This is an optimization exercise on Yosys and OpenROAD, whose aim is small area, not a production implementation.
In this exercise RTL edits were held to simulation tests only and were not proved equivalent to the original.
The series may have gaps, and a smaller design here may also do less where the tests do not look.
The flow treats the clock pin as an ideal source, which a real chip does not have.

<file path="flow/constraint.sdc">
create_clock -name core_clock -period 10.0 [get_ports {clk}]
set_input_delay 2.0000 -clock core_clock [delete_from_list [all_inputs] [get_ports {clk}]]
set_output_delay 2.0000 -clock core_clock [all_outputs]
set_load 0.01 [all_outputs]
</file>
<file path="flow/design.v">
`timescale 1ps/1ps
module lcd114_test(
	input clk,  
	input resetn,
	output lcd_resetn,
	output lcd_cs,
	output lcd_rs,
	output lcd_data,
	output lcd_bl
);
assign lcd_bl =1'b1;
localparam MAX_CMDS = 69;
wire [8:0] init_cmd[MAX_CMDS:0];
assign init_cmd[ 0] = 9'h036;
assign init_cmd[ 1] = 9'h170;
assign init_cmd[ 2] = 9'h03A;
assign init_cmd[ 3] = 9'h105;
assign init_cmd[ 4] = 9'h0B2;
assign init_cmd[ 5] = 9'h10C;
assign init_cmd[ 6] = 9'h10C;
assign init_cmd[ 7] = 9'h100;
assign init_cmd[ 8] = 9'h133;
assign init_cmd[ 9] = 9'h133;
assign init_cmd[10] = 9'h0B7;
assign init_cmd[11] = 9'h135;
assign init_cmd[12] = 9'h0BB;
assign init_cmd[13] = 9'h119;
assign init_cmd[14] = 9'h0C0;
assign init_cmd[15] = 9'h12C;
assign init_cmd[16] = 9'h0C2;
assign init_cmd[17] = 9'h101;
assign init_cmd[18] = 9'h0C3;
assign init_cmd[19] = 9'h112;
assign init_cmd[20] = 9'h0C4;
assign init_cmd[21] = 9'h120;
assign init_cmd[22] = 9'h0C6;
assign init_cmd[23] = 9'h10F;
assign init_cmd[24] = 9'h0D0;
assign init_cmd[25] = 9'h1A4;
assign init_cmd[26] = 9'h1A1;
assign init_cmd[27] = 9'h0E0;
assign init_cmd[28] = 9'h1D0;
assign init_cmd[29] = 9'h104;
assign init_cmd[30] = 9'h10D;
assign init_cmd[31] = 9'h111;
assign init_cmd[32] = 9'h113;
assign init_cmd[33] = 9'h12B;
assign init_cmd[34] = 9'h13F;
assign init_cmd[35] = 9'h154;
assign init_cmd[36] = 9'h14C;
assign init_cmd[37] = 9'h118;
assign init_cmd[38] = 9'h10D;
assign init_cmd[39] = 9'h10B;
assign init_cmd[40] = 9'h11F;
assign init_cmd[41] = 9'h123;
assign init_cmd[42] = 9'h0E1;
assign init_cmd[43] = 9'h1D0;
assign init_cmd[44] = 9'h104;
assign init_cmd[45] = 9'h10C;
assign init_cmd[46] = 9'h111;
assign init_cmd[47] = 9'h113;
assign init_cmd[48] = 9'h12C;
assign init_cmd[49] = 9'h13F;
assign init_cmd[50] = 9'h144;
assign init_cmd[51] = 9'h151;
assign init_cmd[52] = 9'h12F;
assign init_cmd[53] = 9'h11F;
assign init_cmd[54] = 9'h11F;
assign init_cmd[55] = 9'h120;
assign init_cmd[56] = 9'h123;
assign init_cmd[57] = 9'h021;
assign init_cmd[58] = 9'h029;
assign init_cmd[59] = 9'h02A;  
assign init_cmd[60] = 9'h100;
assign init_cmd[61] = 9'h128;
assign init_cmd[62] = 9'h101;
assign init_cmd[63] = 9'h117;
assign init_cmd[64] = 9'h02B;  
assign init_cmd[65] = 9'h100;
assign init_cmd[66] = 9'h135;
assign init_cmd[67] = 9'h100;
assign init_cmd[68] = 9'h1BB;
assign init_cmd[69] = 9'h02C;  
localparam INIT_RESET   = 4'b0000;  
localparam INIT_PREPARE = 4'b0001;  
localparam INIT_WAKEUP  = 4'b0010;  
localparam INIT_SNOOZE  = 4'b0011;  
localparam INIT_WORKING = 4'b0100;  
localparam INIT_DONE    = 4'b0101;  
localparam CNT_100MS = 32'd27;
localparam CNT_120MS = 32'd32;
localparam CNT_200MS = 32'd54;
reg [ 3:0] init_state;
reg [ 6:0] cmd_index;
reg [31:0] clk_cnt;
reg [ 4:0] bit_loop;
reg [15:0] pixel_cnt;
reg lcd_cs_r;
reg lcd_rs_r;
reg lcd_reset_r;
reg [7:0] spi_data;
assign lcd_resetn = lcd_reset_r;
assign lcd_cs     = lcd_cs_r;
assign lcd_rs     = lcd_rs_r;
assign lcd_data   = spi_data[7];  
wire [15:0] pixel = (pixel_cnt >= 21600) ? 16'hF800 :
					(pixel_cnt >= 10800) ? 16'h07E0 : 16'h001F;
always@(posedge clk or negedge resetn) begin
	if (~resetn) begin
		clk_cnt <= 0;
		cmd_index <= 0;
		init_state <= INIT_RESET;
		lcd_cs_r <= 1;
		lcd_rs_r <= 1;
		lcd_reset_r <= 0;
		spi_data <= 8'hFF;
		bit_loop <= 0;
		pixel_cnt <= 0;
	end else begin
		case (init_state)
			INIT_RESET : begin
				if (clk_cnt == CNT_100MS) begin
					clk_cnt <= 0;
					init_state <= INIT_PREPARE;
					lcd_reset_r <= 1;
				end else begin
					clk_cnt <= clk_cnt + 1;
				end
			end
			INIT_PREPARE : begin
				if (clk_cnt == CNT_200MS) begin
					clk_cnt <= 0;
					init_state <= INIT_WAKEUP;
				end else begin
					clk_cnt <= clk_cnt + 1;
				end
			end
			INIT_WAKEUP : begin
				if (bit_loop == 0) begin
					lcd_cs_r <= 0;
					lcd_rs_r <= 0;
					spi_data <= 8'h11;  
					bit_loop <= bit_loop + 1;
				end else if (bit_loop == 8) begin
					lcd_cs_r <= 1;
					lcd_rs_r <= 1;
					bit_loop <= 0;
					init_state <= INIT_SNOOZE;
				end else begin
					spi_data <= { spi_data[6:0], 1'b1 };
					bit_loop <= bit_loop + 1;
				end
			end
			INIT_SNOOZE : begin
				if (clk_cnt == CNT_120MS) begin
					clk_cnt <= 0;
					init_state <= INIT_WORKING;
				end else begin
					clk_cnt <= clk_cnt + 1;
				end
			end
			INIT_WORKING : begin
				if (cmd_index == MAX_CMDS + 1) begin
					init_state <= INIT_DONE;
				end else begin
					if (bit_loop == 0) begin
						lcd_cs_r <= 0;
						lcd_rs_r <= init_cmd[cmd_index][8];
						spi_data <= init_cmd[cmd_index][7:0];
						bit_loop <= bit_loop + 1;
					end else if (bit_loop == 8) begin
						lcd_cs_r <= 1;
						lcd_rs_r <= 1;
						bit_loop <= 0;
						cmd_index <= cmd_index + 1;  
					end else begin
						spi_data <= { spi_data[6:0], 1'b1 };
						bit_loop <= bit_loop + 1;
					end
				end
			end
			INIT_DONE : begin
				if (pixel_cnt == 32400) begin
					;  
				end else begin
					if (bit_loop == 0) begin
						lcd_cs_r <= 0;
						lcd_rs_r <= 1;
						spi_data <= pixel[15:8];
						bit_loop <= bit_loop + 1;
					end else if (bit_loop == 8) begin
						spi_data <= pixel[7:0];
						bit_loop <= bit_loop + 1;
					end else if (bit_loop == 16) begin
						lcd_cs_r <= 1;
						lcd_rs_r <= 1;
						bit_loop <= 0;
						pixel_cnt <= pixel_cnt + 1;  
					end else begin
						spi_data <= { spi_data[6:0], 1'b1 };
						bit_loop <= bit_loop + 1;
					end
				end
			end
		endcase
	end
end
endmodule
</file>
<file path="flow/run.sh">
#!/bin/bash
# synth_recipe.tcl (not shown) runs the flow's synth.tcl, then flattens the netlist and writes it again
# the make line also repeats each setting of config.mk as NAME=value (left out here)
make -C /OpenROAD-flow-scripts/flow DESIGN_CONFIG=/design/flow/config.mk WORK_HOME=/design/flow/orfs CLKGATE_MAP_FILE= SYNTH_SCRIPT=/design/flow/synth_recipe.tcl finish
</file>
<file path="flow/config.mk">
export PLATFORM = sky130hd
export DESIGN_NAME = lcd114_test
export DESIGN_NICKNAME = lcd114_test
export VERILOG_FILES = /design/flow/design.v
export SDC_FILE = /design/flow/constraint.sdc
export NUM_CORES = 4
export LEC_CHECK = 0
export CAP_MARGIN = 20
export CORE_MARGIN = 2
export CORE_UTILIZATION = 40
export PLACE_DENSITY = 0.6
export SLEW_MARGIN = 20
</file>
run_1/met1.png
Cells faint in the background.
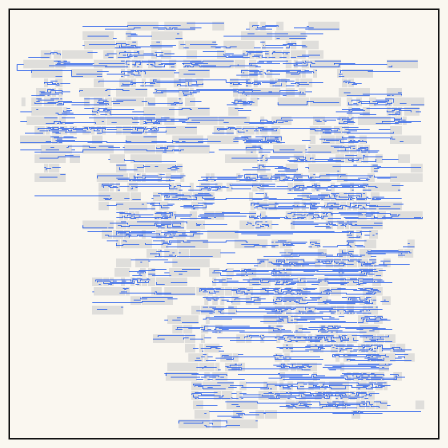
main direction: horizontal
longest straight run: 41.4 µm
nets with wire on the layer: 606
share of all routed wire: 47%
wire length on this layer: 7050 µm
wirelength, routed: 14920 µm
vias post-DR: 5135

run_1/met2.png
Scale bar: 20 µm. Cells faint in the background.
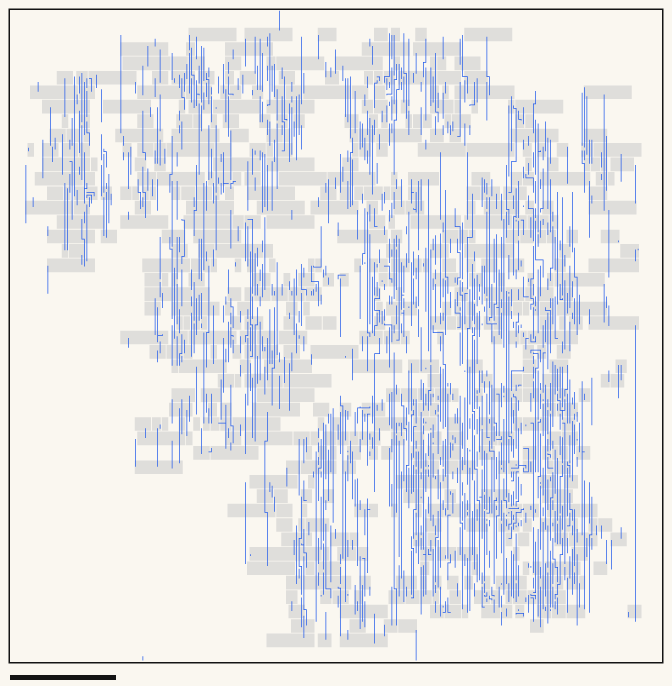
longest straight run: 55.8 µm
share of all routed wire: 43%
main direction: vertical
met2 usage: 29.25%

run_1/met3.png
Scale bar: 20 µm. Cells faint in the background.
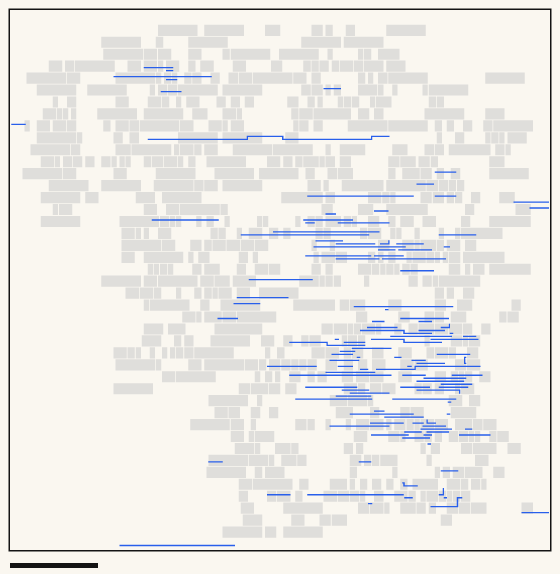
nets with wire on the layer: 80
share of all routed wire: 6.5%
met3 usage: 4.566%

==> flow_metrics.py, run 1 <==
metrics = {
    "synth": {
        "syn_nets": 668,
        "synth-warning-count": 1,
        "synth_top_family_by_area": "simple AND/OR/NAND/NOR gates",
        "ys_top_cells_by_area": "dfrtp_1, xnor2_1, dfstp_2",
        "synth_compound_area_share_pct": 20.85,
        "syn_area_mm2": 0.005659,
        "synthTopCellsByCount": "dfrtp_1, nand2_1, nor2_1",
        "synth_xor_area_share_pct": 8.180,
        "synthArstFlopShare_pct": 100.0,
    },
    "floorplan": {
        "start_util_pct": 40.93,
        "dieHeight_um": 122.9,
    },
    "cells_and_area": {
        "largestClassByArea": "multi-input gates",
        "seq_area_mm2": 0.001864,
        "top_regs": "clk_cnt (32), pixel_cnt (16), spi_data (8)",
        "seq_share_pct": 30.94,
        "fin_util_pct": 43.58,
        "final_cell_mix": "dfrtp_1, nand2_1, nor2_1",
        "regMostFlops": "clk_cnt",
        "area_growth_pct": 6.478,
        "nFlopsAndLatches": 74,
        "nonClkBufAreaFrac_pct": 1.537,
    },
    "global_routing": {
        "grt_max_degree": 75,
        "grt_antenna_before_repair": 0,
    },
    "sta": {
        "setup_violations": 0,
        "clock.fmax_ghz": 0.2907,
        "min_period_ps": 3440,
        "whs_ps": 460.2,
        "relSlewSlack_pct": 30.60,
        "rsz0062_at_grt": "no",
        "period_share_pct": 34.40,
        "final-max-slew-violation-count": 0,
        "fin_skew_ps": 8.213,
    },
    "clock_network": {
        "post_cts_resized": 0,
        "ctsHoldBuffers": 0,
        "cts_max_path_buffers": 2,
    },
    "outcome": {
        "status": "timing/DRC/antenna clean",
    },
    "critical_path": {
        "crit_chain": "clkdlybuf4s50_1",
        "rr_startpoint": "cmd_index[5]",
        "critPathCaptureType": "output pin",
        "path_class": "register to output pin",
    },
    "detailed_routing": {
        "via_per_inst": 6.316,
        "postRouteAntennaNets": 0,
        "dr_wl_met2_um": 6479,
    },
    "place": {
        "io_buffers": 5,
    },
    "hold_path": {
        "min_path_cells": 1,
    },
}
## Run 2: what changed since run 1
==> flow/design.v (replaced) <==
module lcd114_test(
	input clk,
	input resetn,
	output lcd_resetn,
	output lcd_cs,
	output lcd_rs,
	output lcd_data,
	output lcd_bl
);
assign lcd_bl = 1'b1;
reg [4:0] b;
reg [14:0] n;
wire [6:0] a = n[6:0];
reg [8:0] ent;
always @* begin
	case (a)
		7'd18: ent = 9'h036;
		7'd19: ent = 9'h170;
		7'd20: ent = 9'h03a;
		7'd21: ent = 9'h105;
		7'd22: ent = 9'h0b2;
		7'd23: ent = 9'h10c;
		7'd24: ent = 9'h10c;
		7'd25: ent = 9'h100;
		7'd26: ent = 9'h133;
		7'd27: ent = 9'h133;
		7'd28: ent = 9'h0b7;
		7'd29: ent = 9'h135;
		7'd30: ent = 9'h0bb;
		7'd31: ent = 9'h119;
		7'd32: ent = 9'h0c0;
		7'd33: ent = 9'h12c;
		7'd34: ent = 9'h0c2;
		7'd35: ent = 9'h101;
		7'd36: ent = 9'h0c3;
		7'd37: ent = 9'h112;
		7'd38: ent = 9'h0c4;
		7'd39: ent = 9'h120;
		7'd40: ent = 9'h0c6;
		7'd41: ent = 9'h10f;
		7'd42: ent = 9'h0d0;
		7'd43: ent = 9'h1a4;
		7'd44: ent = 9'h1a1;
		7'd45: ent = 9'h0e0;
		7'd46: ent = 9'h1d0;
		7'd47: ent = 9'h104;
		7'd48: ent = 9'h10d;
		7'd49: ent = 9'h111;
		7'd50: ent = 9'h113;
		7'd51: ent = 9'h12b;
		7'd52: ent = 9'h13f;
		7'd53: ent = 9'h154;
		7'd54: ent = 9'h14c;
		7'd55: ent = 9'h118;
		7'd56: ent = 9'h10d;
		7'd57: ent = 9'h10b;
		7'd58: ent = 9'h11f;
		7'd59: ent = 9'h123;
		7'd60: ent = 9'h0e1;
		7'd61: ent = 9'h1d0;
		7'd62: ent = 9'h104;
		7'd63: ent = 9'h10c;
		7'd64: ent = 9'h111;
		7'd65: ent = 9'h113;
		7'd66: ent = 9'h12c;
		7'd67: ent = 9'h13f;
		7'd68: ent = 9'h144;
		7'd69: ent = 9'h151;
		7'd70: ent = 9'h12f;
		7'd71: ent = 9'h11f;
		7'd72: ent = 9'h11f;
		7'd73: ent = 9'h120;
		7'd74: ent = 9'h123;
		7'd75: ent = 9'h021;
		7'd76: ent = 9'h029;
		7'd77: ent = 9'h02a;
		7'd78: ent = 9'h100;
		7'd79: ent = 9'h128;
		7'd80: ent = 9'h101;
		7'd81: ent = 9'h117;
		7'd82: ent = 9'h02b;
		7'd83: ent = 9'h100;
		7'd84: ent = 9'h135;
		7'd85: ent = 9'h100;
		7'd86: ent = 9'h1bb;
		7'd87: ent = 9'h02c;
		7'd13: ent = 9'h002;
		7'd14: ent = 9'h040;
		default: ent = 9'h000;
	endcase
end
wire pix = (n >= 15'd88);
wire wake = (a == 7'd13 && b >= 5'd3) || (a == 7'd14 && b <= 5'd1);
wire cmd = (a >= 7'd18) && !b[3];
wire done = (n == 15'd32488);
wire blue = (n < 15'd10888);
wire red = (n >= 15'd21688);
wire pdat = blue ? (b >= 5'd12) : red ? (b <= 5'd5) : (b >= 5'd6 && b <= 5'd11);
assign lcd_cs = pix ? (b == 5'd0 || done) : !(wake | cmd);
assign lcd_rs = pix | ent[8];
assign lcd_data = pix ? pdat : ent[~b[2:0]];
assign lcd_resetn = pix | (a > 7'd7) | (a == 7'd7 && b != 5'd0);
wire wrap = pix ? b[4] : b[3];
always @(posedge clk or negedge resetn) begin
	if (!resetn) begin
		b <= 5'd0;
		n <= 15'd4;
	end else begin
		if (wrap) b <= 5'd0;
		else b <= b + 5'd1;
		if (wrap && !done) n <= n + 15'd1;
	end
end
endmodule
run_2/met1.png
Cells faint in the background.
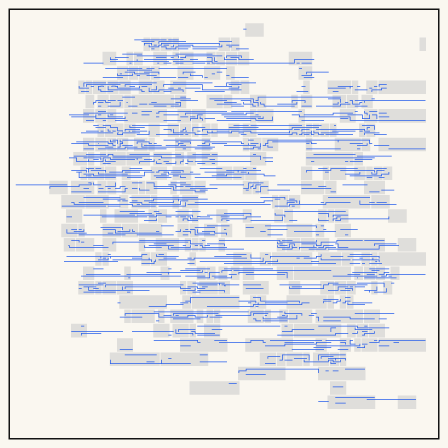
vias post-DR: 2382
met1 Use GR: 30.18%

run_2/met3.png
Scale bar: 20 µm. Cells faint in the background.
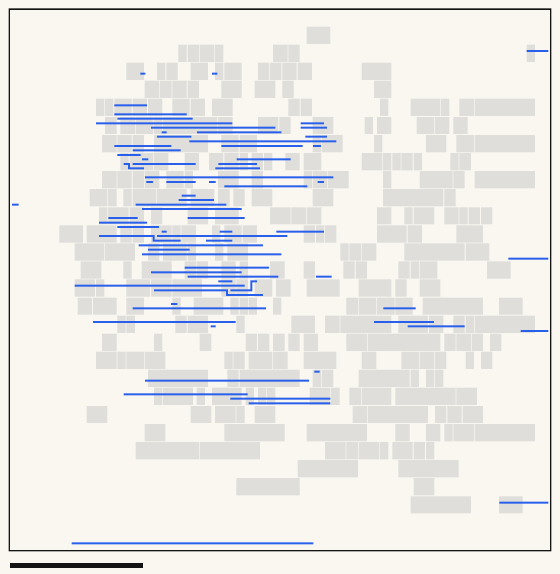
main direction: horizontal
nets with wire on the layer: 52
share of all routed wire: 9.4%
wire length on this layer: 655 µm

==> flow_metrics.py, run 2 <==
metrics = {
    "outcome": {
        "status": "timing/DRC/antenna clean",
    },
    "cells_and_area": {
        "area_growth_pct": 3.925,
        "largestClassByArea": "multi-input gates",
        "seq_area_um2": 503.0,
        "seq_share_pct": 20.24,
        "top_regs": "n (15), b (5)",
    },
    "global_routing": {
        "grt_max_degree": 51,
        "grt_use_met2_pct": 33.77,
    },
    "synth": {
        "synth_xor_area_share_pct": 5.861,
        "ys_top_cells_by_area": "dfrtp_1, ha_1, xnor2_1",
        "synth-warning-count": 1,
        "syn_nets": 328,
        "synth_compound_area_share_pct": 25.22,
    },
    "clock_network": {
        "cts_max_path_buffers": 2,
    },
    "floorplan": {
        "start_util_pct": 40.87,
    },
    "place": {
        "io_buffers": 5,
    },
    "sta": {
        "fin_skew_ps": 9.426,
        "clock.fmax_ghz": 0.1810,
        "period_share_pct": 55.25,
        "setup_violations": 0,
        "final-max-slew-violation-count": 0,
    },
    "detailed_routing": {
        "dr_wl_met2_um": 3186,
    },
    "hold_path": {
        "min_path_cells": 1,
    },
    "critical_path": {
        "crit_chain": "and3b_1, a2111oi_0, a31oi_1, o2111ai_1, a32oi_1, a32oi_1, clkdlybuf4s50_1",
        "rr_startpoint": "n[1]",
        "path_class": "register to output pin",
    },
}
run_2/met4.png
Cells faint in the background.
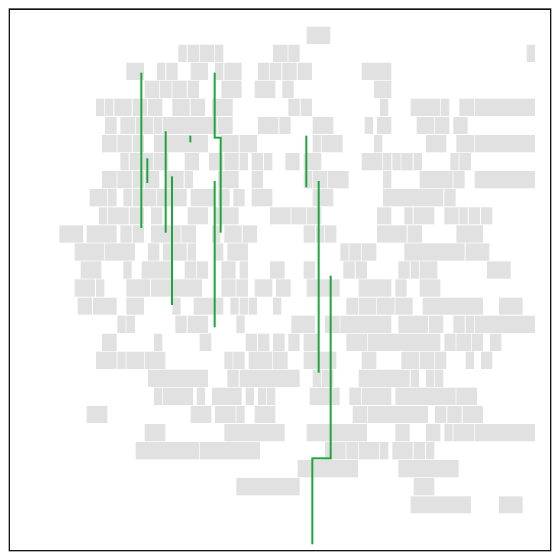
longest straight run: 28.6 µm
share of all routed wire: 2.7%
main direction: vertical
wire length on this layer: 187 µm
nets with wire on the layer: 10
wirelength, routed: 7004 µm

--- run 3 (changed files replaced; the others as in run 2) ---
removed: flow/run.sh
==> flow/design.v <==
module lcd114_test(
	input clk,
	input resetn,
	output lcd_resetn,
	output lcd_cs,
	output lcd_rs,
	output lcd_data,
	output lcd_bl
);
assign lcd_bl = 1'b1;
reg [4:0] b;
reg [14:0] n;
wire [6:0] a = n[6:0];
reg [8:0] ent;
always @* begin
	case (a)
		7'd42: ent = 9'h036;
		7'd43: ent = 9'h170;
		7'd44: ent = 9'h03a;
		7'd45: ent = 9'h105;
		7'd46: ent = 9'h0b2;
		7'd47: ent = 9'h10c;
		7'd48: ent = 9'h10c;
		7'd49: ent = 9'h100;
		7'd50: ent = 9'h133;
		7'd51: ent = 9'h133;
		7'd52: ent = 9'h0b7;
		7'd53: ent = 9'h135;
		7'd54: ent = 9'h0bb;
		7'd55: ent = 9'h119;
		7'd56: ent = 9'h0c0;
		7'd57: ent = 9'h12c;
		7'd58: ent = 9'h0c2;
		7'd59: ent = 9'h101;
		7'd60: ent = 9'h0c3;
		7'd61: ent = 9'h112;
		7'd62: ent = 9'h0c4;
		7'd63: ent = 9'h120;
		7'd64: ent = 9'h0c6;
		7'd65: ent = 9'h10f;
		7'd66: ent = 9'h0d0;
		7'd67: ent = 9'h1a4;
		7'd68: ent = 9'h1a1;
		7'd69: ent = 9'h0e0;
		7'd70: ent = 9'h1d0;
		7'd71: ent = 9'h104;
		7'd72: ent = 9'h10d;
		7'd73: ent = 9'h111;
		7'd74: ent = 9'h113;
		7'd75: ent = 9'h12b;
		7'd76: ent = 9'h13f;
		7'd77: ent = 9'h154;
		7'd78: ent = 9'h14c;
		7'd79: ent = 9'h118;
		7'd80: ent = 9'h10d;
		7'd81: ent = 9'h10b;
		7'd82: ent = 9'h11f;
		7'd83: ent = 9'h123;
		7'd84: ent = 9'h0e1;
		7'd85: ent = 9'h1d0;
		7'd86: ent = 9'h104;
		7'd87: ent = 9'h10c;
		7'd88: ent = 9'h111;
		7'd89: ent = 9'h113;
		7'd90: ent = 9'h12c;
		7'd91: ent = 9'h13f;
		7'd92: ent = 9'h144;
		7'd93: ent = 9'h151;
		7'd94: ent = 9'h12f;
		7'd95: ent = 9'h11f;
		7'd96: ent = 9'h11f;
		7'd97: ent = 9'h120;
		7'd98: ent = 9'h123;
		7'd99: ent = 9'h021;
		7'd100: ent = 9'h029;
		7'd101: ent = 9'h02a;
		7'd102: ent = 9'h100;
		7'd103: ent = 9'h128;
		7'd104: ent = 9'h101;
		7'd105: ent = 9'h117;
		7'd106: ent = 9'h02b;
		7'd107: ent = 9'h100;
		7'd108: ent = 9'h135;
		7'd109: ent = 9'h100;
		7'd110: ent = 9'h1bb;
		7'd111: ent = 9'h02c;
		7'd37: ent = 9'h002;
		7'd38: ent = 9'h040;
		default: ent = 9'h000;
	endcase
end
wire pix = (n >= 15'd112);
wire wake = (a == 7'd37 && b >= 5'd3) || (a == 7'd38 && b <= 5'd1);
wire cmd = (a >= 7'd42) && !b[3];
wire done = (n == 15'd32512);
wire blue = (n < 15'd10912);
wire red = (n >= 15'd21712);
wire pdat = blue ? (b >= 5'd12) : red ? (b <= 5'd5) : (b >= 5'd6 && b <= 5'd11);
assign lcd_cs = pix ? (b == 5'd0 || done) : !(wake | cmd);
assign lcd_rs = pix | ent[8];
assign lcd_data = pix ? pdat : ent[~b[2:0]];
assign lcd_resetn = pix | (a > 7'd31) | (a == 7'd31 && b != 5'd0);
wire wrap = pix ? b[4] : b[3];
always @(posedge clk or negedge resetn) begin
	if (!resetn) begin
		b <= 5'd0;
		n <= 15'd28;
	end else begin
		if (wrap) b <= 5'd0;
		else b <= b + 5'd1;
		if (wrap && !done) n <= n + 15'd1;
	end
end
endmodule
==> flow/flow/run.sh <==
#!/bin/bash
# Own flow: the standard synthesis, then an area-oriented re-synthesis of the
# combinational logic only (registers kept as they are, same names and cells), then
# the standard layout from floorplan to finish.
set -euo pipefail
W=$PWD
R=$W/orfs/results/$FLOW_PLATFORM/lcd114_test/base
LIB=$FLOW_HOME/platforms/$FLOW_PLATFORM/lib/sky130_fd_sc_hd__tt_025C_1v80.lib
YOSYS=$(command -v yosys || echo $FLOW_HOME/../tools/install/yosys/bin/yosys)

bash standard.sh synth > $W/log_1_synth_std.txt 2>&1
cp $R/1_2_yosys.v $W/netlist_std.v

sed -e "s#@LIB@#$LIB#g" -e "s#@IN@#$W/netlist_std.v#" -e "s#@OUT@#$W/netlist_reopt.v#" \
    -e "s#@SCRIPT@#$W/flow/reopt.abc#" -e "s#@STAT@#$W/reopt_stat.txt#" \
    flow/reopt.ys > $W/reopt_run.ys
$YOSYS -s $W/reopt_run.ys > $W/log_1_reopt_yosys.txt 2>&1

cp $W/netlist_reopt.v $R/1_2_yosys.v
rm -f $R/1_synth.odb $R/1_synth.sdc
bash standard.sh > $W/log_2_layout.txt 2>&1
==> flow/flow/reopt.abc <==
&get -n
&st
&deepsyn -T 60
&put
dch
map -a
topo
==> flow/flow/reopt.ys <==
# comb cells become logic, registers and tie cells stay as they are
read_liberty -ignore_miss_func @LIB@
blackbox sky130_fd_sc_hd__df* sky130_fd_sc_hd__conb_1
read_verilog @IN@
hierarchy -top lcd114_test
flatten
opt_clean -purge
stat
abc -script @SCRIPT@ -liberty @LIB@ -dont_use *lpflow* -dont_use *probe* -D 10000
opt_clean -purge
splitnets
opt_clean -purge
tee -o @STAT@ stat -liberty @LIB@
check
write_verilog -noattr -nohex -nodec @OUT@
==> flow/standard.sh <==
#!/bin/bash
# synth_recipe.tcl (not shown) runs the flow's synth.tcl, then flattens the netlist and writes it again
# the make line also repeats each setting of config.mk as NAME=value (left out here)
make -C /OpenROAD-flow-scripts/flow DESIGN_CONFIG=/design/flow/config.mk WORK_HOME=/design/flow/orfs CLKGATE_MAP_FILE= SYNTH_SCRIPT=/design/flow/synth_recipe.tcl "${@:-finish}"
run_3/final_congestion.png
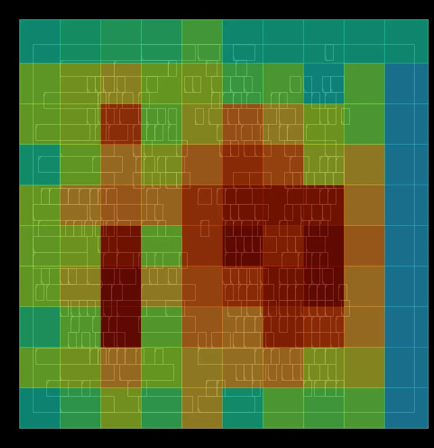
met2 usage: 42.41%
routed len/inst: 17.05 µm
Most Crowded Layer GR: met2
Total Routing Usage GR: 24.74%

run_3/met4.png
Cells faint in the background.
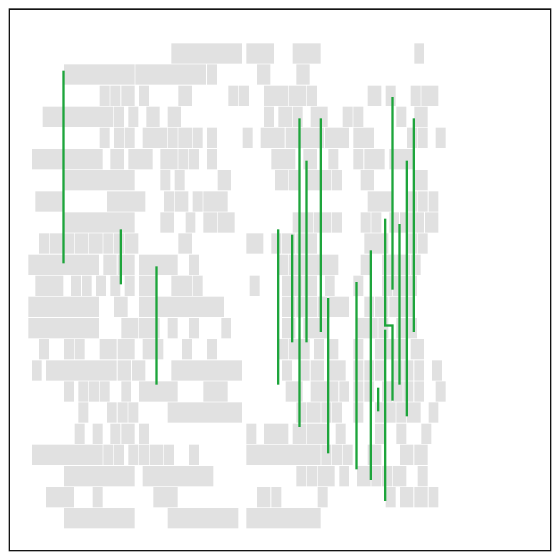
wire length on this layer: 395 µm
main direction: vertical

==> flow_metrics.py, run 3 <==
metrics = {
    "critical_path": {
        "crit_chain": "clkinv_1, nor2_1, nor2_1, clkinv_1, nor2_1, a2111oi_0, a22oi_1, nor2_1, o2111ai_1, a41oi_1, o2111ai_1, a21oi_1, clkdlybuf4s50_1",
        "critPathCaptureType": "output pin",
    },
    "floorplan": {
        "start_util_pct": 42.31,
        "dieHeight_um": 69.51,
    },
    "detailed_routing": {
        "dr_wl_met2_um": 2799,
        "via_per_inst": 5.926,
    },
    "synth": {
        "syn_nets": 282,
    },
    "cells_and_area": {
        "nFlopsAndLatches": 20,
        "area_growth_pct": 10.71,
        "top_regs": "n (15), b (5)",
        "largestClassByArea": "multi-input gates",
        "final_cell_mix": "nor2_1, clkinv_1, nand2_1",
    },
    "sta": {
        "final-max-slew-violation-count": 0,
        "clock.fmax_ghz": 0.1717,
        "relSlewSlack_pct": 43.07,
        "period_share_pct": 58.23,
        "rsz0062_at_grt": "no",
    },
    "global_routing": {
        "grt_antenna_before_repair": 0,
    },
    "place": {
        "io_buffers": 5,
    },
    "clock_network": {
        "post_cts_resized": 0,
        "cts_max_path_buffers": 2,
        "ctsHoldBuffers": 0,
    },
    "outcome": {
        "status": "timing/DRC/antenna clean",
    },
}
run_3/met2.png
Scale bar: 20 µm. Cells faint in the background.
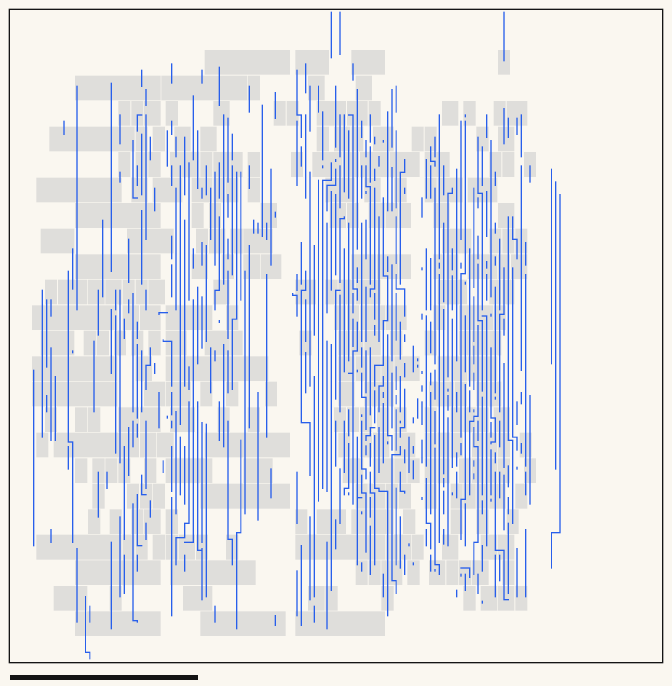
wirelength, routed: 5781 µm
vias post-DR: 2009

## Run 4: what changed since run 3
--- a/flow/flow/run.sh
+++ b/flow/flow/run.sh
@@ -19,3 +19,3 @@
 cp $W/netlist_reopt.v $R/1_2_yosys.v
 rm -f $R/1_synth.odb $R/1_synth.sdc
-bash standard.sh > $W/log_2_layout.txt 2>&1
+bash standard.sh "BUFFER_PORTS_ARGS=-buffer_cell sky130_fd_sc_hd__buf_1" finish > $W/log_2_layout.txt 2>&1
--- a/flow/config.mk
+++ b/flow/config.mk
@@ -9,4 +9,7 @@
 export CORE_MARGIN = 2
 export CORE_UTILIZATION = 40
+export CTS_BUF_LIST = sky130_fd_sc_hd__clkbuf_4
+export CTS_CLUSTER_DIAMETER = 100
+export CTS_CLUSTER_SIZE = 30
 export PLACE_DENSITY = 0.6
 export SLEW_MARGIN = 20
run_4/met4.png
Cells faint in the background.
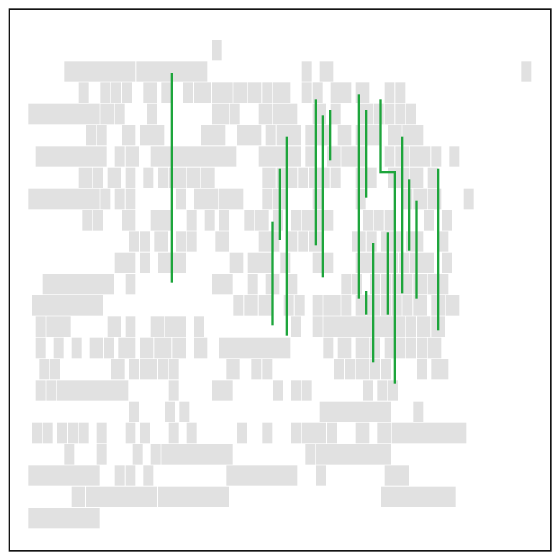
wirelength, routed: 5293 µm
vias post-DR: 2032

run_4/final_congestion.png
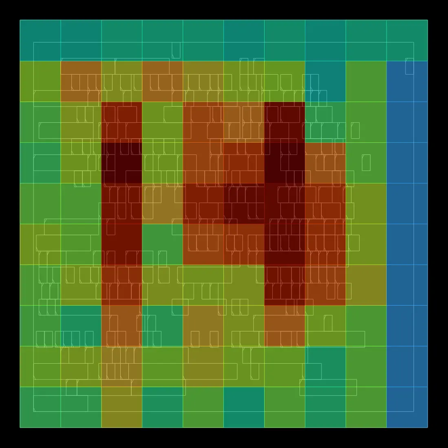
met2 usage: 34.51%
met3 usage: 3.655%
Total Routing Usage GR: 23.11%
routed len/inst: 15.85 µm
utilization after layout: 45.37%

==> flow_metrics.py, run 4 <==
metrics = {
    "global_routing": {
        "gr-usage-met1_pct": 30.78,
        "grt_max_degree": 21,
    },
    "critical_path": {
        "critPathCaptureType": "output pin",
        "cp.depth": 12,
        "rr_startpoint": "n[1]",
    },
    "sta": {
        "rsz0062_at_grt": "no",
        "min_period_ps": 5938,
        "relSlewSlack_pct": 56.40,
        "setup_violations": 0,
        "period_share_pct": 59.38,
        "final-max-slew-violation-count": 0,
        "whs_ps": 533.3,
        "tightestPinTransition_ps": 649.7,
        "clock.fmax_ghz": 0.1684,
        "fin_skew_ps": 5.111,
    },
    "clock_network": {
        "cts_max_path_buffers": 2,
        "ctsHoldBuffers": 0,
        "post_cts_resized": 0,
    },
    "cells_and_area": {
        "seq_area_um2": 504.2,
        "nonClkBufAreaFrac_pct": 1.095,
        "largestClassByArea": "multi-input gates",
        "top_regs": "n (15), b (5)",
        "nFlopsAndLatches": 20,
        "seq_share_pct": 27.58,
        "multi_input_area_share_pct": 57.22,
        "final_cell_mix": "nor2_1, clkinv_1, nand2_1",
        "area_growth_pct": 7.982,
    },
    "floorplan": {
        "dieHeight_um": 69.06,
        "dieArea_mm2": 0.004769,
        "start_util_pct": 42.02,
    },
    "synth": {
        "syn_nets": 277,
        "syn_area_mm2": 0.001693,
    },
    "place": {
        "io_buffers": 5,
    },
    "detailed_routing": {
        "via_per_inst": 6.084,
        "dr_wl_met2_um": 2282,
    },
    "hold_path": {
        "min_path_cells": 1,
    },
    "outcome": {
        "status": "timing/DRC/antenna clean",
    },
}
run_4/met3.png
Scale bar: 20 µm. Cells faint in the background.
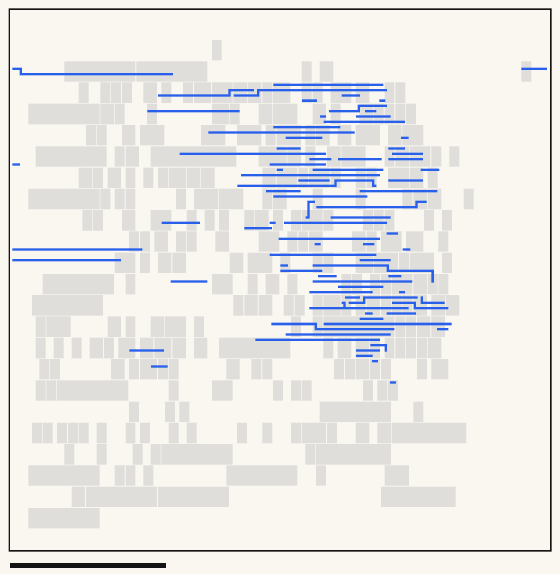
wire length on this layer: 551 µm
share of all routed wire: 10%

## Run 5: what changed since run 4
--- a/flow/flow/run.sh
+++ b/flow/flow/run.sh
@@ -19,3 +19,7 @@
 cp $W/netlist_reopt.v $R/1_2_yosys.v
 rm -f $R/1_synth.odb $R/1_synth.sdc
-bash standard.sh "BUFFER_PORTS_ARGS=-buffer_cell sky130_fd_sc_hd__buf_1" finish > $W/log_2_layout.txt 2>&1
+# port buffers: the smallest buffer (repair may still upsize it)
+EXTRA=("BUFFER_PORTS_ARGS=-buffer_cell sky130_fd_sc_hd__buf_1")
+# clock tree: settings in flow/cts_args.txt when present
+if [[ -s flow/cts_args.txt ]]; then EXTRA+=("CTS_ARGS=$(tr '\n' ' ' < flow/cts_args.txt)"); fi
+bash standard.sh "${EXTRA[@]}" finish > $W/log_2_layout.txt 2>&1
==> flow/flow/cts_args.txt (new file) <==
-sink_clustering_enable -repair_clock_nets -dont_use_dummy_load -sink_clustering_size 30 -sink_clustering_max_diameter 500 -root_buf sky130_fd_sc_hd__clkbuf_8 -buf_list sky130_fd_sc_hd__clkbuf_8
--- a/flow/config.mk
+++ b/flow/config.mk
@@ -9,7 +9,4 @@
 export CORE_MARGIN = 2
 export CORE_UTILIZATION = 40
-export CTS_BUF_LIST = sky130_fd_sc_hd__clkbuf_4
-export CTS_CLUSTER_DIAMETER = 100
-export CTS_CLUSTER_SIZE = 30
 export PLACE_DENSITY = 0.6
 export SLEW_MARGIN = 20
run_5/met2.png
Scale bar: 20 µm. Cells faint in the background.
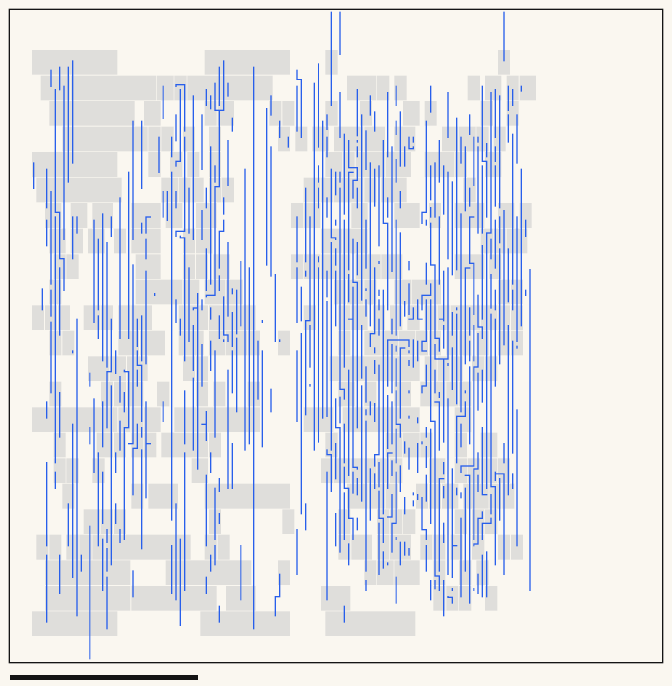
main direction: vertical
wire length on this layer: 2770 µm
nets with wire on the layer: 250
share of all routed wire: 47%
wirelength, routed: 5873 µm
met2 usage: 43.06%
vias post-DR: 2056

run_5/met3.png
Scale bar: 20 µm. Cells faint in the background.
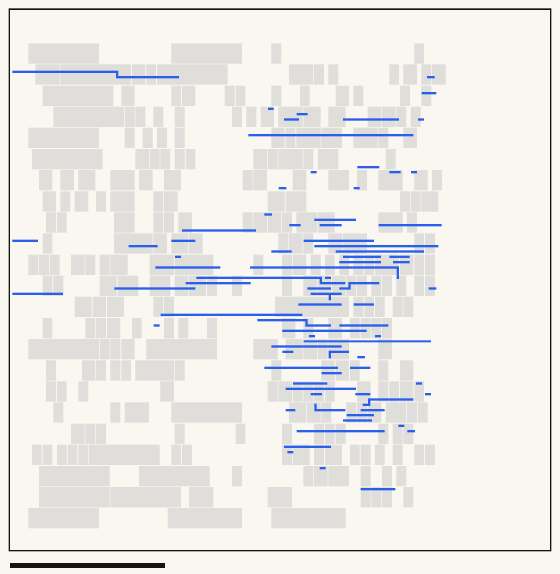
main direction: horizontal
share of all routed wire: 6.6%
wire length on this layer: 390 µm
nets with wire on the layer: 50
longest straight run: 20.9 µm

==> flow_metrics.py, run 5 <==
metrics = {
    "cells_and_area": {
        "largestClassByArea": "multi-input gates",
        "regMostFlops": "n",
        "seq_share_pct": 27.40,
        "multi_input_area_share_pct": 55.27,
        "nonClkBufAreaFrac_pct": 1.088,
        "final_cell_mix": "nor2_1, clkinv_1, nand2_1",
        "nFlopsAndLatches": 20,
        "top_regs": "n (15), b (5)",
    },
    "critical_path": {
        "critPathCaptureType": "output pin",
        "cp.depth": 13,
        "path_class": "register to output pin",
    },
    "clock_network": {
        "ctsHoldBuffers": 0,
        "post_cts_resized": 0,
        "cts_max_path_buffers": 2,
    },
    "outcome": {
        "status": "timing/DRC/antenna clean",
    },
    "floorplan": {
        "start_util_pct": 42.31,
        "dieArea_mm2": 0.004832,
    },
    "detailed_routing": {
        "detail_route.wl_per_cell_um": 17.38,
        "dr_wl_met2_um": 2773,
        "postRouteAntennaNets": 0,
    },
    "sta": {
        "fin_skew_ps": 17.74,
        "final-max-slew-violation-count": 0,
        "setup_violations": 0,
        "clock.fmax_ghz": 0.1817,
        "relSlewSlack_pct": 55.95,
    },
    "global_routing": {
        "grtUsageMet3_pct": 3.343,
        "grt_max_degree": 21,
        "grt_antenna_before_repair": 0,
    },
}
run_5/met1.png
Cells faint in the background.
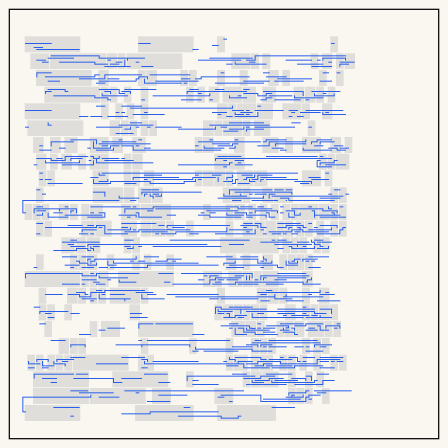
wire length on this layer: 2210 µm
share of all routed wire: 38%
nets with wire on the layer: 267
main direction: horizontal
met1 Use GR: 27.64%

## Run 6: what changed since run 5
==> flow/flow/run.sh (replaced) <==
#!/bin/bash
# Own flow: the standard synthesis, then an area-oriented re-synthesis of the
# combinational logic only (registers kept as they are: same names, same cells),
# then the standard layout from floorplan to finish.
set -euo pipefail
W=$PWD
R=$W/orfs/results/$FLOW_PLATFORM/lcd114_test/base
LIB=$FLOW_HOME/platforms/$FLOW_PLATFORM/lib/sky130_fd_sc_hd__tt_025C_1v80.lib
YOSYS=$(command -v yosys || echo $FLOW_HOME/../tools/install/yosys/bin/yosys)
NJ=${NUM_CORES:-4}

bash standard.sh synth > $W/log_1_synth_std.txt 2>&1
cp $R/1_2_yosys.v $W/netlist_std.v

# re-synthesis: ABC's deepsyn with several seeds, keep the smallest netlist
mkdir -p $W/reopt
run_seed() {
  local s=$1
  sed -e "s#@SEED@#$s#" flow/reopt.abc > $W/reopt/s$s.abc
  sed -e "s#@LIB@#$LIB#g" -e "s#@IN@#$W/netlist_std.v#" -e "s#@OUT@#$W/reopt/s$s.v#" \
      -e "s#@SCRIPT@#$W/reopt/s$s.abc#" -e "s#@STAT@#$W/reopt/s$s.stat#" \
      flow/reopt.ys > $W/reopt/s$s.ys
  $YOSYS -s $W/reopt/s$s.ys > $W/reopt/log_yosys_s$s.txt 2>&1 || true
}
SEEDS=$(cat flow/seeds.txt)
i=0
for s in $SEEDS; do
  run_seed $s &
  i=$((i+1))
  if (( i % NJ == 0 )); then wait; fi
done
wait
best=""; barea=""
for s in $SEEDS; do
  a=$(grep -s "Chip area" $W/reopt/s$s.stat | awk '{print $NF}' || true)
  [[ -n "$a" && -s $W/reopt/s$s.v ]] || continue
  echo "seed $s area $a" >> $W/reopt/areas.txt
  if [[ -z "$best" ]] || awk "BEGIN{exit !($a < $barea)}"; then best=$s; barea=$a; fi
done
echo "best seed $best area $barea" >> $W/reopt/areas.txt
if [[ -n "$best" ]]; then
  cp $W/reopt/s$best.v $R/1_2_yosys.v
  rm -f $R/1_synth.odb $R/1_synth.sdc
fi

# port buffers: the smallest buffer (repair may still upsize it)
EXTRA=("BUFFER_PORTS_ARGS=-buffer_cell sky130_fd_sc_hd__buf_1")
# clock tree: settings in flow/cts_args.txt when present
if [[ -s flow/cts_args.txt ]]; then EXTRA+=("CTS_ARGS=$(tr '\n' ' ' < flow/cts_args.txt)"); fi
bash standard.sh "${EXTRA[@]}" finish > $W/log_2_layout.txt 2>&1
==> flow/flow/reopt.abc (replaced) <==
&get -n
&st
&deepsyn -T 60 -S @SEED@
&put
dch
map -a
topo
==> flow/flow/seeds.txt (new file) <==
0 13 21 89 7 3 42 77
run_6/met2.png
Scale bar: 20 µm. Cells faint in the background.
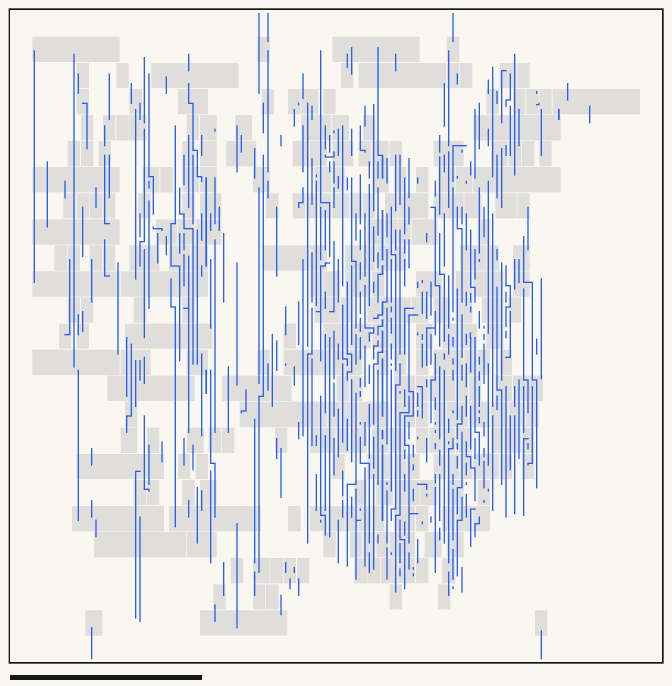
vias post-DR: 1985
met2 usage: 37.50%
wirelength, routed: 5225 µm

run_6/met1.png
Cells faint in the background.
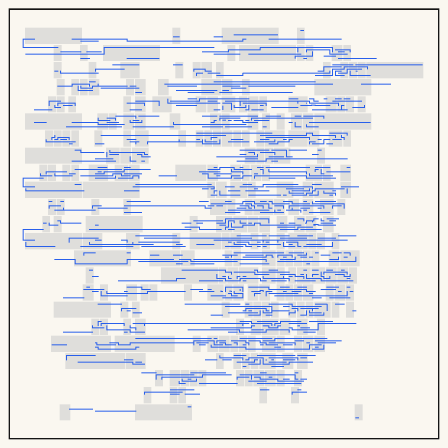
longest straight run: 26.7 µm
share of all routed wire: 40%
nets with wire on the layer: 250
met1 Use GR: 31.87%

==> flow_metrics.py, run 6 <==
metrics = {
    "cells_and_area": {
        "multi_input_area_share_pct": 56.31,
        "seq_area_um2": 504.2,
        "fin_util_pct": 44.42,
        "seq_share_pct": 28.58,
        "nFlopsAndLatches": 20,
        "regMostFlops": "n",
        "largestClassByArea": "multi-input gates",
        "nonClkBufAreaFrac_pct": 1.135,
        "area_growth_pct": 7.551,
        "num-clock-buffers": 3,
        "top_regs": "n (15), b (5)",
        "multi_input_area_um2": 993.5,
        "final_cell_mix": "nor2_1, clkinv_1, nand2_1",
    },
    "outcome": {
        "status": "timing/DRC/antenna clean",
    },
    "floorplan": {
        "start_util_pct": 41.30,
        "dieArea_mm2": 0.004629,
        "dieHeight_um": 68.04,
    },
    "clock_network": {
        "ctsHoldBuffers": 0,
        "cts_max_path_buffers": 2,
        "post_cts_resized": 0,
    },
    "sta": {
        "relSlewSlack_pct": 52.89,
        "rsz0062_at_grt": "no",
        "tightestPinTransition_ps": 706.7,
        "whs_ps": 539.8,
        "final-max-slew-violation-count": 0,
        "setup_violations": 0,
        "clock.fmax_ghz": 0.1901,
    },
    "synth": {
        "syn_area_mm2": 0.001640,
        "avgSynthCellArea_um2": 6.261,
        "synth-warning-count": 1,
    },
    "global_routing": {
        "grt_max_degree": 21,
        "top_usage_layer": "met2",
        "gr-usage-all-layers_pct": 24.88,
        "grt_antenna_before_repair": 0,
    },
    "critical_path": {
        "path_class": "register to output pin",
        "crit_chain": "clkinv_1, nor2_1, clkinv_1, o22ai_1, o21ai_0, o211ai_1, nand2_1, o21ai_0, nand2_1, a41oi_1, buf_1",
        "rr_startpoint": "n[4]",
        "cp.depth": 11,
        "crit_family": "compound AO/OA/AOI/OAI gates",
    },
    "detailed_routing": {
        "via_per_inst": 6.203,
        "detail_route.wl_per_cell_um": 16.33,
        "postRouteAntennaNets": 0,
        "dr_wl_met2_um": 2239,
        "wl_met3_um": 498,
    },
    "place": {
        "place_area_mm2": 0.001722,
        "io_buffers": 5,
    },
}
run_6/met4.png
Cells faint in the background.
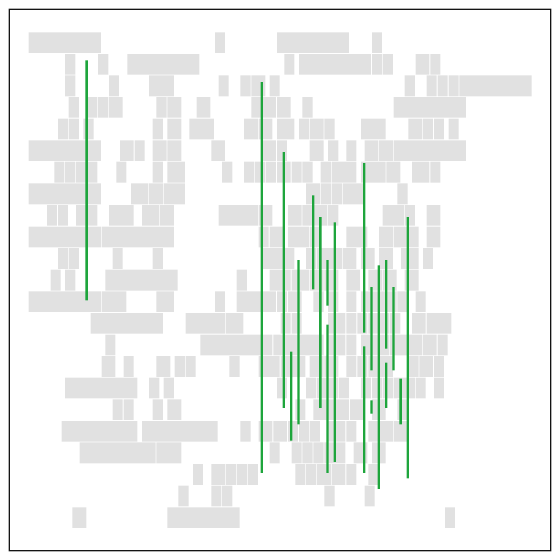
longest straight run: 49.0 µm
wire length on this layer: 372 µm
share of all routed wire: 7.1%
nets with wire on the layer: 19

## Run 7: what changed since run 6
--- a/flow/flow/run.sh
+++ b/flow/flow/run.sh
@@ -46,5 +46,10 @@
 # port buffers: the smallest buffer (repair may still upsize it)
 EXTRA=("BUFFER_PORTS_ARGS=-buffer_cell sky130_fd_sc_hd__buf_1")
-# clock tree: settings in flow/cts_args.txt when present
-if [[ -s flow/cts_args.txt ]]; then EXTRA+=("CTS_ARGS=$(tr '\n' ' ' < flow/cts_args.txt)"); fi
+# clock tree: one clock buffer (flow/one_clkbuf.tcl, run before CTS) drives every register;
+# CTS is then given only the port's net, which has that one sink, so it adds nothing
+if [[ -s flow/one_clkbuf.tcl ]]; then
+  EXTRA+=("PRE_CTS_TCL=$W/flow/one_clkbuf.tcl" "CTS_ARGS=-clk_nets clk")
+elif [[ -s flow/cts_args.txt ]]; then
+  EXTRA+=("CTS_ARGS=$(tr '\n' ' ' < flow/cts_args.txt)")
+fi
 bash standard.sh "${EXTRA[@]}" finish > $W/log_2_layout.txt 2>&1
==> flow/flow/one_clkbuf.tcl (new file) <==
# one clock buffer between the clock port and every register clock pin
proc insert_one_clock_buffer { cell } {
  set block [ord::get_db_block]
  set clk [$block findNet clk]
  set master [[ord::get_db] findMaster $cell]
  set inst [odb::dbInst_create $block $master clkbuf_root]
  set nn [odb::dbNet_create $block clknet_root]
  $nn setSigType CLOCK
  set sx 0; set sy 0; set k 0
  foreach it [$clk getITerms] {
    set i [$it getInst]
    set loc [$i getLocation]
    set sx [expr {$sx + [lindex $loc 0]}]; set sy [expr {$sy + [lindex $loc 1]}]; incr k
    $it disconnect
    $it connect $nn
  }
  [$inst findITerm A] connect $clk
  [$inst findITerm X] connect $nn
  $inst setLocation [expr {$sx / $k}] [expr {$sy / $k}]
  $inst setPlacementStatus PLACED
  puts "inserted $cell driving $k clock pins"
}
insert_one_clock_buffer sky130_fd_sc_hd__clkbuf_16
--- a/flow/config.mk
+++ b/flow/config.mk
@@ -8,5 +8,5 @@
 export CAP_MARGIN = 20
 export CORE_MARGIN = 2
-export CORE_UTILIZATION = 40
+export CORE_UTILIZATION = 55
 export PLACE_DENSITY = 0.6
 export SLEW_MARGIN = 20
removed: flow/flow/cts_args.txt
run_7/met3.png
Scale bar: 20 µm. Cells faint in the background.
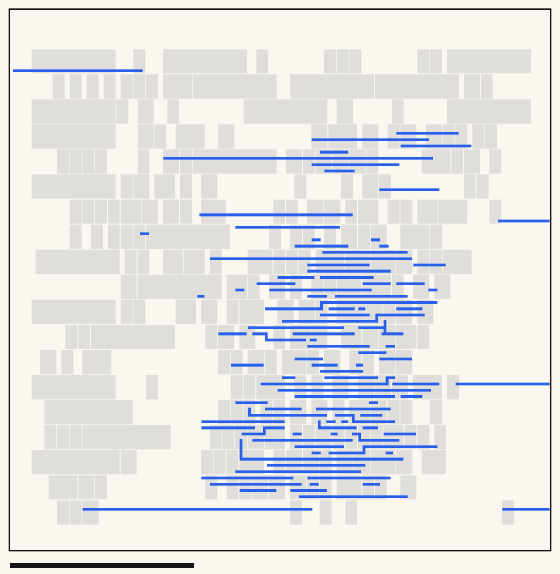
longest straight run: 29.0 µm
nets with wire on the layer: 57
wire length on this layer: 609 µm
share of all routed wire: 12%

run_7/met2.png
Scale bar: 20 µm. Cells faint in the background.
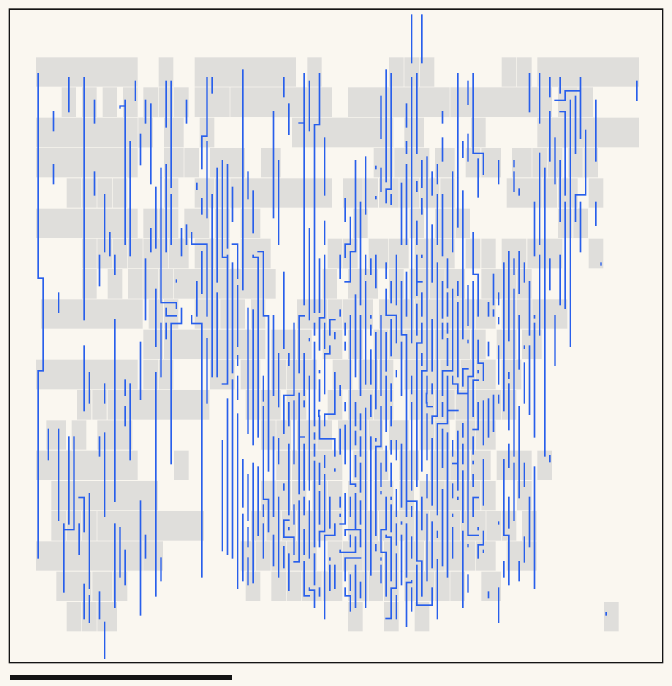
share of all routed wire: 43%
nets with wire on the layer: 225
main direction: vertical
longest straight run: 25.8 µm
met2 usage: 45.59%
wirelength, routed: 4887 µm
vias post-DR: 1976

==> flow_metrics.py, run 7 <==
metrics = {
    "cells_and_area": {
        "seq_share_pct": 29.25,
        "regMostFlops": "n",
        "nFlopsAndLatches": 20,
        "final_cell_mix": "nor2_1, clkinv_1, nand2_1",
        "fin_util_pct": 61.46,
        "top_regs": "n (15), b (5)",
        "area_growth_pct": 5.110,
        "multi_input_area_um2": 993.5,
        "largestClassByArea": "multi-input gates",
        "seq_area_um2": 504.2,
        "multi_input_area_share_pct": 57.62,
    },
    "outcome": {
        "status": "timing/DRC/antenna clean",
    },
    "critical_path": {
        "critPathCaptureType": "output pin",
        "crit_chain": "clkinv_1, nor2_1, nor3_1, a21oi_1, nand4_1, o21ai_0, a31oi_1, a21oi_1, o2111ai_1, a41oi_1, buf_1",
        "cp.depth": 11,
        "crit_family": "compound AO/OA/AOI/OAI gates",
        "path_class": "register to output pin",
    },
    "global_routing": {
        "grt_max_degree": 21,
        "grtUsageMet3_pct": 5.714,
        "grt_pass1_vias": 1800,
        "gr-usage-met1_pct": 40.99,
        "top_usage_layer": "met2",
        "gr-usage-all-layers_pct": 29.64,
        "grt_antenna_before_repair": 0,
    },
    "synth": {
        "syn_area_mm2": 0.001640,
        "syn_nets": 264,
        "avgSynthCellArea_um2": 6.261,
        "synth-warning-count": 1,
    },
    "hold_path": {
        "min_path_cells": 2,
    },
    "detailed_routing": {
        "wl_met3_um": 608,
        "postRouteAntennaNets": 0,
        "via_per_inst": 6.609,
        "dr_wl_met2_um": 2117,
        "detail_route.wl_per_cell_um": 16.34,
    },
    "clock_network": {
        "ctsHoldBuffers": 0,
    },
    "sta": {
        "rsz0062_at_grt": "no",
        "min_period_ps": 5126,
        "fin_skew_ps": 1.185,
        "final-max-slew-violation-count": 0,
        "tightestPinTransition_ps": 666.0,
        "relSlewSlack_pct": 55.44,
        "period_share_pct": 51.26,
        "clock.fmax_ghz": 0.1951,
        "whs_ps": 545.5,
    },
    "place": {
        "place_area_mm2": 0.001698,
        "io_buffers": 5,
    },
    "floorplan": {
        "dieHeight_um": 58.61,
        "tapcell.inserted": 31,
    },
}
run_7/met4.png
Cells faint in the background.
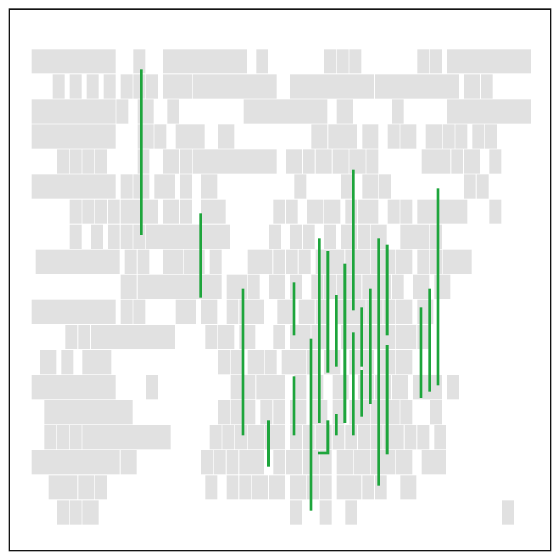

## Run 8: what changed since run 7
==> flow/flow/reopt.abc (replaced) <==
&get -n
&st
&deepsyn -T 90 -S @SEED@
&put
dch
map -a
topo
--- a/flow/config.mk
+++ b/flow/config.mk
@@ -8,5 +8,5 @@
 export CAP_MARGIN = 20
 export CORE_MARGIN = 2
-export CORE_UTILIZATION = 55
+export CORE_UTILIZATION = 45
 export PLACE_DENSITY = 0.6
 export SLEW_MARGIN = 20
run_8/final_congestion.png
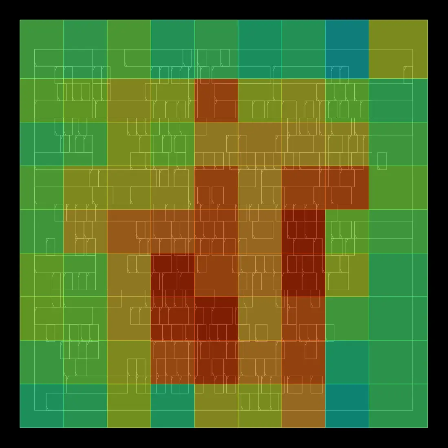
met1 Use GR: 36.71%
Total Routing Usage GR: 26.16%
met3 usage: 4.340%
routed len/inst: 16.40 µm

run_8/met3.png
Scale bar: 20 µm. Cells faint in the background.
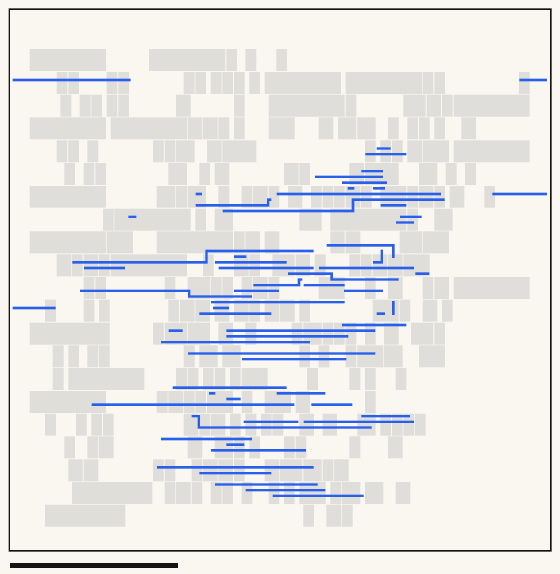
nets with wire on the layer: 47
wire length on this layer: 546 µm
main direction: horizontal
share of all routed wire: 11%
wirelength, routed: 5182 µm
vias post-DR: 1955

==> flow_metrics.py, run 8 <==
metrics = {
    "outcome": {
        "status": "timing/DRC/antenna clean",
    },
    "floorplan": {
        "dieHeight_um": 64.47,
        "start_util_pct": 48.17,
        "tapcell.inserted": 46,
        "dieArea_mm2": 0.004156,
    },
    "cells_and_area": {
        "nFlopsAndLatches": 20,
        "final_cell_mix": "nor2_1, clkinv_1, nand2_1",
        "regMostFlops": "n",
        "multi_input_area_um2": 994.7,
        "seq_area_um2": 504.2,
        "multi_input_area_share_pct": 56.66,
        "largestClassByArea": "multi-input gates",
        "drive_above_1_share_pct": 3.704,
        "area_growth_pct": 6.692,
    },
    "critical_path": {
        "critPathCaptureType": "output pin",
        "crit_family": "compound AO/OA/AOI/OAI gates",
        "cp.depth": 13,
        "rr_startpoint": "n[4]",
        "crit_chain": "clkinv_1, a21oi_1, clkinv_1, nor2_1, clkinv_1, o22ai_1, clkinv_1, o21ai_0, a211oi_1, o2111ai_1, nand4_1, a31oi_1, buf_1",
        "critPathLaunch": "n[4]",
        "path_class": "register to output pin",
    },
    "sta": {
        "fin_skew_ps": 3.526,
        "final-max-slew-violation-count": 0,
        "final_hold_viol_count": 0,
        "tightestPinTransition_ps": 564.2,
        "clock.fmax_ghz": 0.1945,
        "setup_violations": 0,
        "whs_ps": 531.7,
        "rsz0062_at_grt": "no",
        "min_period_ps": 5142,
        "relSlewSlack_pct": 62.24,
    },
    "place": {
        "place_area_mm2": 0.001729,
        "dp_slack_ps": 5123,
        "io_buffers": 5,
    },
    "detailed_routing": {
        "wl_met3_um": 545,
        "dr_wl_met2_um": 2233,
        "top_layer_used": "met4",
        "via_per_inst": 6.187,
    },
    "clock_network": {
        "ctsHoldBuffers": 0,
        "post_cts_resized": 0,
    },
    "synth": {
        "syn_nets": 265,
        "syn_area_mm2": 0.001645,
        "avgSynthCellArea_um2": 6.256,
    },
    "global_routing": {
        "grt_pass1_vias": 1855,
        "grt_max_degree": 21,
        "grt_antenna_before_repair": 0,
        "grt_first_pass_wirelength_um": 8721,
        "grt_use_met2_pct": 41.67,
    },
    "run": {
        "maxCapViolCount": 0,
    },
    "hold_path": {
        "min_path_cells": 1,
    },
}
run_8/cell_classes.png
Scale bar: 20 µm. Fill, decap, tap and diode cells in gray.
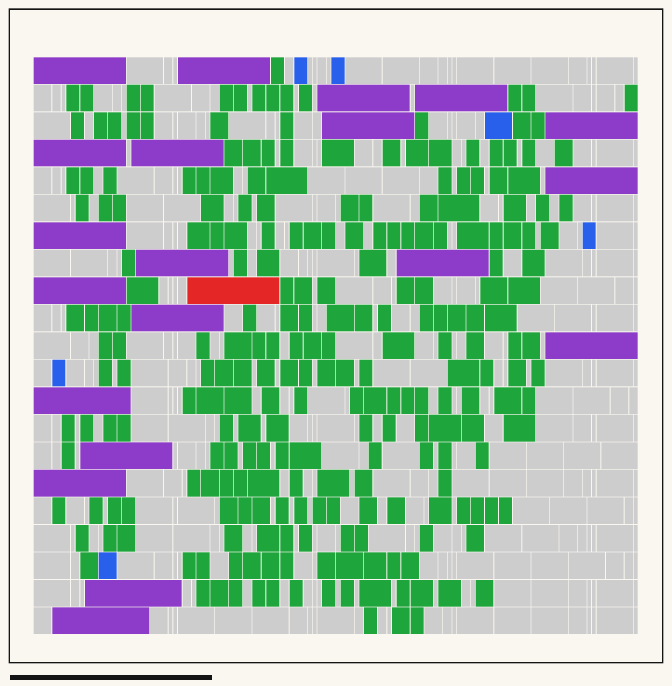
legend:
  all other logic:
    color: green
    cells: 243
  other buffers and delay cells:
    color: blue
    cells: 6
  flip-flops:
    color: purple
    cells: 20
  cells driving clock nets:
    color: red
    cells: 1
Seq area share: 28.72%
final instance area: 0.001755 mm²
utilization after layout: 51.39%

## Run 9: what changed since run 8
--- a/flow/flow/run.sh
+++ b/flow/flow/run.sh
@@ -16,6 +16,6 @@
 mkdir -p $W/reopt
 run_seed() {
-  local s=$1
-  sed -e "s#@SEED@#$s#" flow/reopt.abc > $W/reopt/s$s.abc
+  local s=$1 v=${1%%_*} seed=${1##*_}
+  sed -e "s#@SEED@#$seed#" flow/reopt_$v.abc > $W/reopt/s$s.abc
   sed -e "s#@LIB@#$LIB#g" -e "s#@IN@#$W/netlist_std.v#" -e "s#@OUT@#$W/reopt/s$s.v#" \
       -e "s#@SCRIPT@#$W/reopt/s$s.abc#" -e "s#@STAT@#$W/reopt/s$s.stat#" \
@@ -23,5 +23,6 @@
   $YOSYS -s $W/reopt/s$s.ys > $W/reopt/log_yosys_s$s.txt 2>&1 || true
 }
-SEEDS=$(cat flow/seeds.txt)
+SEEDS=""
+for v in $(cat flow/variants.txt); do for s in $(cat flow/seeds.txt); do SEEDS="$SEEDS ${v}_$s"; done; done
 i=0
 for s in $SEEDS; do
==> flow/flow/reopt_a.abc (new file) <==
&get -n
&st
&deepsyn -T 90 -S @SEED@
&put
dch
map -a
topo
==> flow/flow/reopt_b.abc (new file) <==
&get -n
&st
&deepsyn -T 90 -S @SEED@
&if -K 4 -a
&satlut
&st
&if -K 4 -a
&satlut
&st
&put
dch
map -a
topo
==> flow/flow/variants.txt (new file) <==
a b
removed: flow/flow/reopt.abc
run_9/met2.png
Scale bar: 20 µm. Cells faint in the background.
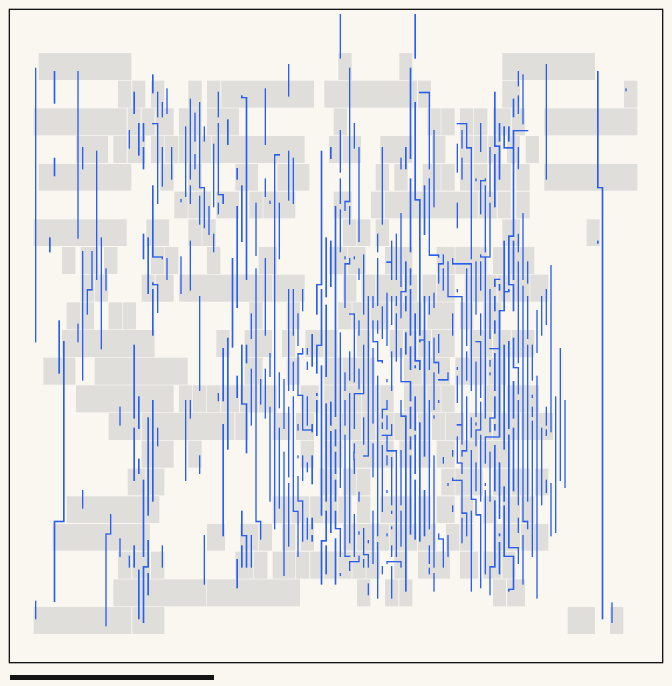
met2 usage: 39.19%
wirelength, routed: 4734 µm

run_9/met3.png
Scale bar: 20 µm. Cells faint in the background.
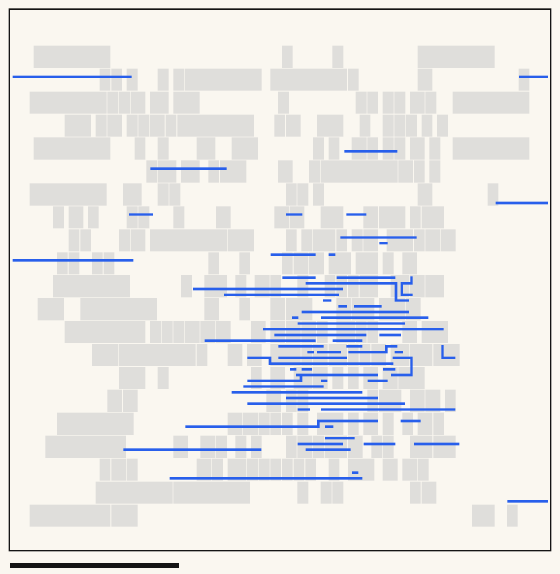
share of all routed wire: 9.7%
longest straight run: 22.5 µm
nets with wire on the layer: 46

==> flow_metrics.py, run 9 <==
metrics = {
    "sta": {
        "clock.fmax_ghz": 0.1624,
        "final-max-slew-violation-count": 0,
        "period_share_pct": 61.59,
        "tightestPinTransition_ps": 840.6,
    },
    "cells_and_area": {
        "fin_util_pct": 51.05,
        "regMostFlops": "n",
        "multi_input_area_um2": 982.2,
        "nFlopsAndLatches": 20,
        "multi_input_area_share_pct": 56.76,
        "seq_share_pct": 29.14,
        "final_cell_mix": "nor2_1, clkinv_1, nand2_1",
        "area_growth_pct": 6.713,
        "top_regs": "n (15), b (5)",
        "largestClassByArea": "multi-input gates",
    },
    "synth": {
        "avgSynthCellArea_um2": 6.512,
        "synth-warning-count": 1,
        "syn_nets": 251,
        "syn_area_mm2": 0.001622,
    },
    "global_routing": {
        "grt_first_pass_wirelength_um": 8100,
        "gr-usage-all-layers_pct": 24.40,
    },
    "critical_path": {
        "path_class": "register to output pin",
    },
    "hold_path": {
        "min_path_cells": 1,
    },
    "detailed_routing": {
        "wl_met3_um": 456,
        "dr_wl_met2_um": 2023,
    },
    "outcome": {
        "status": "timing/DRC/antenna clean",
    },
    "place": {
        "dp_slack_ps": 4161,
        "io_buffers": 5,
    },
    "floorplan": {
        "dieArea_mm2": 0.004100,
    },
}
run_9/met1.png
Cells faint in the background.
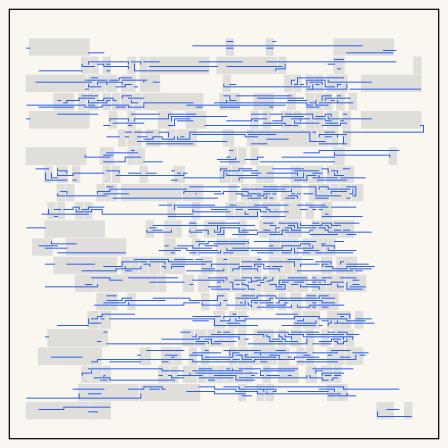
share of all routed wire: 44%
main direction: horizontal
nets with wire on the layer: 244
wire length on this layer: 2090 µm
longest straight run: 25.3 µm
vias post-DR: 1824
met1 Use GR: 36.67%

## Run 10: what changed since run 9
--- a/flow/flow/one_clkbuf.tcl
+++ b/flow/flow/one_clkbuf.tcl
@@ -21,3 +21,3 @@
   puts "inserted $cell driving $k clock pins"
 }
-insert_one_clock_buffer sky130_fd_sc_hd__clkbuf_16
+insert_one_clock_buffer sky130_fd_sc_hd__buf_12
==> flow/flow/reopt_a.abc (replaced) <==
&get -n
&st
&deepsyn -T 120 -S @SEED@
&put
dch
map -a
topo
==> flow/flow/seeds.txt (replaced) <==
13 7 37 26 40 33 77 3
==> flow/flow/variants.txt (replaced) <==
a
removed: flow/flow/reopt_b.abc
run_10/met4.png
Cells faint in the background.
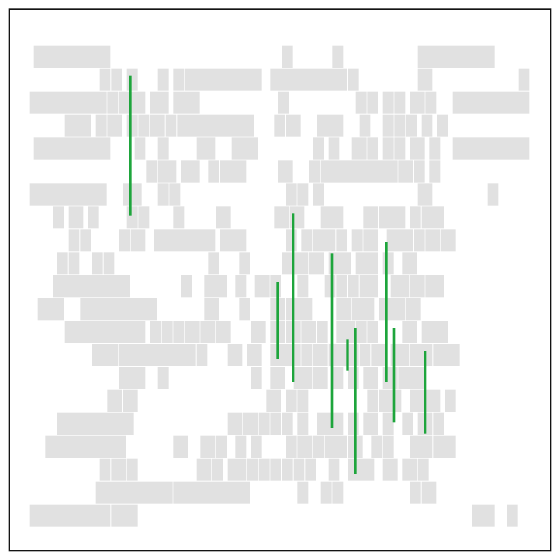
wirelength, routed: 4739 µm
vias post-DR: 1811

run_10/met1.png
Cells faint in the background.
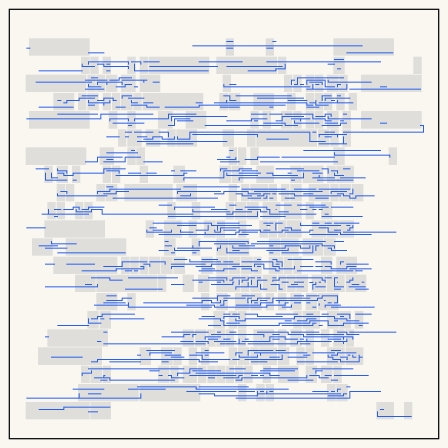
main direction: horizontal
nets with wire on the layer: 245
share of all routed wire: 44%
wire length on this layer: 2100 µm
met1 Use GR: 36.56%

==> flow_metrics.py, run 10 <==
metrics = {
    "sta": {
        "clock.fmax_ghz": 0.1635,
        "whs_ps": 547.4,
        "final_hold_viol_count": 0,
        "rsz0062_at_grt": "no",
        "min_period_ps": 6118,
        "tightestPinTransition_ps": 853.7,
        "setup_violations": 0,
    },
    "outcome": {
        "status": "timing/DRC/antenna clean",
    },
    "critical_path": {
        "path_class": "register to output pin",
        "critPathLaunch": "n[0]",
        "critPathCaptureType": "output pin",
        "crit_family": "simple AND/OR/NAND/NOR gates",
        "crit_chain": "clkinv_1, nor2_1, clkinv_1, nor2_1, nand3_1, o21ai_0, nand2_1, clkinv_1, nand2_1, a22oi_1, nor3_1, or3_2, o21ai_0, nor3b_1, o221ai_1, nand4_1, a21oi_1, a21oi_1, buf_1",
        "cp.depth": 19,
        "rr_startpoint": "n[4]",
    },
    "floorplan": {
        "tapcell.inserted": 46,
        "dieArea_mm2": 0.004100,
        "dieHeight_um": 64.03,
    },
    "global_routing": {
        "grt_first_pass_wirelength_um": 8086,
        "grt_antenna_before_repair": 0,
        "gr-usage-all-layers_pct": 24.36,
        "grt_max_degree": 21,
        "grt_use_met2_pct": 39.19,
        "grtUsageMet3_pct": 1.056,
        "grt_pass1_vias": 1644,
    },
    "cells_and_area": {
        "multi_input_area_um2": 982.2,
        "regMostFlops": "n",
        "multi_input_area_share_pct": 56.93,
        "fin_util_pct": 50.90,
        "seq_share_pct": 29.22,
        "final_cell_mix": "nor2_1, clkinv_1, nand2_1",
        "drive_above_1_share_pct": 2.734,
        "design_area_mm2": 0.001725,
    },
    "hold_path": {
        "min_path_cells": 1,
    },
    "synth": {
        "avgSynthCellArea_um2": 6.512,
        "synth-warning-count": 1,
        "syn_area_mm2": 0.001622,
    },
    "place": {
        "dp_slack_ps": 4161,
        "io_buffers": 5,
        "place_area_mm2": 0.001705,
    },
    "run": {
        "maxCapViolCount": 0,
    },
    "detailed_routing": {
        "postRouteAntennaNets": 0,
        "dr_wl_met2_um": 2104,
    },
}
run_10/met2.png
Scale bar: 20 µm. Cells faint in the background.
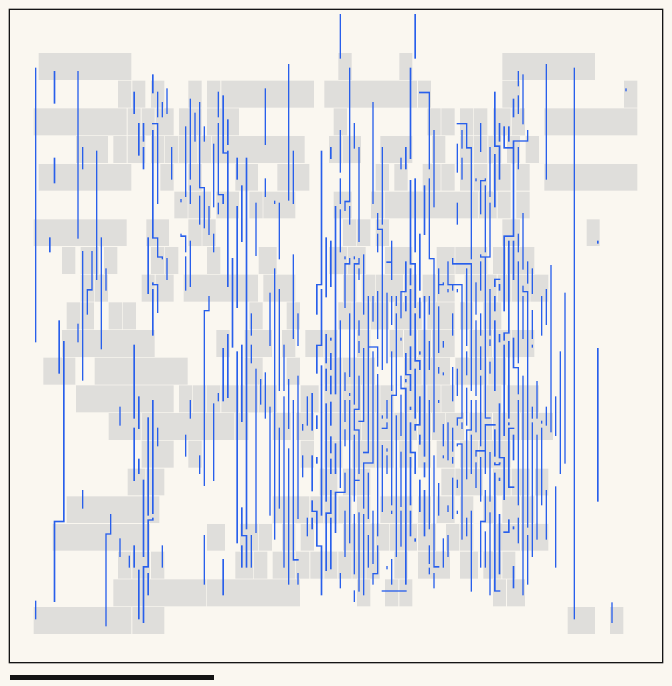

## Run 11: what changed since run 10
==> flow/design.v (replaced) <==
module lcd114_test(
	input clk,
	input resetn,
	output lcd_resetn,
	output lcd_cs,
	output lcd_rs,
	output lcd_data,
	output lcd_bl
);
assign lcd_bl = 1'b1;
reg [4:0] b;
reg [14:0] n;
wire [6:0] a = n[6:0];
reg [8:0] ent;
always @* begin
	case (a)
		7'd14: ent = 9'h036;
		7'd15: ent = 9'h170;
		7'd16: ent = 9'h03a;
		7'd17: ent = 9'h105;
		7'd18: ent = 9'h0b2;
		7'd19: ent = 9'h10c;
		7'd20: ent = 9'h10c;
		7'd21: ent = 9'h100;
		7'd22: ent = 9'h133;
		7'd23: ent = 9'h133;
		7'd24: ent = 9'h0b7;
		7'd25: ent = 9'h135;
		7'd26: ent = 9'h0bb;
		7'd27: ent = 9'h119;
		7'd28: ent = 9'h0c0;
		7'd29: ent = 9'h12c;
		7'd30: ent = 9'h0c2;
		7'd31: ent = 9'h101;
		7'd32: ent = 9'h0c3;
		7'd33: ent = 9'h112;
		7'd34: ent = 9'h0c4;
		7'd35: ent = 9'h120;
		7'd36: ent = 9'h0c6;
		7'd37: ent = 9'h10f;
		7'd38: ent = 9'h0d0;
		7'd39: ent = 9'h1a4;
		7'd40: ent = 9'h1a1;
		7'd41: ent = 9'h0e0;
		7'd42: ent = 9'h1d0;
		7'd43: ent = 9'h104;
		7'd44: ent = 9'h10d;
		7'd45: ent = 9'h111;
		7'd46: ent = 9'h113;
		7'd47: ent = 9'h12b;
		7'd48: ent = 9'h13f;
		7'd49: ent = 9'h154;
		7'd50: ent = 9'h14c;
		7'd51: ent = 9'h118;
		7'd52: ent = 9'h10d;
		7'd53: ent = 9'h10b;
		7'd54: ent = 9'h11f;
		7'd55: ent = 9'h123;
		7'd56: ent = 9'h0e1;
		7'd57: ent = 9'h1d0;
		7'd58: ent = 9'h104;
		7'd59: ent = 9'h10c;
		7'd60: ent = 9'h111;
		7'd61: ent = 9'h113;
		7'd62: ent = 9'h12c;
		7'd63: ent = 9'h13f;
		7'd64: ent = 9'h144;
		7'd65: ent = 9'h151;
		7'd66: ent = 9'h12f;
		7'd67: ent = 9'h11f;
		7'd68: ent = 9'h11f;
		7'd69: ent = 9'h120;
		7'd70: ent = 9'h123;
		7'd71: ent = 9'h021;
		7'd72: ent = 9'h029;
		7'd73: ent = 9'h02a;
		7'd74: ent = 9'h100;
		7'd75: ent = 9'h128;
		7'd76: ent = 9'h101;
		7'd77: ent = 9'h117;
		7'd78: ent = 9'h02b;
		7'd79: ent = 9'h100;
		7'd80: ent = 9'h135;
		7'd81: ent = 9'h100;
		7'd82: ent = 9'h1bb;
		7'd83: ent = 9'h02c;
		7'd9: ent = 9'h002;
		7'd10: ent = 9'h040;
		default: ent = 9'h000;
	endcase
end
wire pix = (n >= 15'd84);
wire wake = (a == 7'd9 && b >= 5'd3) || (a == 7'd10 && b <= 5'd1);
wire cmd = (a >= 7'd14) && !b[3];
wire done = (n == 15'd32484);
wire blue = (n < 15'd10884);
wire red = (n >= 15'd21684);
wire pdat = blue ? (b >= 5'd12) : red ? (b <= 5'd5) : (b >= 5'd6 && b <= 5'd11);
assign lcd_cs = pix ? (b == 5'd0 || done) : !(wake | cmd);
assign lcd_rs = pix | ent[8];
assign lcd_data = pix ? pdat : ent[~b[2:0]];
assign lcd_resetn = pix | (a > 7'd3) | (a == 7'd3 && b != 5'd0);
wire wrap = pix ? b[4] : b[3];
always @(posedge clk or negedge resetn) begin
	if (!resetn) begin
		b <= 5'd0;
		n <= 15'd0;
	end else begin
		if (wrap) b <= 5'd0;
		else b <= b + 5'd1;
		if (wrap && !done) n <= n + 15'd1;
	end
end
endmodule
--- a/flow/flow/one_clkbuf.tcl
+++ b/flow/flow/one_clkbuf.tcl
@@ -21,3 +21,3 @@
   puts "inserted $cell driving $k clock pins"
 }
-insert_one_clock_buffer sky130_fd_sc_hd__buf_12
+insert_one_clock_buffer sky130_fd_sc_hd__clkbuf_16
==> flow/flow/reopt_a.abc (replaced) <==
&get -n
&st
&deepsyn -T 90 -S @SEED@
&put
dch
map -a
topo
==> flow/flow/reopt_b.abc (new file) <==
&get -n
&st
&deepsyn -T 90 -S @SEED@
&if -K 4 -a
&satlut
&st
&if -K 4 -a
&satlut
&st
&put
dch
map -a
topo
==> flow/flow/seeds.txt (replaced) <==
0 13 21 89 7 3 42 77
==> flow/flow/variants.txt (replaced) <==
a b
run_11/met2.png
Scale bar: 20 µm. Cells faint in the background.
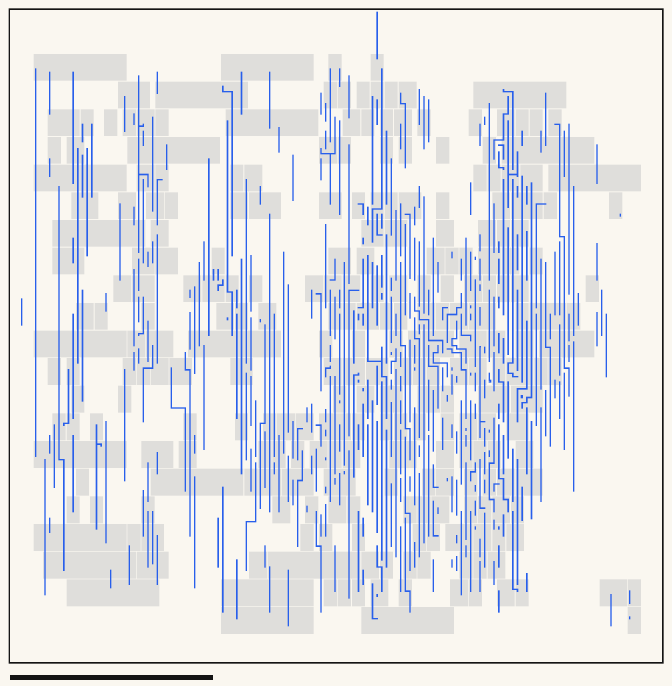
main direction: vertical
longest straight run: 38.1 µm
share of all routed wire: 44%

run_11/met1.png
Cells faint in the background.
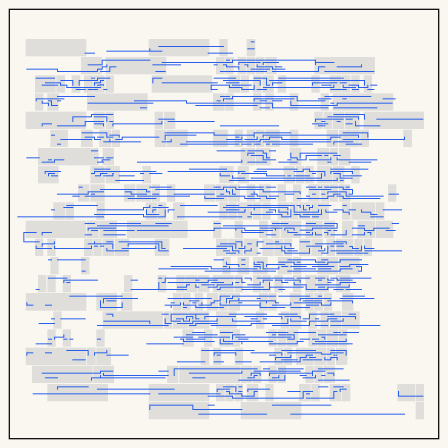
main direction: horizontal
wire length on this layer: 2200 µm
share of all routed wire: 44%

==> flow_metrics.py, run 11 <==
metrics = {
    "critical_path": {
        "crit_chain": "clkinv_1, nor2_1, clkinv_1, a221oi_1, clkinv_1, a21oi_1, o21ai_0, a22oi_1, o31a_2, nor2_1, o41ai_1, buf_1",
        "critPathCaptureType": "output pin",
        "crit_family": "compound AO/OA/AOI/OAI gates",
        "path_class": "register to output pin",
        "cp.depth": 12,
        "critPathLaunch": "n[0]",
    },
    "synth": {
        "syn_area_mm2": 0.001627,
        "avgSynthCellArea_um2": 6.354,
        "synth-warning-count": 1,
    },
    "run": {
        "maxCapViolCount": 0,
    },
    "sta": {
        "period_share_pct": 53.89,
        "clock.fmax_ghz": 0.1856,
        "tightestPinTransition_ps": 665.7,
        "fin_skew_ps": 5.571,
        "rsz0062_at_grt": "no",
        "whs_ps": 540.0,
        "final-max-slew-violation-count": 0,
        "min_period_ps": 5389,
        "setup_violations": 0,
        "final_hold_viol_count": 0,
    },
    "detailed_routing": {
        "wirelength_um": 5043,
        "via_per_inst": 6.097,
        "postRouteAntennaNets": 0,
        "num_vias": 1884,
        "dr_wl_met2_um": 2217,
        "wl_met3_um": 415,
    },
    "global_routing": {
        "top_usage_layer": "met2",
        "grt_pass1_vias": 1764,
        "grt_antenna_before_repair": 0,
        "grtUsageMet3_pct": 2.641,
        "gr-usage-met1_pct": 37.00,
        "grt_first_pass_wirelength_um": 8549,
    },
    "place": {
        "io_buffers": 5,
        "place_area_mm2": 0.001710,
        "dp_slack_ps": 4971,
    },
    "floorplan": {
        "start_util_pct": 47.62,
        "tapcell.inserted": 46,
        "dieHeight_um": 64.12,
    },
    "clock_network": {
        "post_cts_resized": 0,
        "ctsHoldBuffers": 0,
    },
    "outcome": {
        "status": "timing/DRC/antenna clean",
    },
    "cells_and_area": {
        "final_cell_mix": "nor2_1, clkinv_1, nand2_1",
        "design_area_mm2": 0.001735,
        "multi_input_area_share_pct": 57.32,
        "nFlopsAndLatches": 20,
        "largestClassByArea": "multi-input gates",
        "area_growth_pct": 6.692,
        "regMostFlops": "n",
        "drive_above_1_share_pct": 1.901,
        "seq_share_pct": 28.84,
    },
    "hold_path": {
        "min_path_cells": 2,
    },
}
run_11/final_congestion.png
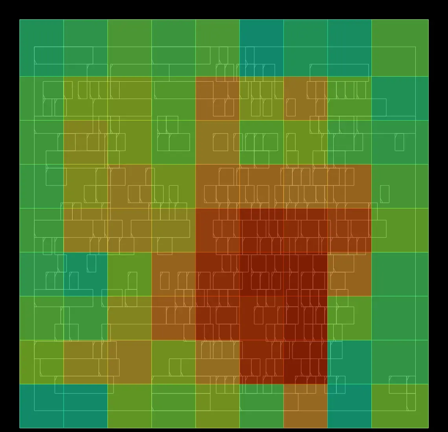
met2 usage: 42.45%
utilization after layout: 50.81%
routed len/inst: 16.32 µm
Total Routing Usage GR: 25.93%

==> separate check: timing with driven ports <==
No port has a modelled driver above. Below, the same layouts with a new extraction and two added sets of constraints. Step 1: set_driving_cell puts a clkbuf_16 on clk and a buf_2 on each other input, an assumption about the parent block. Step 2, shift: input delay + t, output delay - t, t = (earliest + latest rising clock arrival at the registers) / 2. This alone moves slack from input paths to output paths. Three values: ideal, step 1, step 2; two values: the first two.
| run | t, ns | setup WS [ns] | worst setup path at the end | slew at the worst register clock pin (ns) | cell pins on the clock port's net |
|---|---|---|---|---|---|
| run 1 | 0.370 | 6.560 / 6.526 / 6.852 | register to register | 0.06 / 0.06 | 1 |
| run 2 | 0.284 | 4.475 / 4.445 / 4.730 | register to output | 0.09 / 0.09 | 1 |
| run 3 | 0.285 | 4.177 / 4.154 / 4.439 | register to output | 0.08 / 0.08 | 1 |
| run 4 | 0.329 | 4.062 / 4.037 / 4.366 | register to output | 0.12 / 0.12 | 1 |
| run 5 | 0.282 | 4.495 / 4.469 / 4.751 | register to output | 0.08 / 0.08 | 1 |
| run 6 | 0.280 | 4.739 / 4.712 / 4.992 | register to output | 0.08 / 0.08 | 1 |
| run 7 | 0.168 | 4.874 / 4.847 / 5.014 | register to output | 0.08 / 0.08 | 1 |
| run 8 | 0.177 | 4.858 / 4.830 / 5.007 | register to output | 0.09 / 0.09 | 1 |
| run 9 | 0.173 | 3.841 / 3.813 / 3.986 | register to output | 0.08 / 0.08 | 1 |
| run 10 | 0.150 | 3.882 / 3.851 / 4.002 | register to output | 0.08 / 0.08 | 1 |
| run 11 | 0.178 | 4.611 / 4.581 / 4.760 | register to output | 0.09 / 0.09 | 1 |
After both steps setup and hold are still met in every run listed.
